From an optimization exercise on the open Yosys and OpenROAD flow, aimed at small area; shortcuts taken in it are not production practice.
In this exercise RTL edits were held to simulation tests only and were not proved equivalent to the original.
The series may have gaps, and a smaller design here may also do less where the tests do not look.
Power is estimated from default activity; no workload was simulated.

==> flow/design.v <==
module cl_builder
#(
    parameter DATA_WIDTH = 32,
    parameter DATA_PER_CL = 16,
    parameter CL_WIDTH = 512,
    parameter EVICTION_POLICY = "ALL_ZEROS"  
)
(
    input logic clk,
    input logic reset,
    input logic evict,
    input logic data_wr,
    input logic [DATA_WIDTH - 1 : 0 ] data_in,
    output logic out_cl_valid,
    output logic [CL_WIDTH - 1 : 0 ] out_cl
);
    logic                       build_data_valid    [DATA_PER_CL];
    logic [DATA_WIDTH - 1 : 0 ] build_cl            [DATA_PER_CL];
    logic [DATA_PER_CL - 1 : 0][DATA_WIDTH - 1 : 0 ] out_cl_elements;
    logic build_cl_full;
    assign build_cl_full = build_data_valid[DATA_PER_CL-1];
    assign out_cl = out_cl_elements;
    always_ff @(posedge clk) begin
        out_cl_valid <= build_cl_full || evict;
        if (data_wr) begin
            build_cl[0]         <= data_in;
            build_data_valid[0] <= 1;
        end
        else if (build_cl_full || evict || reset) begin
            build_data_valid[0] <= 0;
        end
        for (int i = 1; i < DATA_PER_CL; i++) begin
            if (build_cl_full || evict || reset) begin
                build_data_valid[i] <= 0;
            end
            else if (data_wr) begin
                build_data_valid[i] <= build_data_valid[i-1];
            end
            if (data_wr) begin
                build_cl[i] <= build_cl[i-1];
            end
        end
        for (int i = 0; i < DATA_PER_CL; i++) begin
            if (build_data_valid[i]) begin
                out_cl_elements[i] <= build_cl[i];
            end
            else begin
                if (EVICTION_POLICY == "ALL_ZEROS") begin
                    out_cl_elements[i] <= '0;
                end
                else if (EVICTION_POLICY == "ALL_ONES") begin
                    out_cl_elements[i] <= '1;
                end
            end
        end
    end
endmodule
module cl_fifo
#(
    parameter DATA_WIDTH = 512,
    parameter DEPTH = 8,
    parameter COUNT_WIDTH = 3,
    parameter ALM_FULL_DIFF = 4
)
(
    input  logic                      clock,
    input  logic                      sclr,
    input  logic                      wrreq,
    input  logic                      rdreq,
    input  logic [DATA_WIDTH - 1 : 0] data,
    output logic                      empty,
    output logic                      full,
    output logic                      almost_full,
    output logic [DATA_WIDTH - 1 : 0] q
);
    localparam ALM_FULL_VALUE = DEPTH - ALM_FULL_DIFF;
    logic [DATA_WIDTH - 1 : 0] mem [DEPTH];
    logic [COUNT_WIDTH - 1 : 0] wr_ptr;
    logic [COUNT_WIDTH - 1 : 0] rd_ptr;
    logic [COUNT_WIDTH : 0]     count;
    logic do_wr;
    logic do_rd;
    assign empty       = (count == 0);
    assign full        = (count == DEPTH);
    assign almost_full = (count >= ALM_FULL_VALUE);
    assign q           = mem[rd_ptr];
    assign do_wr = wrreq && !full;
    assign do_rd = rdreq && !empty;
    always_ff @(posedge clock) begin
        if (do_wr) begin
            mem[wr_ptr] <= data;
        end
    end
    always_ff @(posedge clock) begin
        if (sclr) begin
            wr_ptr <= '0;
            rd_ptr <= '0;
            count  <= '0;
        end
        else begin
            if (do_wr) begin
                wr_ptr <= (wr_ptr == DEPTH - 1) ? '0 : wr_ptr + 1'b1;
            end
            if (do_rd) begin
                rd_ptr <= (rd_ptr == DEPTH - 1) ? '0 : rd_ptr + 1'b1;
            end
            count <= count + do_wr - do_rd;
        end
    end
endmodule
module buffered_cl_builder
#(
    parameter DATA_WIDTH = 32,
    parameter DATA_PER_CL = 16,
    parameter CL_WIDTH = 512,
    parameter EVICTION_POLICY = "ALL_ZEROS",  
    parameter BUFFER_DEPTH = 8,  
    parameter ALM_FULL_DIFF = 4  
)
(
    input logic clk,
    input logic reset,
    input logic evict,
    input logic data_wr,
    input logic [DATA_WIDTH - 1 : 0 ] data_in,
    input logic cl_rd,
    output logic alm_full,
    output logic out_cl_valid,
    output logic [CL_WIDTH - 1 : 0 ] out_cl
);
    logic clb_out_cl_valid;
    logic [CL_WIDTH - 1 : 0 ] clb_out_cl;
    logic                      fifo_wr_en;
    logic [CL_WIDTH - 1 : 0 ]  fifo_data_in;
    logic                      fifo_empty;
    logic                      fifo_full;
    logic                      fifo_alm_full;
    logic [CL_WIDTH - 1 : 0 ]  fifo_data_out;
    assign out_cl_valid = ~fifo_empty;
    assign out_cl       = fifo_data_out;
    assign alm_full     = fifo_alm_full;
    always_ff @(posedge clk) begin
        fifo_wr_en   <= clb_out_cl_valid;
        fifo_data_in <= clb_out_cl;
    end
    cl_builder #(
        .DATA_WIDTH(DATA_WIDTH),
        .DATA_PER_CL(DATA_PER_CL),
        .CL_WIDTH(CL_WIDTH),
        .EVICTION_POLICY(EVICTION_POLICY)
    ) cl_builder_internal_mod (
        .clk(clk),
        .reset(reset),
        .evict(evict),
        .data_wr(data_wr),
        .data_in(data_in),
        .out_cl_valid(clb_out_cl_valid),
        .out_cl(clb_out_cl)
    );
    cl_fifo #(
        .DATA_WIDTH(CL_WIDTH),
        .DEPTH(BUFFER_DEPTH),
        .COUNT_WIDTH($clog2(BUFFER_DEPTH)),
        .ALM_FULL_DIFF(ALM_FULL_DIFF)
    ) buffer_fifo_mod (
        .clock(clk),
        .sclr(reset),
        .wrreq(fifo_wr_en),
        .rdreq(cl_rd),
        .data(fifo_data_in),
        .empty(fifo_empty),
        .full(fifo_full),
        .almost_full(fifo_alm_full),
        .q(fifo_data_out)
    );
endmodule
==> flow/run.sh <==
#!/bin/bash
# synth_recipe.tcl (not shown) runs the flow's synth.tcl, then flattens the netlist and writes it again
# the make line also repeats each setting of config.mk as NAME=value (left out here)
make -C /OpenROAD-flow-scripts/flow DESIGN_CONFIG=/design/flow/config.mk WORK_HOME=/design/flow/orfs CLKGATE_MAP_FILE= SYNTH_SCRIPT=/design/flow/synth_recipe.tcl finish
==> flow/config.mk <==
export PLATFORM = sky130hd
export DESIGN_NAME = buffered_cl_builder
export DESIGN_NICKNAME = buffered_cl_builder
export VERILOG_FILES = /design/flow/design.v
export SDC_FILE = /design/flow/constraint.sdc
export NUM_CORES = 4
export LEC_CHECK = 0
export CAP_MARGIN = 20
export CORE_MARGIN = 2
export CORE_UTILIZATION = 50
export SLEW_MARGIN = 20
export SYNTH_MEMORY_MAX_BITS = 8192
==> flow/constraint.sdc <==
create_clock -name core_clock -period 6.0 [get_ports {clk}]
set_input_delay 1.2000 -clock core_clock [delete_from_list [all_inputs] [get_ports {clk}]]
set_output_delay 1.2000 -clock core_clock [all_outputs]
set_load 0.01 [all_outputs]
Figure 1. Power grid (run 1).
Pins as bars on the die edge. Tap cells in grey.
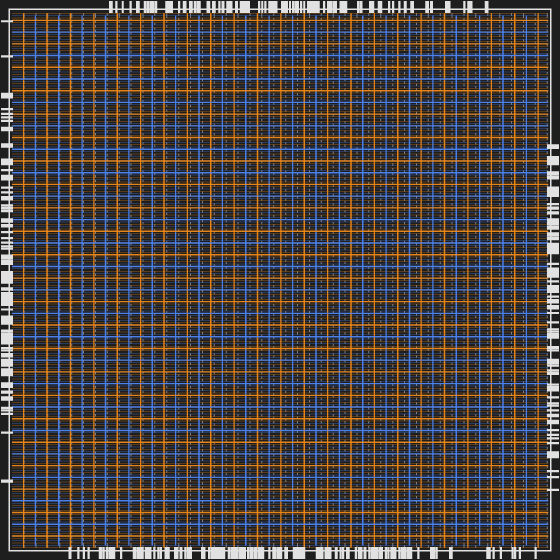
- orange: VSS
- blue: VDD
- tap cells: 5175
- rows: 228
Worst VDD drop: 0.000279 V
CORE AREA: 386000 um^2
die extent in y: 627 um
die width: 627 um

Figure 2. Placement by cell class (run 1).
(1 px per um)
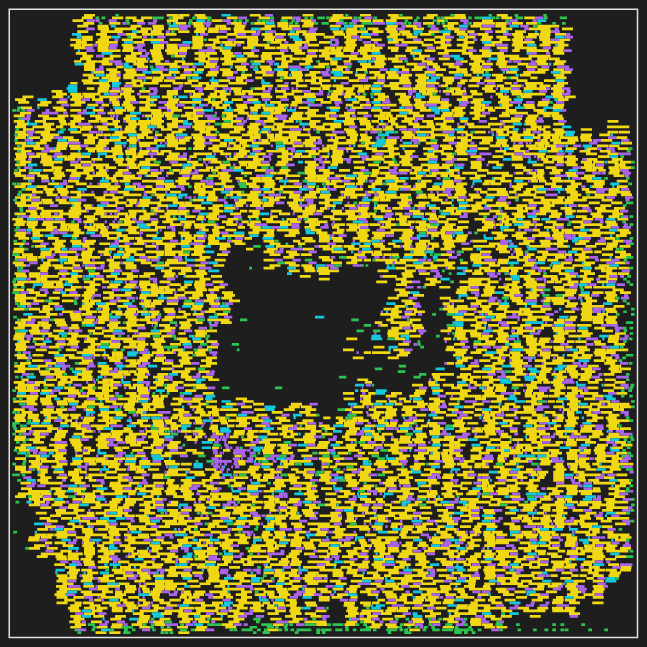
- cyan: clock drivers and dummy loads (cells 1062; share of their area 8.5%)
- green: remaining buffers and delay cells (cells 761; share of their area 3.9%)
- yellow: sequential cells (cells 5663; share of their area 73%)
- purple: combinational and other logic (cells 2151; share of their area 15%)
final core utilization: 0.586
design area: 226000 um^2

==> out/results.txt, run 1 <==
status: timing/DRC/antenna clean
post-synthesis cell area: 194000 um^2
P&R area growth vs syn: 16.6%
DIE AREA: 393000 um^2
Seq/Total Area, Yosys: 0.822
HPWL after detailed placement: 250 mm
Synth Area in Compound Gates: 0.000342
sw frac: 0.239
Clock Pin Slew Worst Setup and Hold Paths: 0.06 ns
WL final: 435 mm
TNS Setup: 0 ns
Comb group: 13900 uW
most frequent cell after synthesis: edfxtp_1
Final WS setup: 0.612 ns
main combinational cell family by area after synthesis: multiplexers
pin count of the biggest net entering global routing: 107
Clk Latency, worst-skew pair: 1.03 ns
combinational power share: 0.149
CTS Hold Buffers Added: 0
simple logic cell fraction of the synthesized area: 0.0179
Fmax: 0.186 GHz
Fin. Hold Viols: 0
worst r2r src: buffer_fifo_mod.count[2]
max incr delay on CP: 1.03 ns
Signal inverters: 10
CP Depth: 5
first-pass GRT wire length: 623 mm
post-synth top area cell: edfxtp_1
min cycle time layout: 5.39 ns
Figure 3. Clock network drawn from the DEF (run 1).
(1 px per um)
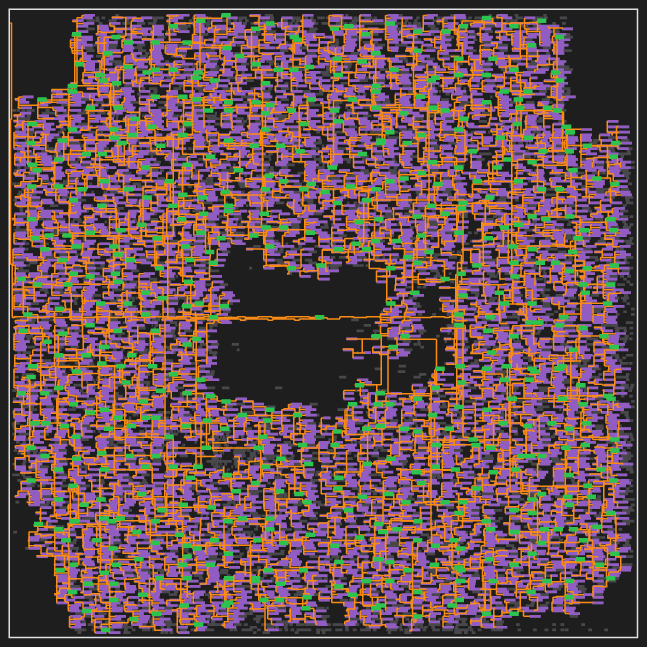
- green: clock drivers (count 571)
- purple: flip-flops (count 5663)
- orange: clock wires (length 60.2 mm)
- routed clock nets: 572
- flops lie: widely spread

Figure 4. Metal layers overlaid (run 1).
(1 px per um) Two of the layers only.
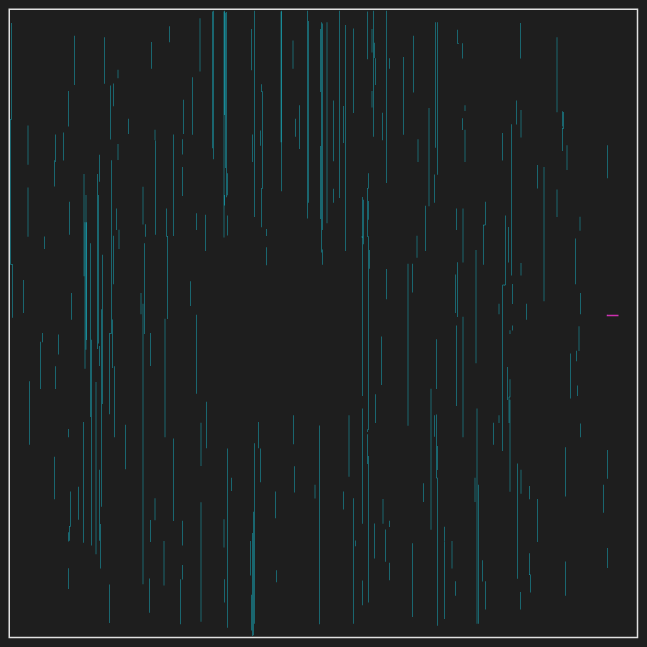
- cyan: metal 4 (wire length 16300 um)
- magenta: metal 5 (wire length 10.1 um)

[run 1: cells in the final DEF (no fill, tap or decap), types with 11 or more instances in the layout]
master,instances
and2_1,513
buf_12,114
buf_4,95
bufinv_16,33
clkbuf_1,182
clkbuf_16,581
clkbuf_8,64
clkdlybuf4s50_1,549
clkinv_1,50
clkinv_16,11
clkinv_2,83
clkinv_8,16
dfxtp_1,1048
diode_2,17
edfxtp_1,4608
inv_16,11
inv_6,16
mux2_2,512
mux2i_1,18
mux4_2,1024
nor2_1,16
[run 1: metrics by stage]
| stage | std cells | cell area, um^2 | total power, uW | hold WS [ns] |
|---|---|---|---|---|
| detailed placement | 13800 | 207000 | 59600 | 0.312 |
| global route | 14800 | 226000 | 96600 | 0.310 |
| finish | 14800 | 226000 | 93600 | 0.298 |
| CTS | 14800 | 226000 | 94600 | 0.293 |
| floorplan | 8153 | 194000 | 53000 | 0.310 |
| global placement | 13700 | 207000 | 59600 | 0.310 |
[run 1: routing by layer]
| layer | wire length [um] | track usage |
|---|---|---|
| met5 | 10 | 0 |
| met1 | 179000 | 0.301 |
| met2 | 215000 | 0.365 |
| met3 | 24600 | 0.0373 |
| met4 | 16300 | 0.0795 |
Figure 5. The clock network (run 1).
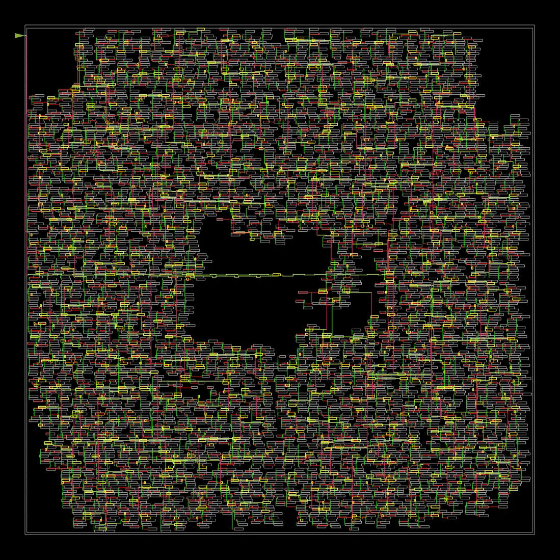

--- run 2 (changed files replaced; the others as in run 1) ---
==> flow/design.v <==
module buffered_cl_builder
#(
    parameter DATA_WIDTH = 32,
    parameter DATA_PER_CL = 16,
    parameter CL_WIDTH = 512,
    parameter EVICTION_POLICY = "ALL_ZEROS",
    parameter BUFFER_DEPTH = 8,
    parameter ALM_FULL_DIFF = 4
)
(
    input logic clk,
    input logic reset,
    input logic evict,
    input logic data_wr,
    input logic [DATA_WIDTH - 1 : 0 ] data_in,
    input logic cl_rd,
    output logic alm_full,
    output logic out_cl_valid,
    output logic [CL_WIDTH - 1 : 0 ] out_cl
);
    localparam NBIG = 4;                 
    localparam M    = 4;                 
    localparam SA   = 5;                 
    localparam SB   = 6;
    localparam NONE = 7;                 
    localparam NSLOT = 7;
    localparam QLEN = 6;                 
    logic [4:0] bn;                      
    logic [2:0] bslot;                   
    logic       close;
    assign close = bn[4] | evict;
    logic [2:0] count;                   
    logic       c1, c2;                  
    logic       rd;
    assign rd           = cl_rd & (count != 3'd0);
    assign out_cl_valid = (count != 3'd0);
    assign alm_full     = count[2];
    always_ff @(posedge clk) begin
        c1 <= close & ~reset;
        c2 <= c1 & ~reset;
        if (reset)
            count <= '0;
        else
            count <= count + {2'b0, c2} - {2'b0, rd};
    end
    logic [DATA_WIDTH-1:0] big  [NBIG][DATA_PER_CL];
    logic [3:0]            big_n [NBIG];     
    logic [DATA_WIDTH-1:0] med  [3];
    logic [1:0]            med_n;            
    logic [DATA_WIDTH-1:0] sa, sb;
    logic [NSLOT-1:0] occ;               
    logic [2:0]       q [QLEN];
    logic [2:0]       qlen;
    logic [2:0]       head;
    assign head = q[0];
    logic [NSLOT-1:0] freed, avail, wen;
    logic             grow;              
    logic             need_slot;         
    logic [2:0]       ns;                
    logic [1:0]       need;              
    always_comb begin
        freed = '0;
        if (rd && head != NONE) freed[head] = 1'b1;
        grow = ~close & data_wr &
               ((bslot == NONE) ||
                ((bslot == SA || bslot == SB) && bn == 5'd1) ||
                (bslot == M && bn == 5'd3));
        need_slot = (close & data_wr) | grow;
        avail = ~occ | freed;
        if (grow && bslot != NONE) avail[bslot] = 1'b1;
        if (close || bslot == NONE)
            need = 2'd0;
        else if (bslot == M)
            need = 2'd2;
        else
            need = 2'd1;
        if (need == 2'd0 && avail[SA])
            ns = SA;
        else if (need == 2'd0 && avail[SB])
            ns = SB;
        else if (need != 2'd2 && avail[M])
            ns = M;
        else if (avail[0])
            ns = 3'd0;
        else if (avail[1])
            ns = 3'd1;
        else if (avail[2])
            ns = 3'd2;
        else
            ns = 3'd3;
        wen = '0;
        if (need_slot)
            wen[ns] = 1'b1;
        else if (data_wr && bslot != NONE)
            wen[bslot] = 1'b1;
    end
    logic [DATA_WIDTH-1:0] mv [3];
    always_comb begin
        case (bslot)
            3'd0: for (int i = 0; i < 3; i++) mv[i] = big[0][i];
            3'd1: for (int i = 0; i < 3; i++) mv[i] = big[1][i];
            3'd2: for (int i = 0; i < 3; i++) mv[i] = big[2][i];
            3'd3: for (int i = 0; i < 3; i++) mv[i] = big[3][i];
            3'd4: for (int i = 0; i < 3; i++) mv[i] = med[i];
            3'd5: begin mv[0] = sa; mv[1] = med[0]; mv[2] = med[1]; end
            default: begin mv[0] = sb; mv[1] = med[0]; mv[2] = med[1]; end
        endcase
    end
    always_ff @(posedge clk) begin
        if (reset) begin
            occ   <= '0;
            qlen  <= '0;
            bn    <= '0;
            bslot <= NONE;
        end
        else begin
            qlen <= qlen + {2'b0, close} - {2'b0, rd};
            occ  <= (occ & ~freed & ~((grow && bslot != NONE) ? (7'b1 << bslot) : 7'b0)) | wen;
            if (close) begin
                bn    <= {4'b0, data_wr};
                bslot <= data_wr ? ns : NONE;
            end
            else if (data_wr) begin
                bn <= bn + 5'd1;
                if (grow) bslot <= ns;
            end
        end
        for (int i = 0; i < QLEN; i++) begin
            if (close && (qlen - {2'b0, rd}) == i)
                q[i] <= (bn == 5'd0) ? NONE : bslot;
            else if (rd)
                q[i] <= (i == QLEN - 1) ? q[i] : q[i+1];
        end
        if (close) begin
            for (int s = 0; s < NBIG; s++)
                if (bslot == s) big_n[s] <= bn[3:0] - 4'd1;
            if (bslot == M) med_n <= bn[1:0] - 2'd1;
        end
        for (int s = 0; s < NBIG; s++) begin
            if (wen[s]) begin
                big[s][0] <= data_in;
                for (int i = 1; i < 4; i++) big[s][i] <= mv[i-1];
                for (int i = 4; i < DATA_PER_CL; i++) big[s][i] <= big[s][i-1];
            end
        end
        if (wen[M]) begin
            med[0] <= data_in;
            med[1] <= mv[0];
            med[2] <= mv[1];
        end
        if (wen[SA]) sa <= data_in;
        if (wen[SB]) sb <= data_in;
    end
    logic [3:0] head_n;                  
    logic       head_some;               
    always_comb begin
        head_some = 1'b1;
        case (head)
            3'd0: head_n = big_n[0];
            3'd1: head_n = big_n[1];
            3'd2: head_n = big_n[2];
            3'd3: head_n = big_n[3];
            3'd4: head_n = {2'b0, med_n};
            3'd5, 3'd6: head_n = 4'd0;
            default: begin head_n = 4'd0; head_some = 1'b0; end
        endcase
    end
    always_comb begin
        for (int i = 0; i < DATA_PER_CL; i++) begin
            logic [DATA_WIDTH-1:0] w;
            case (head)
                3'd0: w = big[0][i];
                3'd1: w = big[1][i];
                3'd2: w = big[2][i];
                3'd3: w = big[3][i];
                3'd4: w = (i < 3) ? med[i % 3] : '0;
                3'd5: w = (i == 0) ? sa : '0;
                3'd6: w = (i == 0) ? sb : '0;
                default: w = '0;
            endcase
            out_cl[i*DATA_WIDTH +: DATA_WIDTH] = (head_some && i <= head_n) ? w : '0;
        end
    end
endmodule
==> flow/config.mk <==
export PLATFORM = sky130hd
export DESIGN_NAME = buffered_cl_builder
export DESIGN_NICKNAME = buffered_cl_builder
export VERILOG_FILES = /design/flow/design.v
export SDC_FILE = /design/flow/constraint.sdc
export NUM_CORES = 4
export LEC_CHECK = 0
export ABC_AREA = 1
export CAP_MARGIN = 20
export CORE_MARGIN = 2
export CORE_UTILIZATION = 50
export CTS_BUF_LIST = sky130_fd_sc_hd__clkbuf_4
export CTS_CLUSTER_SIZE = 20
export SLEW_MARGIN = 20
export SYNTH_MEMORY_MAX_BITS = 8192
Figure 6. The clock network (run 2).
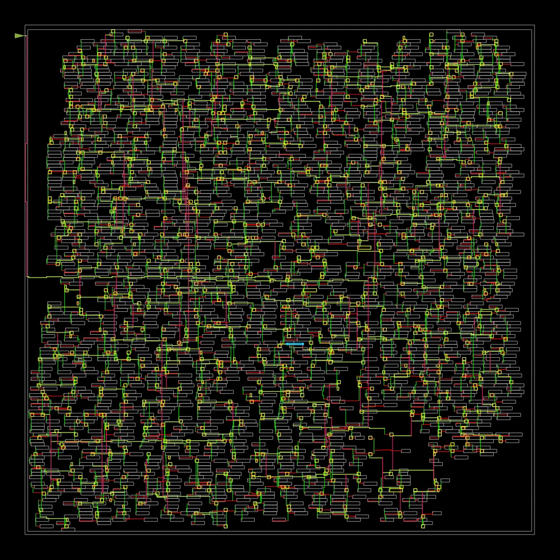
Clk. pwr: 12800 uW
CTS Buf Count: 595
clk_buf instances: 833
Final Skew: 0.102 ns
Clk Latency, worst-skew pair: 1.40 ns

==> run 2 against run 1 <==
Effect of this change:
- sequential cell count down 3397
- wire length down 36%
- utilization up 2.1 points
- global-route usage up 8.8 points
- synthesized cell count down 23%
- area after synthesis down 55%
- first-iteration DRC count up 4.0%
==> out/results.txt, run 2 <==
status: timing/DRC/antenna clean
most frequent cell after synthesis: edfxtp_1
commonest non-fill, non-tap cell in the layout: edfxtp_1
Non-Filler Instances: 10000 (-33%)
TNS Setup: 0 ns (unchanged)
post-synth top area cell: edfxtp_1
Synth Area in Compound Gates: 0.0906 (+0.0902)
Fmax: 0.169 GHz (-9.1%)
Placed Area: 97300 um^2 (-53%)
Hold Slack: 0.374 ns (+0.0761 ns)
met2 GRT Util: 0.456 (+0.0915)
CORE AREA: 174000 um^2 (-55%)
DIE AREA: 179000 um^2 (-55%)
commonest cells after routing, fill and taps aside: 2244 x edfxtp_1, 2013 x nand2_1, 833 x clkbuf_4
DR WL met2: 125 mm (-42%)
GR peak layer: met2
final core utilization: 0.607 (+0.0205)
design area: 106000 um^2 (-53%)
cell count after placement: 9022 (-34%)
CTS Hold Buffers Added: 0 (unchanged)
WL met1: 113 mm (-37%)
sw frac: 0.342 (+0.103)
Fin. Hold Viols: 0 (unchanged)
Clock Pin Slew Worst Setup and Hold Paths: 0.06 ns (about the same)
main combinational cell family by area after synthesis: simple AND/OR/NAND/NOR gates
Tot Pwr: 44600 uW (-52%)
first-pass GRT wire length: 405 mm (-35%)
max incr delay on CP: 0.68 ns (-0.35 ns)
die extent in y: 423 um (-33%)
P&R area growth vs syn: 20.4%
HPWL after detailed placement: 177 mm (-29%)
met3 Use GR: 0.0580 (+0.0208)
die width: 423 um (-33%)
metal3 WL: 24.7 mm (+0.18%)
Worst VDD drop: 0.000671 V (+140%)
Signal inverters: 277 (+267)
Figure 7. Metal layers overlaid (run 2).
(1.5 px per um) Two of the layers only.
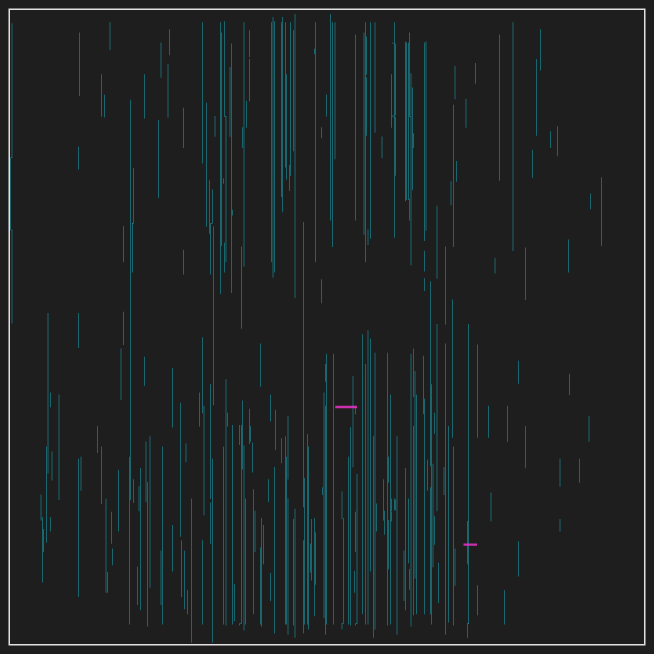
- cyan: metal 4 (wire length 17300 um)
- magenta: metal 5 (wire length 20.2 um)
drt wl/cell: 28.0 um
WL final: 280 mm

==> run 2: cell types whose count changed after synthesis, moves of 512 or more <==
cell and change:
mux2_2 -512, edfxtp_1 -2364, and2_1 -513, dfxtp_1 -1033, nand2_1 +2019, mux4_2 -1024
==> run 2: kinds of logic after synthesis <==
logic type / count (synthesis)
compound gates: 1023
fa+ha+maj: 29
buf+inv: 638
xor+xnor: 6
flops: 2266
simple gates: 2345
==> run 2: power by group through the flow <==
stage	clock network, uW	registers [uW]	logic (uW)
6_report	12800	18800	13100
3_3_place_gp	0	19100	12200
2_1_floorplan	0	19300	5820
3_5_place_dp	0	19100	12200
4_1_cts	13000	18800	12900
5_1_grt	13800	18800	13700
==> run 2: repair_timing <==
item,4_1_cts,5_1_grt
pin swaps,9,1
gates resized for setup,126,24
setup buffers,17,2
gates cloned,8,1
endpoints found under the setup margin,480,76
==> run 2: final timing paths <==
| path | endpoint | depth (start not counted) | start |
|---|---|---|---|
| max reg2reg | big[18][20] | 18 | q[0][0] |
| min reg2reg | big[37][24] | 0 | big[36][24] |
| max | out_cl[250] | 13 | q[0][0] |
| min | big[37][24] | 0 | big[36][24] |
Figure 8. Cell outlines without signal wires (run 2).
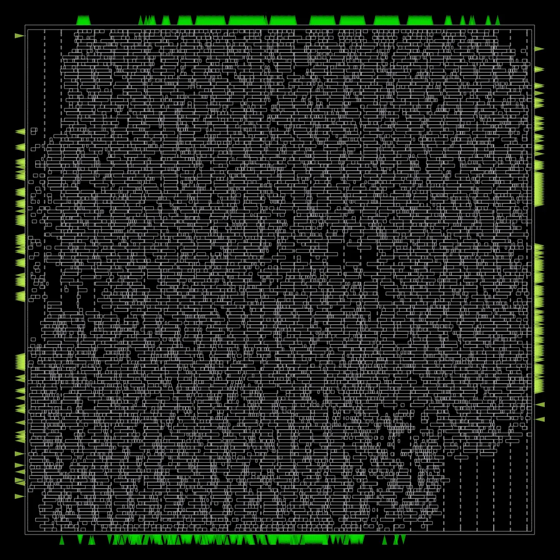

## Run 3: what changed since run 2
==> flow/config.mk (replaced) <==
export PLATFORM = sky130hd
export DESIGN_NAME = buffered_cl_builder
export DESIGN_NICKNAME = buffered_cl_builder
export VERILOG_FILES = /design/flow/design.v
export SDC_FILE = /design/flow/constraint.sdc
export NUM_CORES = 4
export LEC_CHECK = 0
export CAP_MARGIN = 20
export CORE_MARGIN = 2
export CORE_UTILIZATION = 50
export SLEW_MARGIN = 20
export SYNTH_MEMORY_MAX_BITS = 8192
Figure 9. Cell outlines without signal wires (run 3).
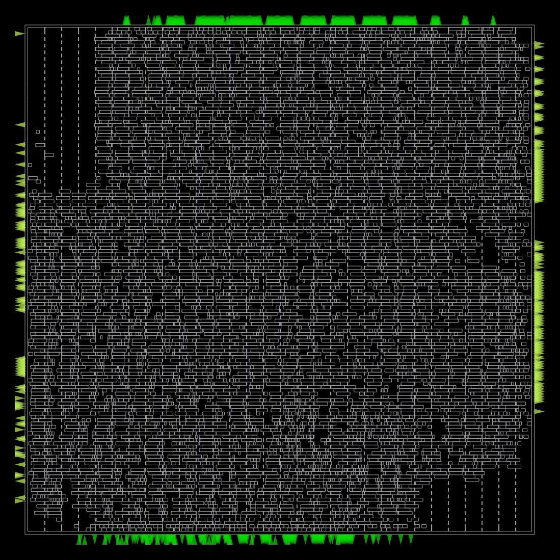
fraction of area in registers: 0.667
tap cells: 2233
CORE AREA: 171000 um^2
Non-Filler Instances: 8005
final core utilization: 0.595

==> run 3 against run 2 <==
Effect of this change:
- wire length fell by 9.6%
- fmax rose by 1.4%
- combinational power fell by 5%
- first-iteration DRC count rose by 1.1%
- largest power group unchanged
- highest routed layer unchanged
==> out/results.txt, run 3 <==
Crit. Startpoint: q[0][0]
worst r2r path cells: 13 (-5)
die width: 418 um (-1.1%)
status: timing/DRC/antenna clean
metal3 WL: 21.7 mm (-12%)
Clock Pin Slew Worst Setup and Hold Paths: 0.06 ns (about the same)
GR peak layer: met2
CTS Hold Buffers Added: 0 (unchanged)
met3 Use GR: 0.0446 (-0.0135)
drt wl/cell: 31.6 um (+13%)
Fmax: 0.171 GHz (+1.4%)
commonest non-fill, non-tap cell in the layout: edfxtp_1
Fin. Hold Viols: 0 (unchanged)
CTS Buf Count: 224 (-62%)
P&R area growth vs syn: 18.6%
design area: 102000 um^2 (-3.7%)
Tot Pwr: 45000 uW (+0.91%)
Final Skew: 0.0263 ns (-0.0762 ns)
worst hold stages: 0 (unchanged)
main combinational cell family by area after synthesis: compound AO/OA/AOI/OAI gates
die extent in y: 418 um (-1.1%)
WL met1: 103 mm (-9.2%)
first-pass GRT wire length: 366 mm (-9.5%)
TNS Setup: 0 ns (unchanged)
HPWL after detailed placement: 158 mm (-11%)
r2r endpoint: big[4][11]
Hold Startpoint: big[10][23]
max incr delay on CP: 0.68 ns (about the same)
Worst VDD drop: 0.000440 V (-34%)
crit path capture: out_cl[89]
DIE AREA: 175000 um^2 (-2.1%)
cell count after placement: 7593 (-16%)
Figure 10. The clock network (run 3).
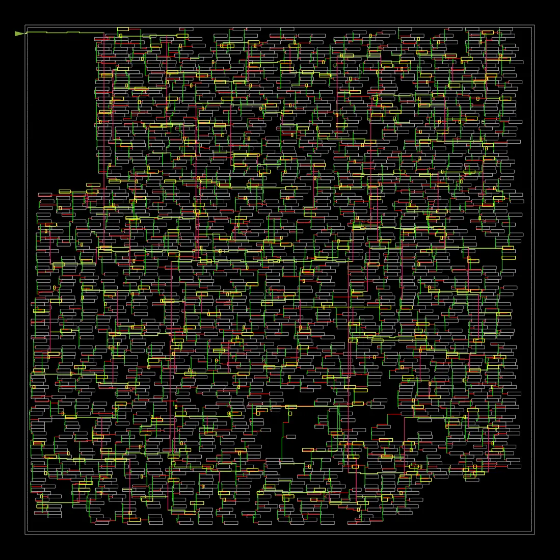
clk sinks: 2266
clk_buf instances: 297

[run 3: cell count changes after synthesis, sizes merged, moves of 59 or more]
cell and delta:
a31oi +93, a211oi -63, nand3 -64, o22ai -89, inv -244, nor2 -63, o21ai -59, nand2 -1914
mux2 +77, a21oi +479, a41oi -397, a222oi +181, a221oi -147, a22oi +992
[run 3: timing repair]
action,4_1_cts,5_1_grt
resized for setup,16,2
setup buffers,0,4
setup endpoints to repair,210,79
pin swaps,0,2
[run 3: power breakdown]
group          leakage, uW  internal (uW)  switching, uW
logic              0.00644           4200           8240
registers           0.0204          18900            551
clock network      0.00331           7340           5770
[run 3: layout make-up]
type	instances	area, um^2	area share
inverters	29	109	0.00107
flip-flops and latches	2266	67800	0.667
clock buffers	297	5970	0.0587
multi-input cells	2366	16700	0.164
clock inverters	109	813	0.00800
diodes	2	5.00	0.0000492
well taps	2233	2790	0.0275
repair buffers	703	7480	0.0735
[run 3: cell families (layout without fill, tap and decap cells)]
family                     count (synthesis)  count (layout)
DFF                                     2266            2266
AOI/OAI and AO/OA                       1931            1931
buffers and inverters                    423            1138
and+or+nand+nor                          315             315
muxes                                     80              80
adders and majority gates                 29              29
xor gates and xnor gates                  11              11
other                                      0               2
Figure 11. Placement by cell class (run 3).
(1 px per um)
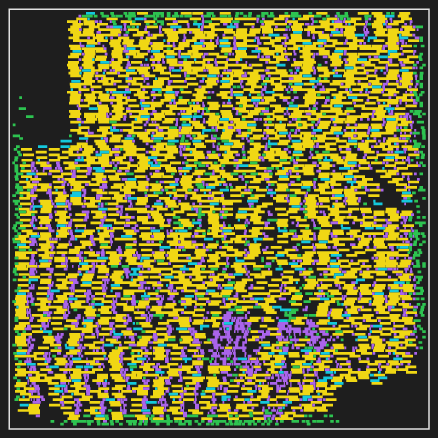

## Run 4: what changed since run 3
--- a/flow/config.mk
+++ b/flow/config.mk
@@ -8,5 +8,8 @@
 export CAP_MARGIN = 20
 export CORE_MARGIN = 2
 export CORE_UTILIZATION = 50
+export CTS_BUF_LIST = sky130_fd_sc_hd__clkbuf_16
+export CTS_CLUSTER_DIAMETER = 100
+export CTS_CLUSTER_SIZE = 30
 export SLEW_MARGIN = 20
 export SYNTH_MEMORY_MAX_BITS = 8192
Figure 12. Placement by cell class (run 4).
(1 px per um)
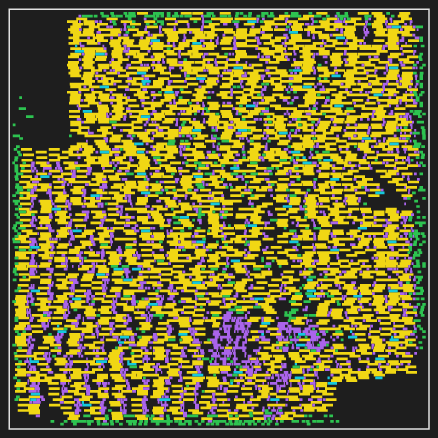
- green: remaining buffers and delay cells (cells 702; share of their area 7.9%)
- yellow: sequential cells (cells 2266; share of their area 72%)
- cyan: clock drivers and dummy loads (cells 109; share of their area 2.5%)
- purple: combinational and other logic (cells 2395; share of their area 18%)
row count: 152
design area: 97200 um^2
final core utilization: 0.569
fraction of area in registers: 0.698

==> run 4 against run 3 <==
Effect of this change:
- still clean
- power is 13% lower
- global-route usage is 0.55 points lower
- final area is 4.4% lower
- clock power is 44% lower
- sequential share of layout area is 3.1 points higher
- largest cell class unchanged
- largest power group unchanged
==> out/results.txt, run 4 <==
GR peak layer: met2
commonest non-fill, non-tap cell in the layout: edfxtp_1
htree depth: 3
Fmax: 0.173 GHz (+0.86%)
# resized after CTS: 6 (-10)
Worst setup SP type: flip-flop
Clock Pin Slew Worst Setup and Hold Paths: 0.11 ns (+0.05 ns)
Multi-input gate area: 16700 um^2 (-0.13%)
clk sinks: 2266 (unchanged)
CORE AREA: 171000 um^2 (unchanged)
Crit. End Element: output pin
Final Skew: 0.0417 ns (+0.0153 ns)
DIE AREA: 175000 um^2 (unchanged)
P&R area growth vs syn: 13.3%
Fin. Hold Viols: 0 (unchanged)
drt wl/cell: 32.5 um (+2.6%)
HPWL after detailed placement: 158 mm (unchanged)
Worst VDD drop: 0.000450 V (+2.2%)
worst r2r path cells: 12 (-1)
die width: 418 um (unchanged)
TNS Setup: 0 ns (unchanged)
met3 Use GR: 0.0312 (-0.0134)
CTS Buf Count: 86 (-62%)
Crit. Startpoint: q[0][0]
worst hold stages: 0 (unchanged)
Post-CTS Setup Bufs: 0 (unchanged)
die extent in y: 418 um (unchanged)
Post-Syn Area per Cell: 17.0 um^2
Seq. cell area: 67800 um^2 (unchanged)
cell count after placement: 7593 (unchanged)
via/cell ratio: 6.57
Tot Pwr: 39100 uW (-13%)
Hold Startpoint: big[40][11]
first-pass GRT wire length: 360 mm (-1.8%)
status: timing/DRC/antenna clean
post-synth top area cell: edfxtp_1
Figure 13. Cell outlines without signal wires (run 4).
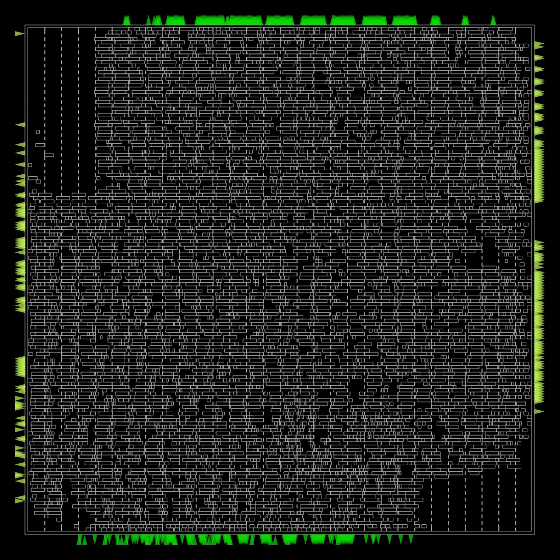
seq_cells: 2266
Non-Filler Instances: 7708
fillers: 13000

-- run 4: path summary, 6_finish.rpt --
kind,slack [ns],end
hold reg to reg,0.44,big[41][11]
setup reg to reg,1.00,big[3][14]
hold / removal,0.44,big[41][11]
setup / recovery,0.20,out_cl[100]
-- run 4: layout make-up --
class | instances | area share
clock buffer | 87 | 0.0224
inverter | 29 | 0.00112
antenna | 3 | 0.0000772
timing repair buffer | 702 | 0.0767
clock inverter | 22 | 0.00192
tap | 2233 | 0.0287
multi-input combinational | 2366 | 0.171
sequential | 2266 | 0.698
-- run 4: cells by family (layout without fill, tap and decap cells) --
family          Yosys count  after routing  synth area share
compound gates         1931           1931             0.157
buf+inv                 423            840            0.0195
flops                  2266           2266             0.791
other cells               0              3                 0
mux                      80             80            0.0106
simple gates            315            315            0.0163
xor+xnor                 11             11           0.00112
fa+ha+maj                29             29           0.00441
-- run 4: per-layer routing --
layer / up-vias / share of wire
met5: - / 0
met4: 0 / 0.050
met3: 350 / 0.078
met2: 2865 / 0.46
met1: 25700 / 0.41
li1: 21700 / -
-- run 4: report_power, final --
group          switching (uW)  internal [uW]
Clock                    4610           2690
Combinational            8220           4180
Sequential                550          18900
Total                   13400          25800
Figure 14. Power grid (run 4).
(1 px per um) Pins as bars on the die edge. Tap cells in grey.
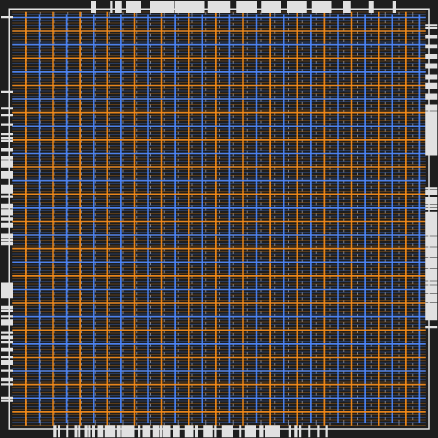

## Run 5: what changed since run 4
==> flow/flow/run.sh (new file) <==
#!/bin/bash
# Layout: the standard flow (standard.sh), with two changes:
#  - ports are buffered with sky130_fd_sc_hd__buf_1 (every input and output still gets a buffer)
#  - clock tree synthesis does not insert dummy loads, and clusters up to 30 sinks
# standard.sh's make output goes to make_flow.log here; ORFS writes each step's log under orfs/logs.
set -euo pipefail
export BUFFER_PORTS_ARGS="-buffer_cell sky130_fd_sc_hd__buf_1"
export CTS_ARGS="-sink_clustering_enable -repair_clock_nets -dont_use_dummy_load -buf_list sky130_fd_sc_hd__clkbuf_16 -sink_clustering_size 30 -sink_clustering_max_diameter 80"
bash standard.sh finish > make_flow.log 2>&1
==> flow/standard.sh (new file) <==
#!/bin/bash
# synth_recipe.tcl (not shown) runs the flow's synth.tcl, then flattens the netlist and writes it again
# the make line also repeats each setting of config.mk as NAME=value (left out here)
make -C /OpenROAD-flow-scripts/flow DESIGN_CONFIG=/design/flow/config.mk WORK_HOME=/design/flow/orfs CLKGATE_MAP_FILE= SYNTH_SCRIPT=/design/flow/synth_recipe.tcl "${@:-finish}"
--- a/flow/config.mk
+++ b/flow/config.mk
@@ -7,9 +7,7 @@
 export LEC_CHECK = 0
 export CAP_MARGIN = 20
 export CORE_MARGIN = 2
-export CORE_UTILIZATION = 50
-export CTS_BUF_LIST = sky130_fd_sc_hd__clkbuf_16
-export CTS_CLUSTER_DIAMETER = 100
-export CTS_CLUSTER_SIZE = 30
+export CORE_UTILIZATION = 58
+export SETUP_SLACK_MARGIN = 0.1
 export SLEW_MARGIN = 20
 export SYNTH_MEMORY_MAX_BITS = 8192
removed: flow/run.sh
Figure 15. Power grid (run 5).
(1 px per um) Pins as bars on the die edge. Tap cells in grey.
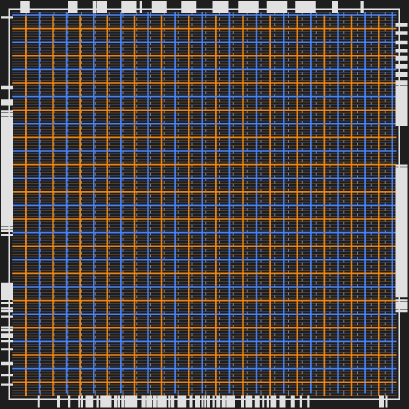
- orange: VSS
- blue: VDD
- tap cells: 1930
- signal pins: 551

==> run 5 against run 4 <==
Effect of this change:
- first-iteration DRC count is 5.2% higher
- via count is 2.0% higher
- still clean on timing, DRC and antenna
- sequential share of layout area is 2.5 points higher
- highest routed layer is now met5
==> out/results.txt, run 5 <==
status: timing/DRC/antenna clean
Final Skew: 0.0851 ns (+0.0434 ns)
Worst VDD drop: 0.000386 V (-14%)
drt wl/cell: 33.4 um (+3.0%)
via/cell ratio: 6.96 (+6.0%)
clk sinks: 2266 (unchanged)
htree depth: 3 (unchanged)
Worst setup SP type: flip-flop
TNS Setup: 0 ns (unchanged)
# diodes: 0 (-3)
Hold Startpoint: big[13][6]
Post-CTS Setup Bufs: 0 (unchanged)
Crit. Startpoint: q[0][0]
P_seq: 19500 uW (about the same)
fillers: 10600 (-19%)
WL met1: 105 mm (+1.5%)
die extent in y: 389 um (-7.1%)
GR peak layer: met1
Clk. pwr: 7620 uW (+4.4%)
CORE AREA: 147000 um^2 (-14%)
# resized after CTS: 0 (-6)
uppermost routed layer: met5
DIE AREA: 151000 um^2 (-14%)
Fmax: 0.175 GHz (+1.6%)
commonest non-fill, non-tap cell in the layout: edfxtp_1
combinational power share: 0.290 (-0.027)
Figure 16. Metal layers overlaid (run 5).
(1.5 px per um) Two of the layers only.
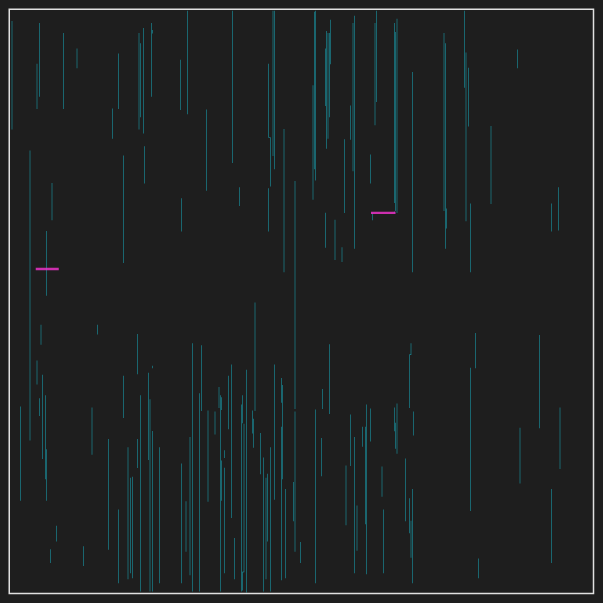
- magenta: metal 5 (wire length 28.5 um)
- cyan: metal 4 (wire length 8790 um)

[run 5: area by class of cell]
| class | count | area, um^2 | share of cell area |
|---|---|---|---|
| inverters | 29 | 109 | 0.00116 |
| multi-input cells | 2366 | 16600 | 0.177 |
| repair buffers | 725 | 4220 | 0.0450 |
| flip-flops and latches | 2266 | 67800 | 0.723 |
| clock buffers | 104 | 2600 | 0.0277 |
| well taps | 1930 | 2410 | 0.0257 |
[run 5: kinds of logic (layout without fill, tap and decap cells)]
| family | count (synthesis) | in the layout | synth area share |
|---|---|---|---|
| xor gates and xnor gates | 11 | 11 | 0.00112 |
| muxes | 80 | 80 | 0.0106 |
| AOI/OAI and AO/OA | 1931 | 1931 | 0.157 |
| and+or+nand+nor | 315 | 315 | 0.0163 |
| DFF | 2266 | 2266 | 0.791 |
| adders and majority gates | 29 | 29 | 0.00441 |
| buffers and inverters | 423 | 858 | 0.0195 |
[run 5: worst paths after layout]
| path | end | slack (ns) | cells past startpoint |
|---|---|---|---|
| worst max register to register | big[15][31] | 1.20 | 14 |
| worst max-delay path | out_cl[150] | 0.29 | 8 |
| worst min register to register | big[14][6] | 0.42 | 0 |
| worst min-delay path | big[14][6] | 0.42 | 0 |
Figure 17. Clock network drawn from the DEF (run 5).
(1 px per um)
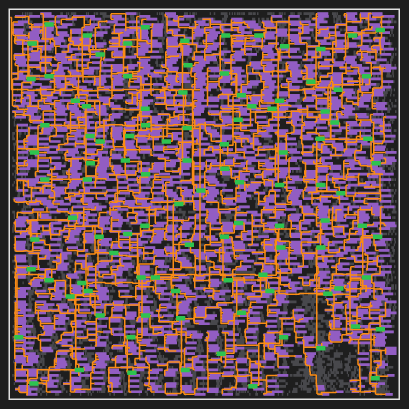

## Run 6: what changed since run 5
--- a/flow/config.mk
+++ b/flow/config.mk
@@ -7,7 +7,7 @@
 export LEC_CHECK = 0
 export CAP_MARGIN = 20
 export CORE_MARGIN = 2
-export CORE_UTILIZATION = 58
+export CORE_UTILIZATION = 50
 export SETUP_SLACK_MARGIN = 0.1
 export SLEW_MARGIN = 20
 export SYNTH_MEMORY_MAX_BITS = 8192
Figure 18. Clock network drawn from the DEF (run 6).
(1 px per um)
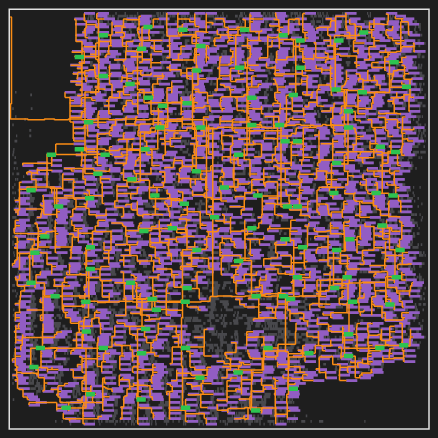
- purple: flip-flops (count 2266)
- green: clock drivers (count 111)
- orange: clock wires (length 21.8 mm)
- flops lie: widely spread

==> run 6 against run 5 <==
Effect of this change:
- cell count up 4.0%
- sequential share of layout area down 0.31 points
- worst setup slack better by 0.020 ns
- power up 0.60%
- largest cell class unchanged
- critical path type unchanged
==> out/results.txt, run 6 <==
status: timing/DRC/antenna clean
Post-CTS Setup Bufs: 0 (unchanged)
htree depth: 3 (unchanged)
Top reg by flops: big
DIE AREA: 175000 um^2 (+16%)
Hold Startpoint: big[36][7]
Synth Area in Compound Gates: 0.157 (unchanged)
Crit. Startpoint: q[0][1]
die extent in y: 418 um (+7.6%)
number of global-route vias before repair: 48500
GR peak layer: met2
via/cell ratio: 6.57 (-5.7%)
Multi-input gate area: 16700 um^2 (+0.25%)
TNS Setup: 0 ns (unchanged)
Seq. cell area: 67800 um^2 (unchanged)
Primary FF master, synth: edfxtp_1
# resized after CTS: 3 (+3)
Fin. Hold Viols: 0
Unique masters post-synth: 77
Initial Util: 0.502
commonest non-fill, non-tap cell in the layout: edfxtp_1
Non-Filler Instances: 7714
Final Skew: 0.103 ns (+0.0174 ns)
DR WL met2: 116 mm
CORE AREA: 171000 um^2 (+16%)
Crit. End Element: output pin
clk sinks: 2266 (unchanged)
Setup WS pre-CTS: 0.672 ns
WL met1: 102 mm (-2.8%)
simple logic cell fraction of the synthesized area: 0.0163 (unchanged)
worst-case clock buffer depth: 3
Synth async-reset ratio: 0
Fmax: 0.176 GHz (+0.36%)
drt wl/cell: 32.1 um (-3.9%)
post-synthesis mux area share: 0.0106 (unchanged)
xor/xnor share of the synthesized area: 0.00112 (unchanged)
Worst VDD drop: 0.000440 V (+14%)
fillers: 13400 (+27%)
Worst setup SP type: flip-flop
uppermost routed layer: met5
main combinational cell family by area after synthesis: compound AO/OA/AOI/OAI gates
Figure 19. The clock network (run 6).
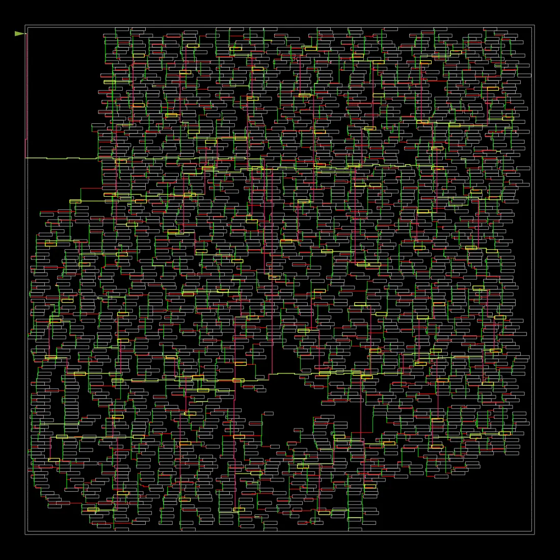
Clk Latency, worst-skew pair: 0.77 ns
clk_buf instances: 111
Clk. pwr: 7860 uW

[run 6: cell types whose count changed in the layout (fill, tap and decap cells not counted), moves of 4 or more]
cell       previous run  this run
a21oi_2               1         5
diode_2               0         4
buf_4               108        90
clkbuf_16           104       111
a21oi_1             547       543
[run 6: power breakdown]
part	internal [uW]	switching [uW]
clock network	3290	4580
logic	3010	8080
registers	18900	554
total	25200	13200
[run 6: path summary, 6_finish.rpt]
check                              endpoint  slack, ns  cells after the start
worst min register to register   big[37][7]       0.38                      0
worst max-delay path            out_cl[160]       0.32                     11
worst max register to register   big[3][16]       1.08                     14
worst min-delay path             big[37][7]       0.38                      0
[run 6: critical path: stages (launching register included)]
cell and delay, ns:
edfxtp_1 0.48, inv_1 0.12, ha_2 0.26, buf_4 0.55
a22oi_1 0.19, o21ai_1 0.25, a21boi_2 0.19, buf_4 0.26
a221oi_4 0.20, buf_4 0.34, a21oi_1 0.64, buf_1 0.25
[run 6: layout make-up]
type	instances	area share
Tap cell	2233	0.0297
Clock buffer	111	0.0295
Sequential cell	2266	0.720
Multi-Input combinational cell	2366	0.177
Antenna cell	4	0.000106
Inverter	29	0.00116
Timing Repair Buffer	705	0.0427
Figure 20. Placement by cell class (run 6).
(1 px per um)
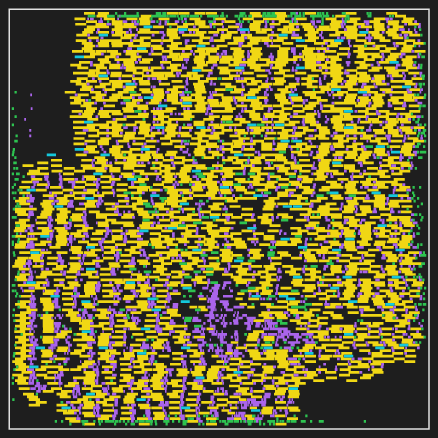

## Run 7: what changed since run 6
--- a/flow/design.v
+++ b/flow/design.v
@@ -165,20 +165,23 @@
             default: begin head_n = 4'd0; head_some = 1'b0; end
         endcase
     end
+    logic [NSLOT-1:0] hsel;
+    logic [DATA_PER_CL-1:0] hmask;
+    always_comb begin
+        hsel = '0;
+        if (head != NONE) hsel[head] = 1'b1;
+        for (int i = 0; i < DATA_PER_CL; i++)
+            hmask[i] = (i <= head_n);
+    end
     always_comb begin
         for (int i = 0; i < DATA_PER_CL; i++) begin
             logic [DATA_WIDTH-1:0] w;
-            case (head)
-                3'd0: w = big[0][i];
-                3'd1: w = big[1][i];
-                3'd2: w = big[2][i];
-                3'd3: w = big[3][i];
-                3'd4: w = (i < 3) ? med[i % 3] : '0;
-                3'd5: w = (i == 0) ? sa : '0;
-                3'd6: w = (i == 0) ? sb : '0;
-                default: w = '0;
-            endcase
-            out_cl[i*DATA_WIDTH +: DATA_WIDTH] = (head_some && i <= head_n) ? w : '0;
+            w = '0;
+            for (int s = 0; s < NBIG; s++)
+                w = w | ({DATA_WIDTH{hsel[s] & hmask[i]}} & big[s][i]);
+            if (i < 3) w = w | ({DATA_WIDTH{hsel[M] & hmask[i]}} & med[i % 3]);
+            if (i == 0) w = w | ({DATA_WIDTH{hsel[SA]}} & sa) | ({DATA_WIDTH{hsel[SB]}} & sb);
+            out_cl[i*DATA_WIDTH +: DATA_WIDTH] = w;
         end
     end
 endmodule
Figure 21. Placement by cell class (run 7).
(1 px per um)
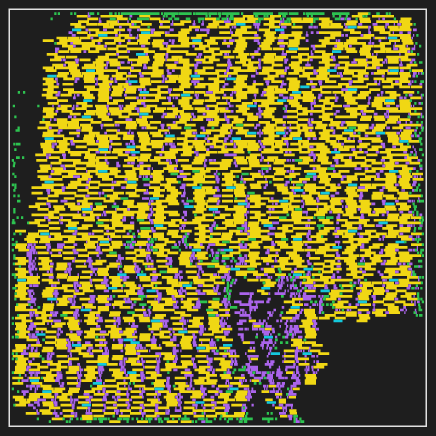
- purple: combinational and other logic (cells 2498; share of their area 18%)
- green: remaining buffers and delay cells (cells 717; share of their area 4.3%)
- cyan: clock drivers (cells 110; share of their area 3.0%)
- yellow: sequential cells (cells 2266; share of their area 75%)

Figure 22. Power grid (run 7).
(1 px per um) Pins as bars on the die edge. Tap cells in grey.
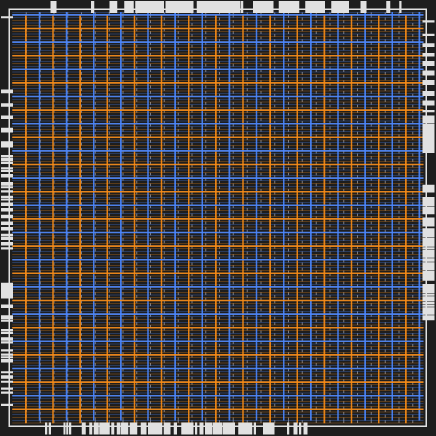
- orange: VSS
- blue: VDD
- met4 straps: 30
- tap cells: 2218

==> run 7 against run 6 <==
Effect of this change:
- non-clock buffer count up 12
- utilization up 0.21 points
- critical path depth down 1
- sequential cell count unchanged
- combinational power down 31%
- fmax up 3.3%
- largest power group unchanged
- synthesized cell count up 0.34%
- sequential power up 3%
- die area down 1.2%
- first-iteration DRC count down 0.38%
- worst setup slack better by 0.18 ns
- area after synthesis down 1.2%
==> out/results.txt, run 7 <==
fraction of area in registers: 0.726 (+0.00601)
DIE AREA: 173000 um^2 (-1.2%)
Setup WS pre-CTS: 0.794 ns (+0.122 ns)
multi-input combinational area share: 0.172 (-0.00542)
Clk. pwr: 7830 uW (about the same)
Internal Power: 24400 uW (-2.9%)
status: timing/DRC/antenna clean
largest class: flip-flops and latches
via/cell ratio: 6.39 (-2.8%)
CORE AREA: 169000 um^2 (-1.2%)
post-synthesis mux area share: 0.00628 (-0.00433)
clock power share: 0.222 (+0.017)
Initial Util: 0.502 (about the same)
TNS Setup: 0 ns (unchanged)
Non-Filler Instances: 7814 (+1.3%)
ClkCell Share: 0.0295 (about the same)
Comb group: 7630 uW (-31%)
simple logic cell fraction of the synthesized area: 0.0456 (+0.0293)
main combinational cell family by area after synthesis: compound AO/OA/AOI/OAI gates
combinational power share: 0.216 (-0.073)
Switch Pwr: 10900 uW (-17%)
clk sinks: 2266 (unchanged)
fillers: 13300 (-1.5%)
Worst setup SP type: flip-flop
Flop pwr share: 0.562 (+0.056)
Signal inverters: 33 (+14%)
P_seq: 19900 uW (+3%)
number of multi-input logic gates: 2465 (+4.2%)
tap cells: 2218 (-0.67%)
Multi-input gate area: 16000 um^2 (-3.9%)
Seq. cell area: 67800 um^2 (unchanged)
Primary FF master, synth: edfxtp_1
Top Consumer: sequential cells
Unique masters post-synth: 59 (-23%)
Crit. End Element: output pin
## run 7: cell count changes after synthesis, moves of 7 or more
cell      delta
buf_2       -15
a22oi_1     -39
mux2i_1     +32
clkbuf_1    -57
nand2_1    +484
a31oi_1     -28
nor2_1      +89
buf_1        -7
nand3_1     +67
mux2_2      -60
nor3_1      +11
a21oi_1    -458
## run 7: layer usage
metal / vias up / routed length (um) / track usage
met4: 0 / 14800 / 0.147
met2: 2690 / 113000 / 0.427
met3: 390 / 17000 / 0.0270
li1: 21600 / - / -
met5: - / 0 / 0
met1: 25300 / 97800 / 0.389
## run 7: worst max-delay path: stages, from the launching register on
cell and delay, ns:
edfxtp_1 0.48, ha_1 0.35, a222oi_1 0.40, o21ai_1 0.33, or2_2 0.43, nor3_4 0.39
nor2_2 0.05, buf_4 0.29, a222oi_1 0.47, nand2_1 0.24, buf_1 0.18
## run 7: path summary, 6_finish.rpt
check	slack, ns	end	start	cells past startpoint
setup / recovery	0.50	out_cl[37]	q[0][0]	10
hold / removal	0.33	big[13][10]	big[12][10]	0
setup reg to reg	1.02	big[16][31]	q[0][0]	15
hold reg to reg	0.33	big[13][10]	big[12][10]	0
Figure 23. Clock network drawn from the DEF (run 7).
(1 px per um)
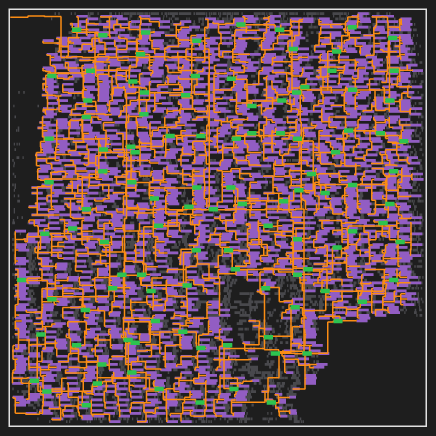

## Run 8: what changed since run 7
==> flow/flow/run.sh (replaced) <==
#!/bin/bash
# Layout: the standard flow (standard.sh), with two changes:
#  - ports are buffered with sky130_fd_sc_hd__buf_1 (every input and output still gets a buffer)
#  - clock tree synthesis does not insert dummy loads, and clusters up to 20 sinks under clkbuf_8 leaf buffers
# standard.sh's make output goes to make_flow.log here; ORFS writes each step's log under orfs/logs.
set -euo pipefail
export BUFFER_PORTS_ARGS="-buffer_cell sky130_fd_sc_hd__buf_1"
export CTS_ARGS="-sink_clustering_enable -repair_clock_nets -dont_use_dummy_load -buf_list sky130_fd_sc_hd__clkbuf_8 -root_buf sky130_fd_sc_hd__clkbuf_16 -sink_clustering_size 20 -sink_clustering_max_diameter 60"
bash standard.sh finish > make_flow.log 2>&1
Figure 24. Clock network drawn from the DEF (run 8).
(1 px per um)
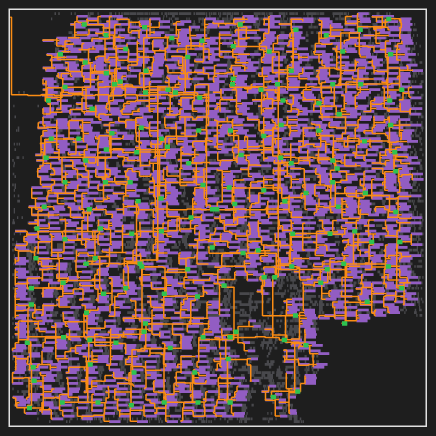
- orange: clock wires (length 22.4 mm)
- green: clock drivers (count 151)
- purple: flip-flops (count 2266)
- flops lie: widely spread
- routed clock nets: 152
Final Skew: 0.138 ns
Clk. pwr: 6780 uW
Clk Latency, worst-skew pair: 0.81 ns

Figure 25. The clock network (run 8).
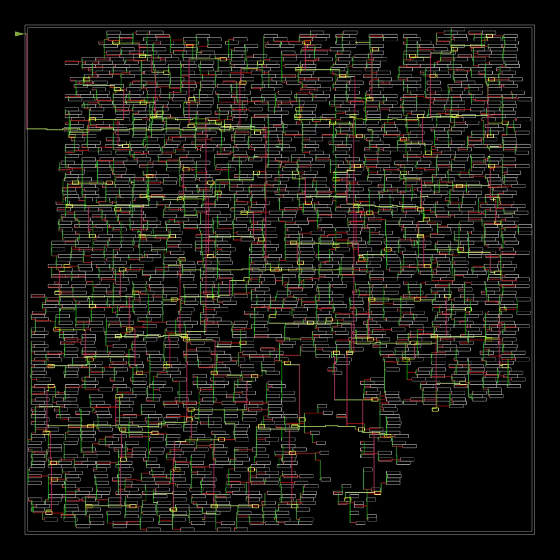
CTS Buf Count: 151
clk_buf instances: 151

==> run 8 against run 7 <==
Effect of this change:
- still clean
- wire length increased by 0.14%
- final area decreased by 0.72%
- clock power decreased by 13%
- global-route usage increased by 0.14 points
- clock-buffer cell count increased by 41
- die area unchanged
- critical path type unchanged
- largest cell class unchanged
==> out/results.txt, run 8 <==
status: timing/DRC/antenna clean
post-synthesis cell area: 84700 um^2
period utilisation layout: 0.922
layout cells sized above 1: 0.0792
Primary FF master, synth: edfxtp_1
DR WL met2: 113 mm (-0.63%)
P_seq: 19900 uW (about the same)
Flop pwr share: 0.580 (+0.018)
Comb group: 7630 uW (about the same)
DIE AREA: 173000 um^2 (unchanged)
Crit. End Element: output pin
worst r2r path cells: 15 (unchanged)
main combinational cell family by area after synthesis: compound AO/OA/AOI/OAI gates
via/cell ratio: 6.38 (-0.16%)
grt met1 use: 0.387 (-0.00190)
metal3 WL: 17.6 mm (+3.3%)
crit path capture: out_cl[37]
Worst Hold End: big[60][0]
Slew Viols, Final: 0
commonest non-fill, non-tap cell in the layout: edfxtp_1
met2 GRT Util: 0.426 (-0.00150)
Top Consumer: sequential cells
Internal Power: 23500 uW (-4.0%)
Rel. slew slack: 0.237
GR peak layer: met2
P per Cell Area: 370 nW/um^2
simple logic cell fraction of the synthesized area: 0.0456 (unchanged)
post-synthesis mux area share: 0.00628 (unchanged)
clock power share: 0.198 (-0.024)
worst hold stages: 0 (unchanged)
CORE AREA: 169000 um^2 (unchanged)
r2r setup slk: 1.02 ns (about the same)
Unique masters post-synth: 59 (unchanged)
Crit. Startpoint: q[0][0]
P_leak: 0.0294 uW
Synth Instances: 5072
met3 Use GR: 0.0325 (+0.00554)
uppermost routed layer: met4
initial antenna violation count: 3
Seq/Total Area, Yosys: 0.801
Hold/Removal Path Class: flip-flop to flip-flop
Hold Startpoint: big[59][0]
Top reg by flops: big
Switch Pwr: 10800 uW (-0.79%)
WL met1: 97.2 mm (-0.61%)
Worst setup SP type: flip-flop
top post-synthesis cells by count: 2244 x edfxtp_1, 957 x a22oi_1, 595 x nand2_1
Initial Util: 0.502 (unchanged)
TNS Setup: 0 ns (unchanged)
clk sinks: 2266 (unchanged)
r2r endpoint: big[16][31]
worst r2r src: q[0][0]
Post-CTS Setup Bufs: 0
combinational power share: 0.223 (+0.007)
## run 8: changes by cell type in the layout (fill, tap and decap cells not counted)
cell	change
clkbuf_8	+150
clkbuf_16	-109
diode_2	-4
## run 8: worst max-delay path, cell delays in order, from the launching register on
cell,delay [ns]
edfxtp_1,0.48
ha_1,0.35
a222oi_1,0.41
o21ai_1,0.32
or2_2,0.43
nor3_4,0.39
nor2_2,0.05
buf_4,0.28
a222oi_1,0.45
nand2_1,0.25
buf_1,0.19
## run 8: area by class of cell
type / instances / area (um^2)
Antenna cell: 1 / 2.50
Multi-Input combinational cell: 2465 / 16000
Fill cell: 13400 / 76100
Tap cell: 2218 / 2780
Inverter: 33 / 124
Timing Repair Buffer: 717 / 3920
Sequential cell: 2266 / 67800
Clock buffer: 151 / 2090
## run 8: through the flow
stage	std cells	util	worst slack [ns]	instance area (um^2)	total power (uW)
floorplan	5072	-	-8.93	84900	24500
global placement	7699	0.537	0.810	90700	27700
detailed placement	7699	0.537	0.794	90700	27800
CTS	7850	0.549	0.422	92800	34400
global route	7850	0.549	0.160	92800	35400
finish	7851	0.549	0.468	92800	34300
Figure 26. Placement by cell class (run 8).
(1 px per um)
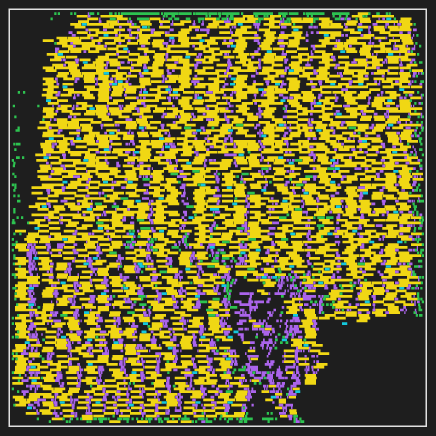

## Run 9: what changed since run 8
--- a/flow/config.mk
+++ b/flow/config.mk
@@ -8,6 +8,7 @@
 export CAP_MARGIN = 20
 export CORE_MARGIN = 2
 export CORE_UTILIZATION = 50
+export GPL_TIMING_DRIVEN = 0
 export SETUP_SLACK_MARGIN = 0.1
 export SLEW_MARGIN = 20
 export SYNTH_MEMORY_MAX_BITS = 8192
Figure 27. Placement by cell class (run 9).
(1 px per um)
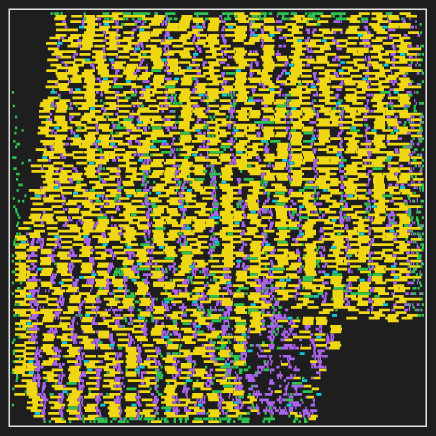
- cyan: clock drivers (cells 153; share of their area 2.3%)
- yellow: sequential cells (cells 2266; share of their area 73%)
- purple: combinational and other logic (cells 2500; share of their area 17%)
- green: remaining buffers and delay cells (cells 1000; share of their area 6.8%)
CORE AREA: 169000 um^2
row count: 151
fraction of area in registers: 0.713
design area: 95100 um^2
final core utilization: 0.563

==> run 9 against run 8 <==
Effect of this change:
- utilization up 1.4 points
- non-clock buffer count up 283
- fmax down 5.2%
- global-route usage up 2.5 points
- final area up 2.6%
- critical path type unchanged
- sequential share of layout area down 1.8 points
- combinational power up 13%
- first-iteration DRC count up 24%
- area after synthesis unchanged
- still clean
- largest cell class unchanged
- power up 3.1%
- worst hold slack worse by 0.040 ns
- largest power group unchanged
- clock power up 1%
==> out/results.txt, run 9 <==
period utilisation layout: 0.973 (+0.0508)
clk sinks: 2266 (unchanged)
Non-Filler Instances: 8140 (+3.7%)
via/cell ratio: 6.35 (-0.47%)
status: timing/DRC/antenna clean
post-synthesis cell area: 84700 um^2 (unchanged)
CP delay by family, top: simple AND/OR/NAND/NOR gates
Hold Startpoint: big[28][4]
Post-CTS Setup Bufs: 12 (+12)
Crit. End Element: output pin
Slew Viols, Final: 0 (unchanged)
Internal Power: 24000 uW (+2.1%)
Multi-input gate area: 16000 um^2 (about the same)
Rel. slew slack: 0.217 (-0.0197)
DIE AREA: 173000 um^2 (unchanged)
initial antenna violation count: 1 (-2)
max incr delay on CP: 0.47 ns (about the same)
Synth Instances: 5072 (unchanged)
commonest non-fill, non-tap cell in the layout: edfxtp_1
layout cells sized above 1: 0.0894 (+0.0102)
CP max stage cell: edfxtp_1
Primary FF master, synth: edfxtp_1
Placed Area: 92500 um^2 (+2.0%)
Worst Hold End: big[29][4]
cell count after placement: 7966 (+3.5%)
Hold/Removal Path Class: flip-flop to flip-flop
P per Cell Area: 372 nW/um^2 (+0.55%)
worst r2r path cells: 16 (+1)
Initial Util: 0.502 (unchanged)
worst hold stages: 0 (unchanged)
Crit. Startpoint: q[0][0]
Comb group: 8630 uW (+13%)
Worst setup SP type: flip-flop
Unique masters post-synth: 59 (unchanged)
crit-path cells: ha_1 -> buf_2 -> a222oi_1 -> o21ai_2 -> or2_2 -> nor3_4 -> buf_12 -> nor2_1 -> buf_2 -> a222oi_1 -> nand2_1 -> buf_1
fillers: 13200 (-1.4%)
CP Depth: 12 (+2)
top post-synthesis cells by count: 2244 x edfxtp_1, 957 x a22oi_1, 595 x nand2_1
r2r setup slk: 0.33 ns (-0.69 ns)
Final WS setup: 0.163 ns (-0.305 ns)
Figure 28. Clock network drawn from the DEF (run 9).
(1 px per um)
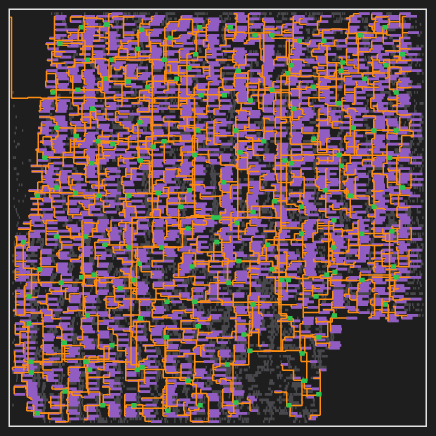
- green: clock drivers (count 153)
- purple: flip-flops (count 2266)
- orange: clock wires (length 22.5 mm)
- flops lie: widely spread
- routed clock nets: 154
Clk. pwr: 6850 uW
Clk Latency, worst-skew pair: 0.82 ns
Final Skew: 0.149 ns
clock power share: 0.194

## run 9: cell types whose count changed in the layout (fill, tap and decap cells not counted), sizes merged
| cell | delta |
|---|---|
| diode | +2 |
| clkbuf | +273 |
| buf | +12 |
| nand2 | +2 |
## run 9: logic make-up (layout without fill, tap and decap cells)
logic type | after synthesis | count (layout) | share of synthesized area
buffers and inverters | 341 | 1186 | 0.0154
xor gates and xnor gates | 11 | 11 | 0.00114
DFF | 2266 | 2266 | 0.801
adders and majority gates | 29 | 29 | 0.00446
and+or+nand+nor | 961 | 963 | 0.0456
AOI/OAI and AO/OA | 1413 | 1413 | 0.127
other | 0 | 3 | 0
muxes | 51 | 51 | 0.00628
## run 9: layer usage
| layer | global-route usage | part of all wire |
|---|---|---|
| met5 | 0 | 0 |
| met2 | 0.460 | 0.46 |
| met4 | 0.188 | 0.070 |
| met3 | 0.0452 | 0.084 |
| met1 | 0.410 | 0.39 |
## run 9: area by class of cell
type                       count  share of cell area
antenna                        3           0.0000789
buffer                       303              0.0137
clock buffer                 153              0.0223
inverter                      33             0.00130
multi-input combinational   2467               0.169
sequential                  2266               0.713
tap                         2218              0.0292
timing repair buffer         697              0.0520
Figure 29. Cell outlines without signal wires (run 9).
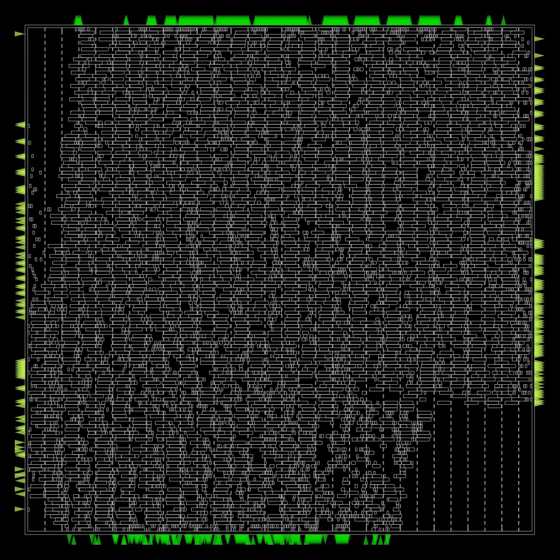

## Run 10: what changed since run 9
--- a/flow/config.mk
+++ b/flow/config.mk
@@ -8,7 +8,5 @@
 export CAP_MARGIN = 20
 export CORE_MARGIN = 2
 export CORE_UTILIZATION = 50
-export GPL_TIMING_DRIVEN = 0
-export SETUP_SLACK_MARGIN = 0.1
 export SLEW_MARGIN = 20
 export SYNTH_MEMORY_MAX_BITS = 8192
Figure 30. Cell outlines without signal wires (run 10).
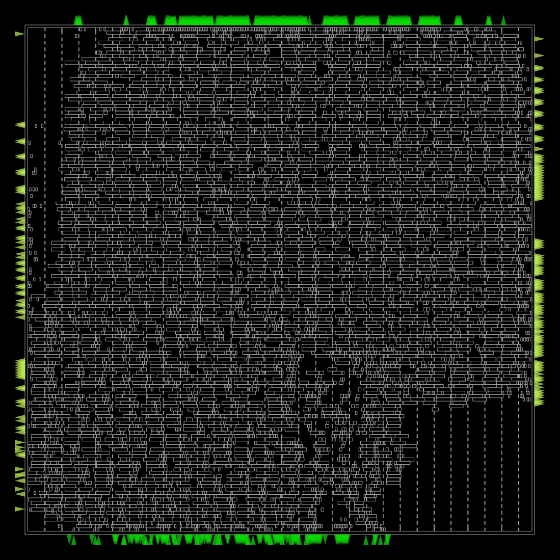
fillers: 13400
final core utilization: 0.549
fraction of area in registers: 0.731
Non-Filler Instances: 7851
tap cells: 2218

==> run 10 against run 9 <==
Effect of this change:
- clock-buffer cell count decreased by 2
- critical path depth decreased by 2
- final area decreased by 2.5%
- worst setup slack improved by 0.30 ns
- wire length decreased by 8.2%
- power decreased by 3.0%
- register-to-register slack improved by 0.69 ns
==> out/results.txt, run 10 <==
Synth Instances: 5072 (unchanged)
P per Cell Area: 370 nW/um^2 (-0.55%)
metal3 WL: 17.6 mm (-21%)
Signal inverters: 33 (unchanged)
Comb group: 7630 uW (-12%)
worst r2r path cells: 15 (-1)
WL met1: 97.2 mm (-5.4%)
r2r setup slk: 1.02 ns (+0.69 ns)
Largest regs: big x2048, med x96
via/cell ratio: 6.38 (+0.48%)
number of non-clock buffers: 717 (-28%)
largest class: flip-flops and latches
Synth Register Bits: 2266
Rel. slew slack: 0.237 (+0.0197)
seq_cells: 2266 (unchanged)
Worst Hold End: big[60][0]
TritonCTS clock tree: yes
multi-input combinational area share: 0.173 (+0.00424)
xor/xnor share of the synthesized area: 0.00114 (unchanged)
main combinational cell family by area after synthesis: compound AO/OA/AOI/OAI gates
# diodes: 1 (-2)
layout cells sized above 1: 0.0792 (-0.0102)
Synth Area in Compound Gates: 0.127 (unchanged)
Crit. End Element: output pin
Initial Util: 0.502 (unchanged)
met2 GRT Util: 0.426 (-0.0346)
Unique masters post-synth: 59 (unchanged)
first-pass GRT wire length: 349 mm
Final Skew: 0.138 ns (-0.0113 ns)
commonest non-fill, non-tap cell in the layout: edfxtp_1
CORE AREA: 169000 um^2 (unchanged)
Primary FF master, synth: edfxtp_1
post-synthesis cell area: 84700 um^2 (unchanged)
status: timing/DRC/antenna clean
synthesized-area fraction occupied by adder cells: 0.00446 (unchanged)
clock power share: 0.198 (+0.004)
nets: 5700
simple logic cell fraction of the synthesized area: 0.0456 (unchanged)
initial antenna violation count: 3 (+2)
uppermost routed layer: met4
grt met1 use: 0.387 (-0.0231)
Crit. Startpoint: q[0][0]
Clk Latency, worst-skew pair: 0.81 ns (about the same)
row count: 151 (unchanged)
DR WL met2: 113 mm (-7.2%)
Multi-input gate area: 16000 um^2 (about the same)
number of multi-input logic gates: 2465 (-0.081%)
clk_buf instances: 151 (-1.3%)
post-synthesis mux area share: 0.00628 (unchanged)
DIE AREA: 173000 um^2 (unchanged)
ClkCell Share: 0.0225 (+0.000274)
Clk. pwr: 6780 uW (-1%)
clk sinks: 2266 (unchanged)
Slew Viols, Final: 0 (unchanged)
Internal Power: 23500 uW (-2.1%)
Figure 31. Metal layers overlaid (run 10).
(1.5 px per um) Two of the layers only.
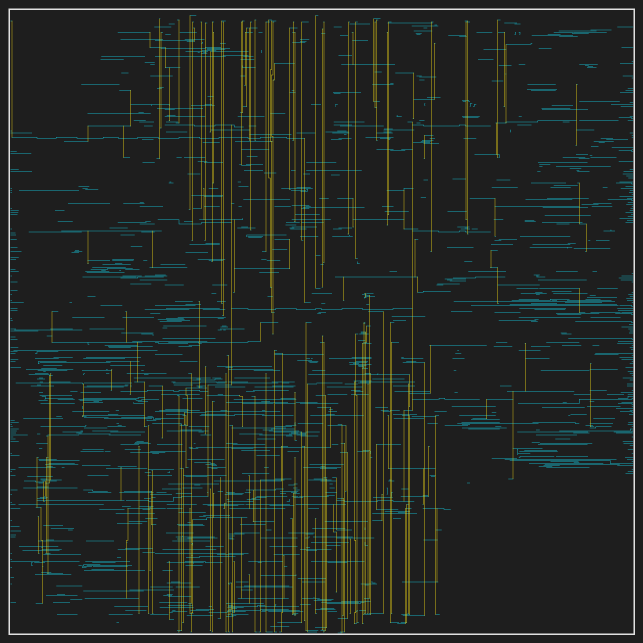
- yellow: metal 4 (wire length 15900 um)
- cyan: metal 3 (wire length 17600 um)
Tot GR Track Use: 0.277
drt wl/cell: 31.0 um
via count: 50100
WL final: 243 mm

[run 10: changes by cell type in the layout (fill, tap and decap cells not counted), moves of 34 or more]
cell / previous run / this run
clkbuf_2: 77 / 0
buf_12: 4 / 48
buf_4: 21 / 119
buf_2: 34 / 0
nor2_2: 19 / 53
clkbuf_1: 183 / 0
buf_16: 71 / 0
[run 10: per-stage QoR]
step | worst slack, ns | total power, uW | area (um^2) | cells | util
2_1_floorplan | -8.93 | 24500 | 84900 | 5072 | -
3_3_place_gp | 0.810 | 27700 | 90700 | 7699 | 0.537
3_5_place_dp | 0.794 | 27800 | 90700 | 7699 | 0.537
4_1_cts | 0.422 | 34400 | 92800 | 7850 | 0.549
5_1_grt | 0.160 | 35400 | 92800 | 7850 | 0.549
6_report | 0.468 | 34300 | 92800 | 7851 | 0.549
[run 10: critical path: stages (launching register included)]
cell and delay (ns):
edfxtp_1 0.48, ha_1 0.35, a222oi_1 0.41, o21ai_1 0.32
or2_2 0.43, nor3_4 0.39, nor2_2 0.05, buf_4 0.28
a222oi_1 0.45, nand2_1 0.25, buf_1 0.19
## Run 11: what changed since run 10
--- a/flow/config.mk
+++ b/flow/config.mk
@@ -5,8 +5,9 @@
 export SDC_FILE = /design/flow/constraint.sdc
 export NUM_CORES = 4
 export LEC_CHECK = 0
-export CAP_MARGIN = 20
+export CAP_MARGIN = 5
 export CORE_MARGIN = 2
 export CORE_UTILIZATION = 50
-export SLEW_MARGIN = 20
+export SETUP_SLACK_MARGIN = 0.1
+export SLEW_MARGIN = 5
 export SYNTH_MEMORY_MAX_BITS = 8192
Figure 32. Metal layers overlaid (run 11).
(1.5 px per um) Two of the layers only.
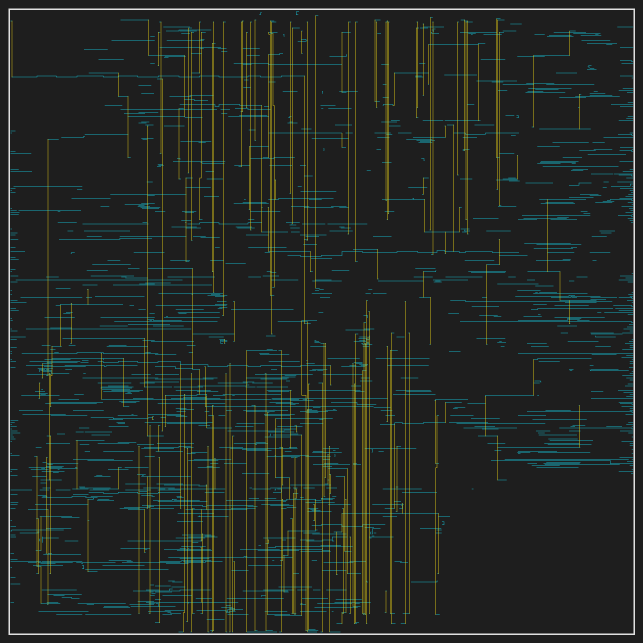
- cyan: metal 3 (wire length 17700 um)
- yellow: metal 4 (wire length 15300 um)

Figure 33. The clock network (run 11).
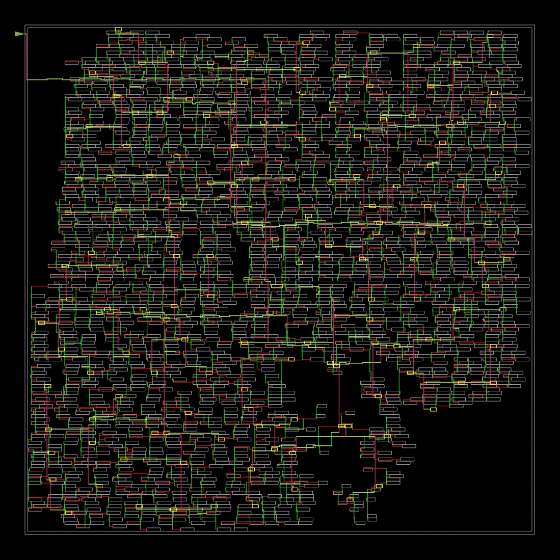
clk_buf instances: 153
Final Skew: 0.123 ns
Clk Latency, worst-skew pair: 0.83 ns
CTS Buf Count: 153

==> run 11 against run 10 <==
Effect of this change:
- clock skew down 0.015 ns
- first-iteration DRC count grew 0.23%
- critical path depth stayed put
- utilization is essentially flat
- power up 0.20%
- cell count is essentially flat
==> out/results.txt, run 11 <==
status: timing/DRC/antenna clean
CP delay by family, top: compound AO/OA/AOI/OAI gates
first-pass GRT wire length: 348 mm (-0.19%)
CORE AREA: 169000 um^2 (unchanged)
Synth Register Bits: 2266 (unchanged)
final core utilization: 0.549 (about the same)
main combinational cell family by area after synthesis: compound AO/OA/AOI/OAI gates
via/cell ratio: 6.36 (-0.27%)
design area: 92800 um^2 (about the same)
via count: 50000 (-0.22%)
synthesized-area fraction occupied by adder cells: 0.00446 (unchanged)
CP bufs+invs: 2 (unchanged)
TritonCTS clock tree: yes
Rel. slew slack: 0.235 (-0.00187)
WL final: 244 mm (+0.10%)
crit-path cells: ha_1 -> a222oi_1 -> o21ai_1 -> or2_2 -> nor3_4 -> nor2_2 -> buf_4 -> a222oi_1 -> nand2_1 -> buf_1
Slew Viols, Final: 0 (unchanged)
row count: 151 (unchanged)
clk sinks: 2266 (unchanged)
Final WS setup: 0.411 ns (-0.0573 ns)
Setup WS pre-CTS: 0.785 ns (-0.00872 ns)
P per Cell Area: 370 nW/um^2 (+0.18%)
post-synthesis mux area share: 0.00628 (unchanged)
Placed Area: 90700 um^2 (about the same)
Largest regs: big x2048, med x96
nets: 5702 (+0.035%)
DIE AREA: 173000 um^2 (unchanged)
max incr delay on CP: 0.49 ns (about the same)
cell count after placement: 7699 (unchanged)
Primary FF master, synth: edfxtp_1
Synth Instances: 5072 (unchanged)
io pins: 551
Unique masters post-synth: 59 (unchanged)
commonest non-fill, non-tap cell in the layout: edfxtp_1
Crit. End Element: output pin
Synth Area in Compound Gates: 0.127 (unchanged)
post-synthesis cell area: 84700 um^2 (unchanged)
Crit Path Max Fanout: 32
xor/xnor share of the synthesized area: 0.00114 (unchanged)
post-synth top area cell: edfxtp_1
period utilisation layout: 0.932
drt wl/cell: 31.0 um (about the same)
layout cells sized above 1: 0.0793 (+0.000149)
simple logic cell fraction of the synthesized area: 0.0456 (unchanged)
most used cell, CP: a222oi_1
Tot Pwr: 34400 uW (+0.20%)
Non-Filler Instances: 7855 (+0.051%)
run 11: cell counts after synthesis:
No cell type changed its count.
run 11: final cells by class:
type	instances	area, um^2	share of cell area
clock buffer	153	2120	0.0228
antenna	3	7.51	0.0000809
timing repair buffer	717	3920	0.0422
tap	2218	2780	0.0299
inverter	33	124	0.00133
sequential	2266	67800	0.731
multi-input combinational	2465	16000	0.173
run 11: power by group:
group	total, uW	internal (uW)	leakage, uW	switching, uW
logic	7630	1990	0.00793	5640
clock network	6850	2310	0.00111	4540
registers	19900	19200	0.0204	682
run 11: path summary, 6_finish.rpt:
path | startpoint | end | cells after the start | slack (ns)
max | q[0][0] | out_cl[37] | 10 | 0.41
min | big[26][5] | big[27][5] | 0 | 0.40
max reg2reg | q[0][0] | big[59][6] | 15 | 0.98
min reg2reg | big[26][5] | big[27][5] | 0 | 0.40
run 11: per-layer routing:
metal,track usage,vias up,wire (um)
li1,-,21600,-
met1,0.383,25200,97500
met2,0.427,2690,113000
met3,0.0374,446,17700
met4,0.155,0,15300
met5,0,-,0
Figure 34. Cell outlines without signal wires (run 11).
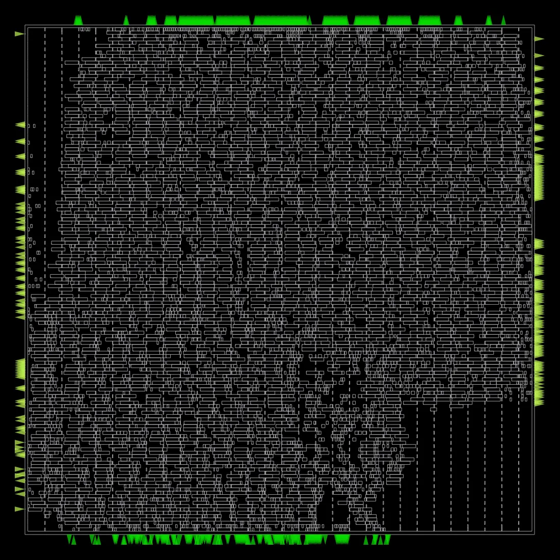

## Run 12: what changed since run 11
==> flow/flow/run.sh (replaced) <==
#!/bin/bash
# Layout: the standard flow (standard.sh), with two changes:
#  - ports are buffered with sky130_fd_sc_hd__buf_1 (every input and output still gets a buffer)
#  - clock tree synthesis does not insert dummy loads, and clusters up to 16 sinks under clkbuf_8 leaf buffers
# standard.sh's make output goes to make_flow.log here; ORFS writes each step's log under orfs/logs.
set -euo pipefail
export BUFFER_PORTS_ARGS="-buffer_cell sky130_fd_sc_hd__buf_1"
export CTS_ARGS="-sink_clustering_enable -repair_clock_nets -dont_use_dummy_load -buf_list sky130_fd_sc_hd__clkbuf_8 -root_buf sky130_fd_sc_hd__clkbuf_16 -sink_clustering_size 16 -sink_clustering_max_diameter 50"
bash standard.sh finish > make_flow.log 2>&1
--- a/flow/config.mk
+++ b/flow/config.mk
@@ -5,9 +5,9 @@
 export SDC_FILE = /design/flow/constraint.sdc
 export NUM_CORES = 4
 export LEC_CHECK = 0
-export CAP_MARGIN = 5
+export CAP_MARGIN = 20
 export CORE_MARGIN = 2
 export CORE_UTILIZATION = 50
-export SETUP_SLACK_MARGIN = 0.1
-export SLEW_MARGIN = 5
+export SETUP_SLACK_MARGIN = 0.05
+export SLEW_MARGIN = 20
 export SYNTH_MEMORY_MAX_BITS = 8192
Figure 35. Cell outlines without signal wires (run 12).
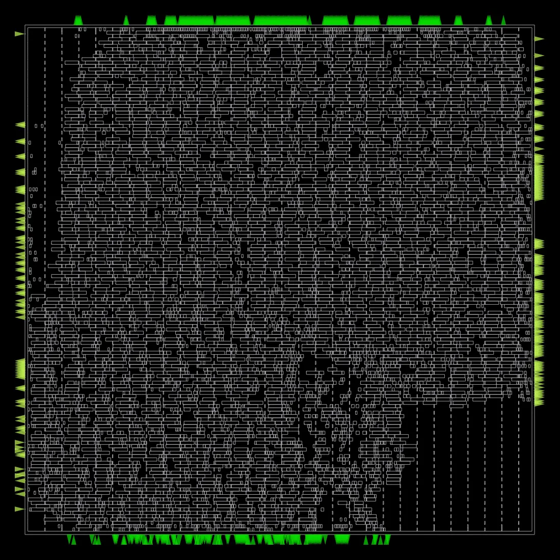
fillers: 13300
Non-Filler Instances: 7886
fraction of area in registers: 0.727
final core utilization: 0.552

==> run 12 against run 11 <==
Effect of this change:
- sequential power barely moved
- clock power increased by 8.2%
- via count increased by 0.60%
- final area is 0.48% higher
- cell count grew 0.39%
- sequential share of layout area fell by 0.35 points
- highest routed layer unchanged
- utilization increased by 0.26 points
- register-to-register slack better by 0.05 ns
- largest power group unchanged
- global-route usage increased by 0.12 points
==> out/results.txt, run 12 <==
Crit. End Element: output pin
clk sinks: 2266 (unchanged)
io pins: 551 (unchanged)
synthesized-area fraction occupied by adder cells: 0.00446 (unchanged)
status: timing/DRC/antenna clean
WL final: 244 mm (+0.16%)
main combinational cell family by area after synthesis: compound AO/OA/AOI/OAI gates
CTS Buf Count: 185 (+21%)
post-synth top area cell: edfxtp_1
via count: 50300 (+0.60%)
nets: 5734 (+0.56%)
crit-path cells: inv_1 -> ha_2 -> ha_1 -> a22oi_1 -> o21ai_1 -> or2_2 -> nor3_4 -> nor2_2 -> buf_4 -> a222oi_1 -> nand2_1 -> buf_1
DIE AREA: 173000 um^2 (unchanged)
post-synthesis mux area share: 0.00628 (unchanged)
Primary FF master, synth: edfxtp_1
TritonCTS clock tree: yes
Final WS setup: 0.447 ns (+0.0365 ns)
Synth Register Bits: 2266 (unchanged)
clock power share: 0.212 (+0.013)
via/cell ratio: 6.37 (+0.21%)
first-pass GRT wire length: 350 mm (+0.52%)
design area: 93200 um^2 (+0.48%)
period utilisation layout: 0.925 (-0.00609)
P per Cell Area: 375 nW/um^2 (+1.2%)
drt wl/cell: 30.9 um (-0.23%)
Figure 36. Placement by cell class (run 12).
(1 px per um)
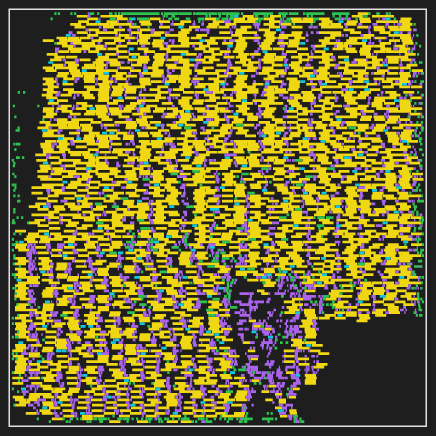
- green: remaining buffers and delay cells (cells 717; share of their area 4.3%)
- yellow: sequential cells (cells 2266; share of their area 75%)
- cyan: clock drivers (cells 185; share of their area 2.8%)
- purple: combinational and other logic (cells 2498; share of their area 18%)

-- run 12: changes by cell type in the layout (fill, tap and decap cells not counted) --
cell,before,now
a31oi_2,0,1
clkbuf_8,152,184
a31oi_1,86,85
diode_2,3,2
-- run 12: path summary, 6_finish.rpt --
| kind | start | to | slack, ns | cells after the start |
|---|---|---|---|---|
| max | q[0][0] | out_cl[37] | 0.45 | 12 |
| min | big[19][21] | big[20][21] | 0.38 | 0 |
| max reg2reg | q[0][0] | big[16][17] | 1.03 | 15 |
| min reg2reg | big[19][21] | big[20][21] | 0.38 | 0 |
-- run 12: layer usage --
| layer | global-route usage | up-vias | wire (um) |
|---|---|---|---|
| met4 | 0.162 | 0 | 15800 |
| met3 | 0.0354 | 423 | 17700 |
| met1 | 0.387 | 25400 | 97600 |
| li1 | - | 21600 | - |
| met2 | 0.425 | 2785 | 113000 |
| met5 | 0 | - | 0 |
-- run 12: final cells by class --
class,count,area (um^2),area share
antenna,2,5.00,0.0000537
clock buffer,185,2560,0.0274
sequential,2266,67800,0.727
timing repair buffer,717,3920,0.0420
multi-input combinational,2465,16000,0.172
inverter,33,124,0.00133
tap,2218,2780,0.0298

static timing again, ports no longer ideal:
The results above use ideal ports. As a check the final layouts listed here were re-extracted and re-timed, cells and wires unchanged.
Step 1: set_driving_cell puts a clkbuf_16 on clk and a buf_2 on each other input, an assumption about the parent block.
Step 2, shift: input delay + t, output delay - t, t = (earliest + latest rising clock arrival at the registers) / 2. This alone moves slack from input paths to output paths.
a / b / c = ideal ports / drivers / drivers and shift; a / b = the first two.
run | t, ns | setup WS [ns] | slew at the worst register clock pin (ns) | pins driven straight from the clock port
run 1 | 1.114 | 0.612 / 0.505 / 1.619 | 0.07 / 0.07 | 1
run 2 | 1.426 | 0.072 / -0.004 / 0.379 | 0.08 / 0.08 | 1
run 3 | 0.926 | 0.154 / 0.070 / 0.584 | 0.07 / 0.07 | 1
run 4 | 0.828 | 0.204 / 0.120 / 0.602 | 0.12 / 0.12 | 1
run 5 | 0.808 | 0.295 / 0.213 / 0.992 | 0.12 / 0.12 | 1
run 6 | 0.811 | 0.315 / 0.234 / 0.663 | 0.11 / 0.11 | 1
run 7 | 0.800 | 0.496 / 0.409 / 0.777 | 0.11 / 0.11 | 1
run 8 | 0.826 | 0.468 / 0.382 / 0.764 | 0.12 / 0.12 | 1
run 9 | 0.829 | 0.163 / 0.079 / 0.211 | 0.12 / 0.12 | 1
run 10 | 0.826 | 0.468 / 0.382 / 0.764 | 0.12 / 0.12 | 1
run 11 | 0.862 | 0.411 / 0.321 / 0.742 | 0.12 / 0.12 | 1
run 12 | 0.854 | 0.447 / 0.363 / 0.750 | 0.10 / 0.10 | 1
After both steps every run listed still meets setup and hold.
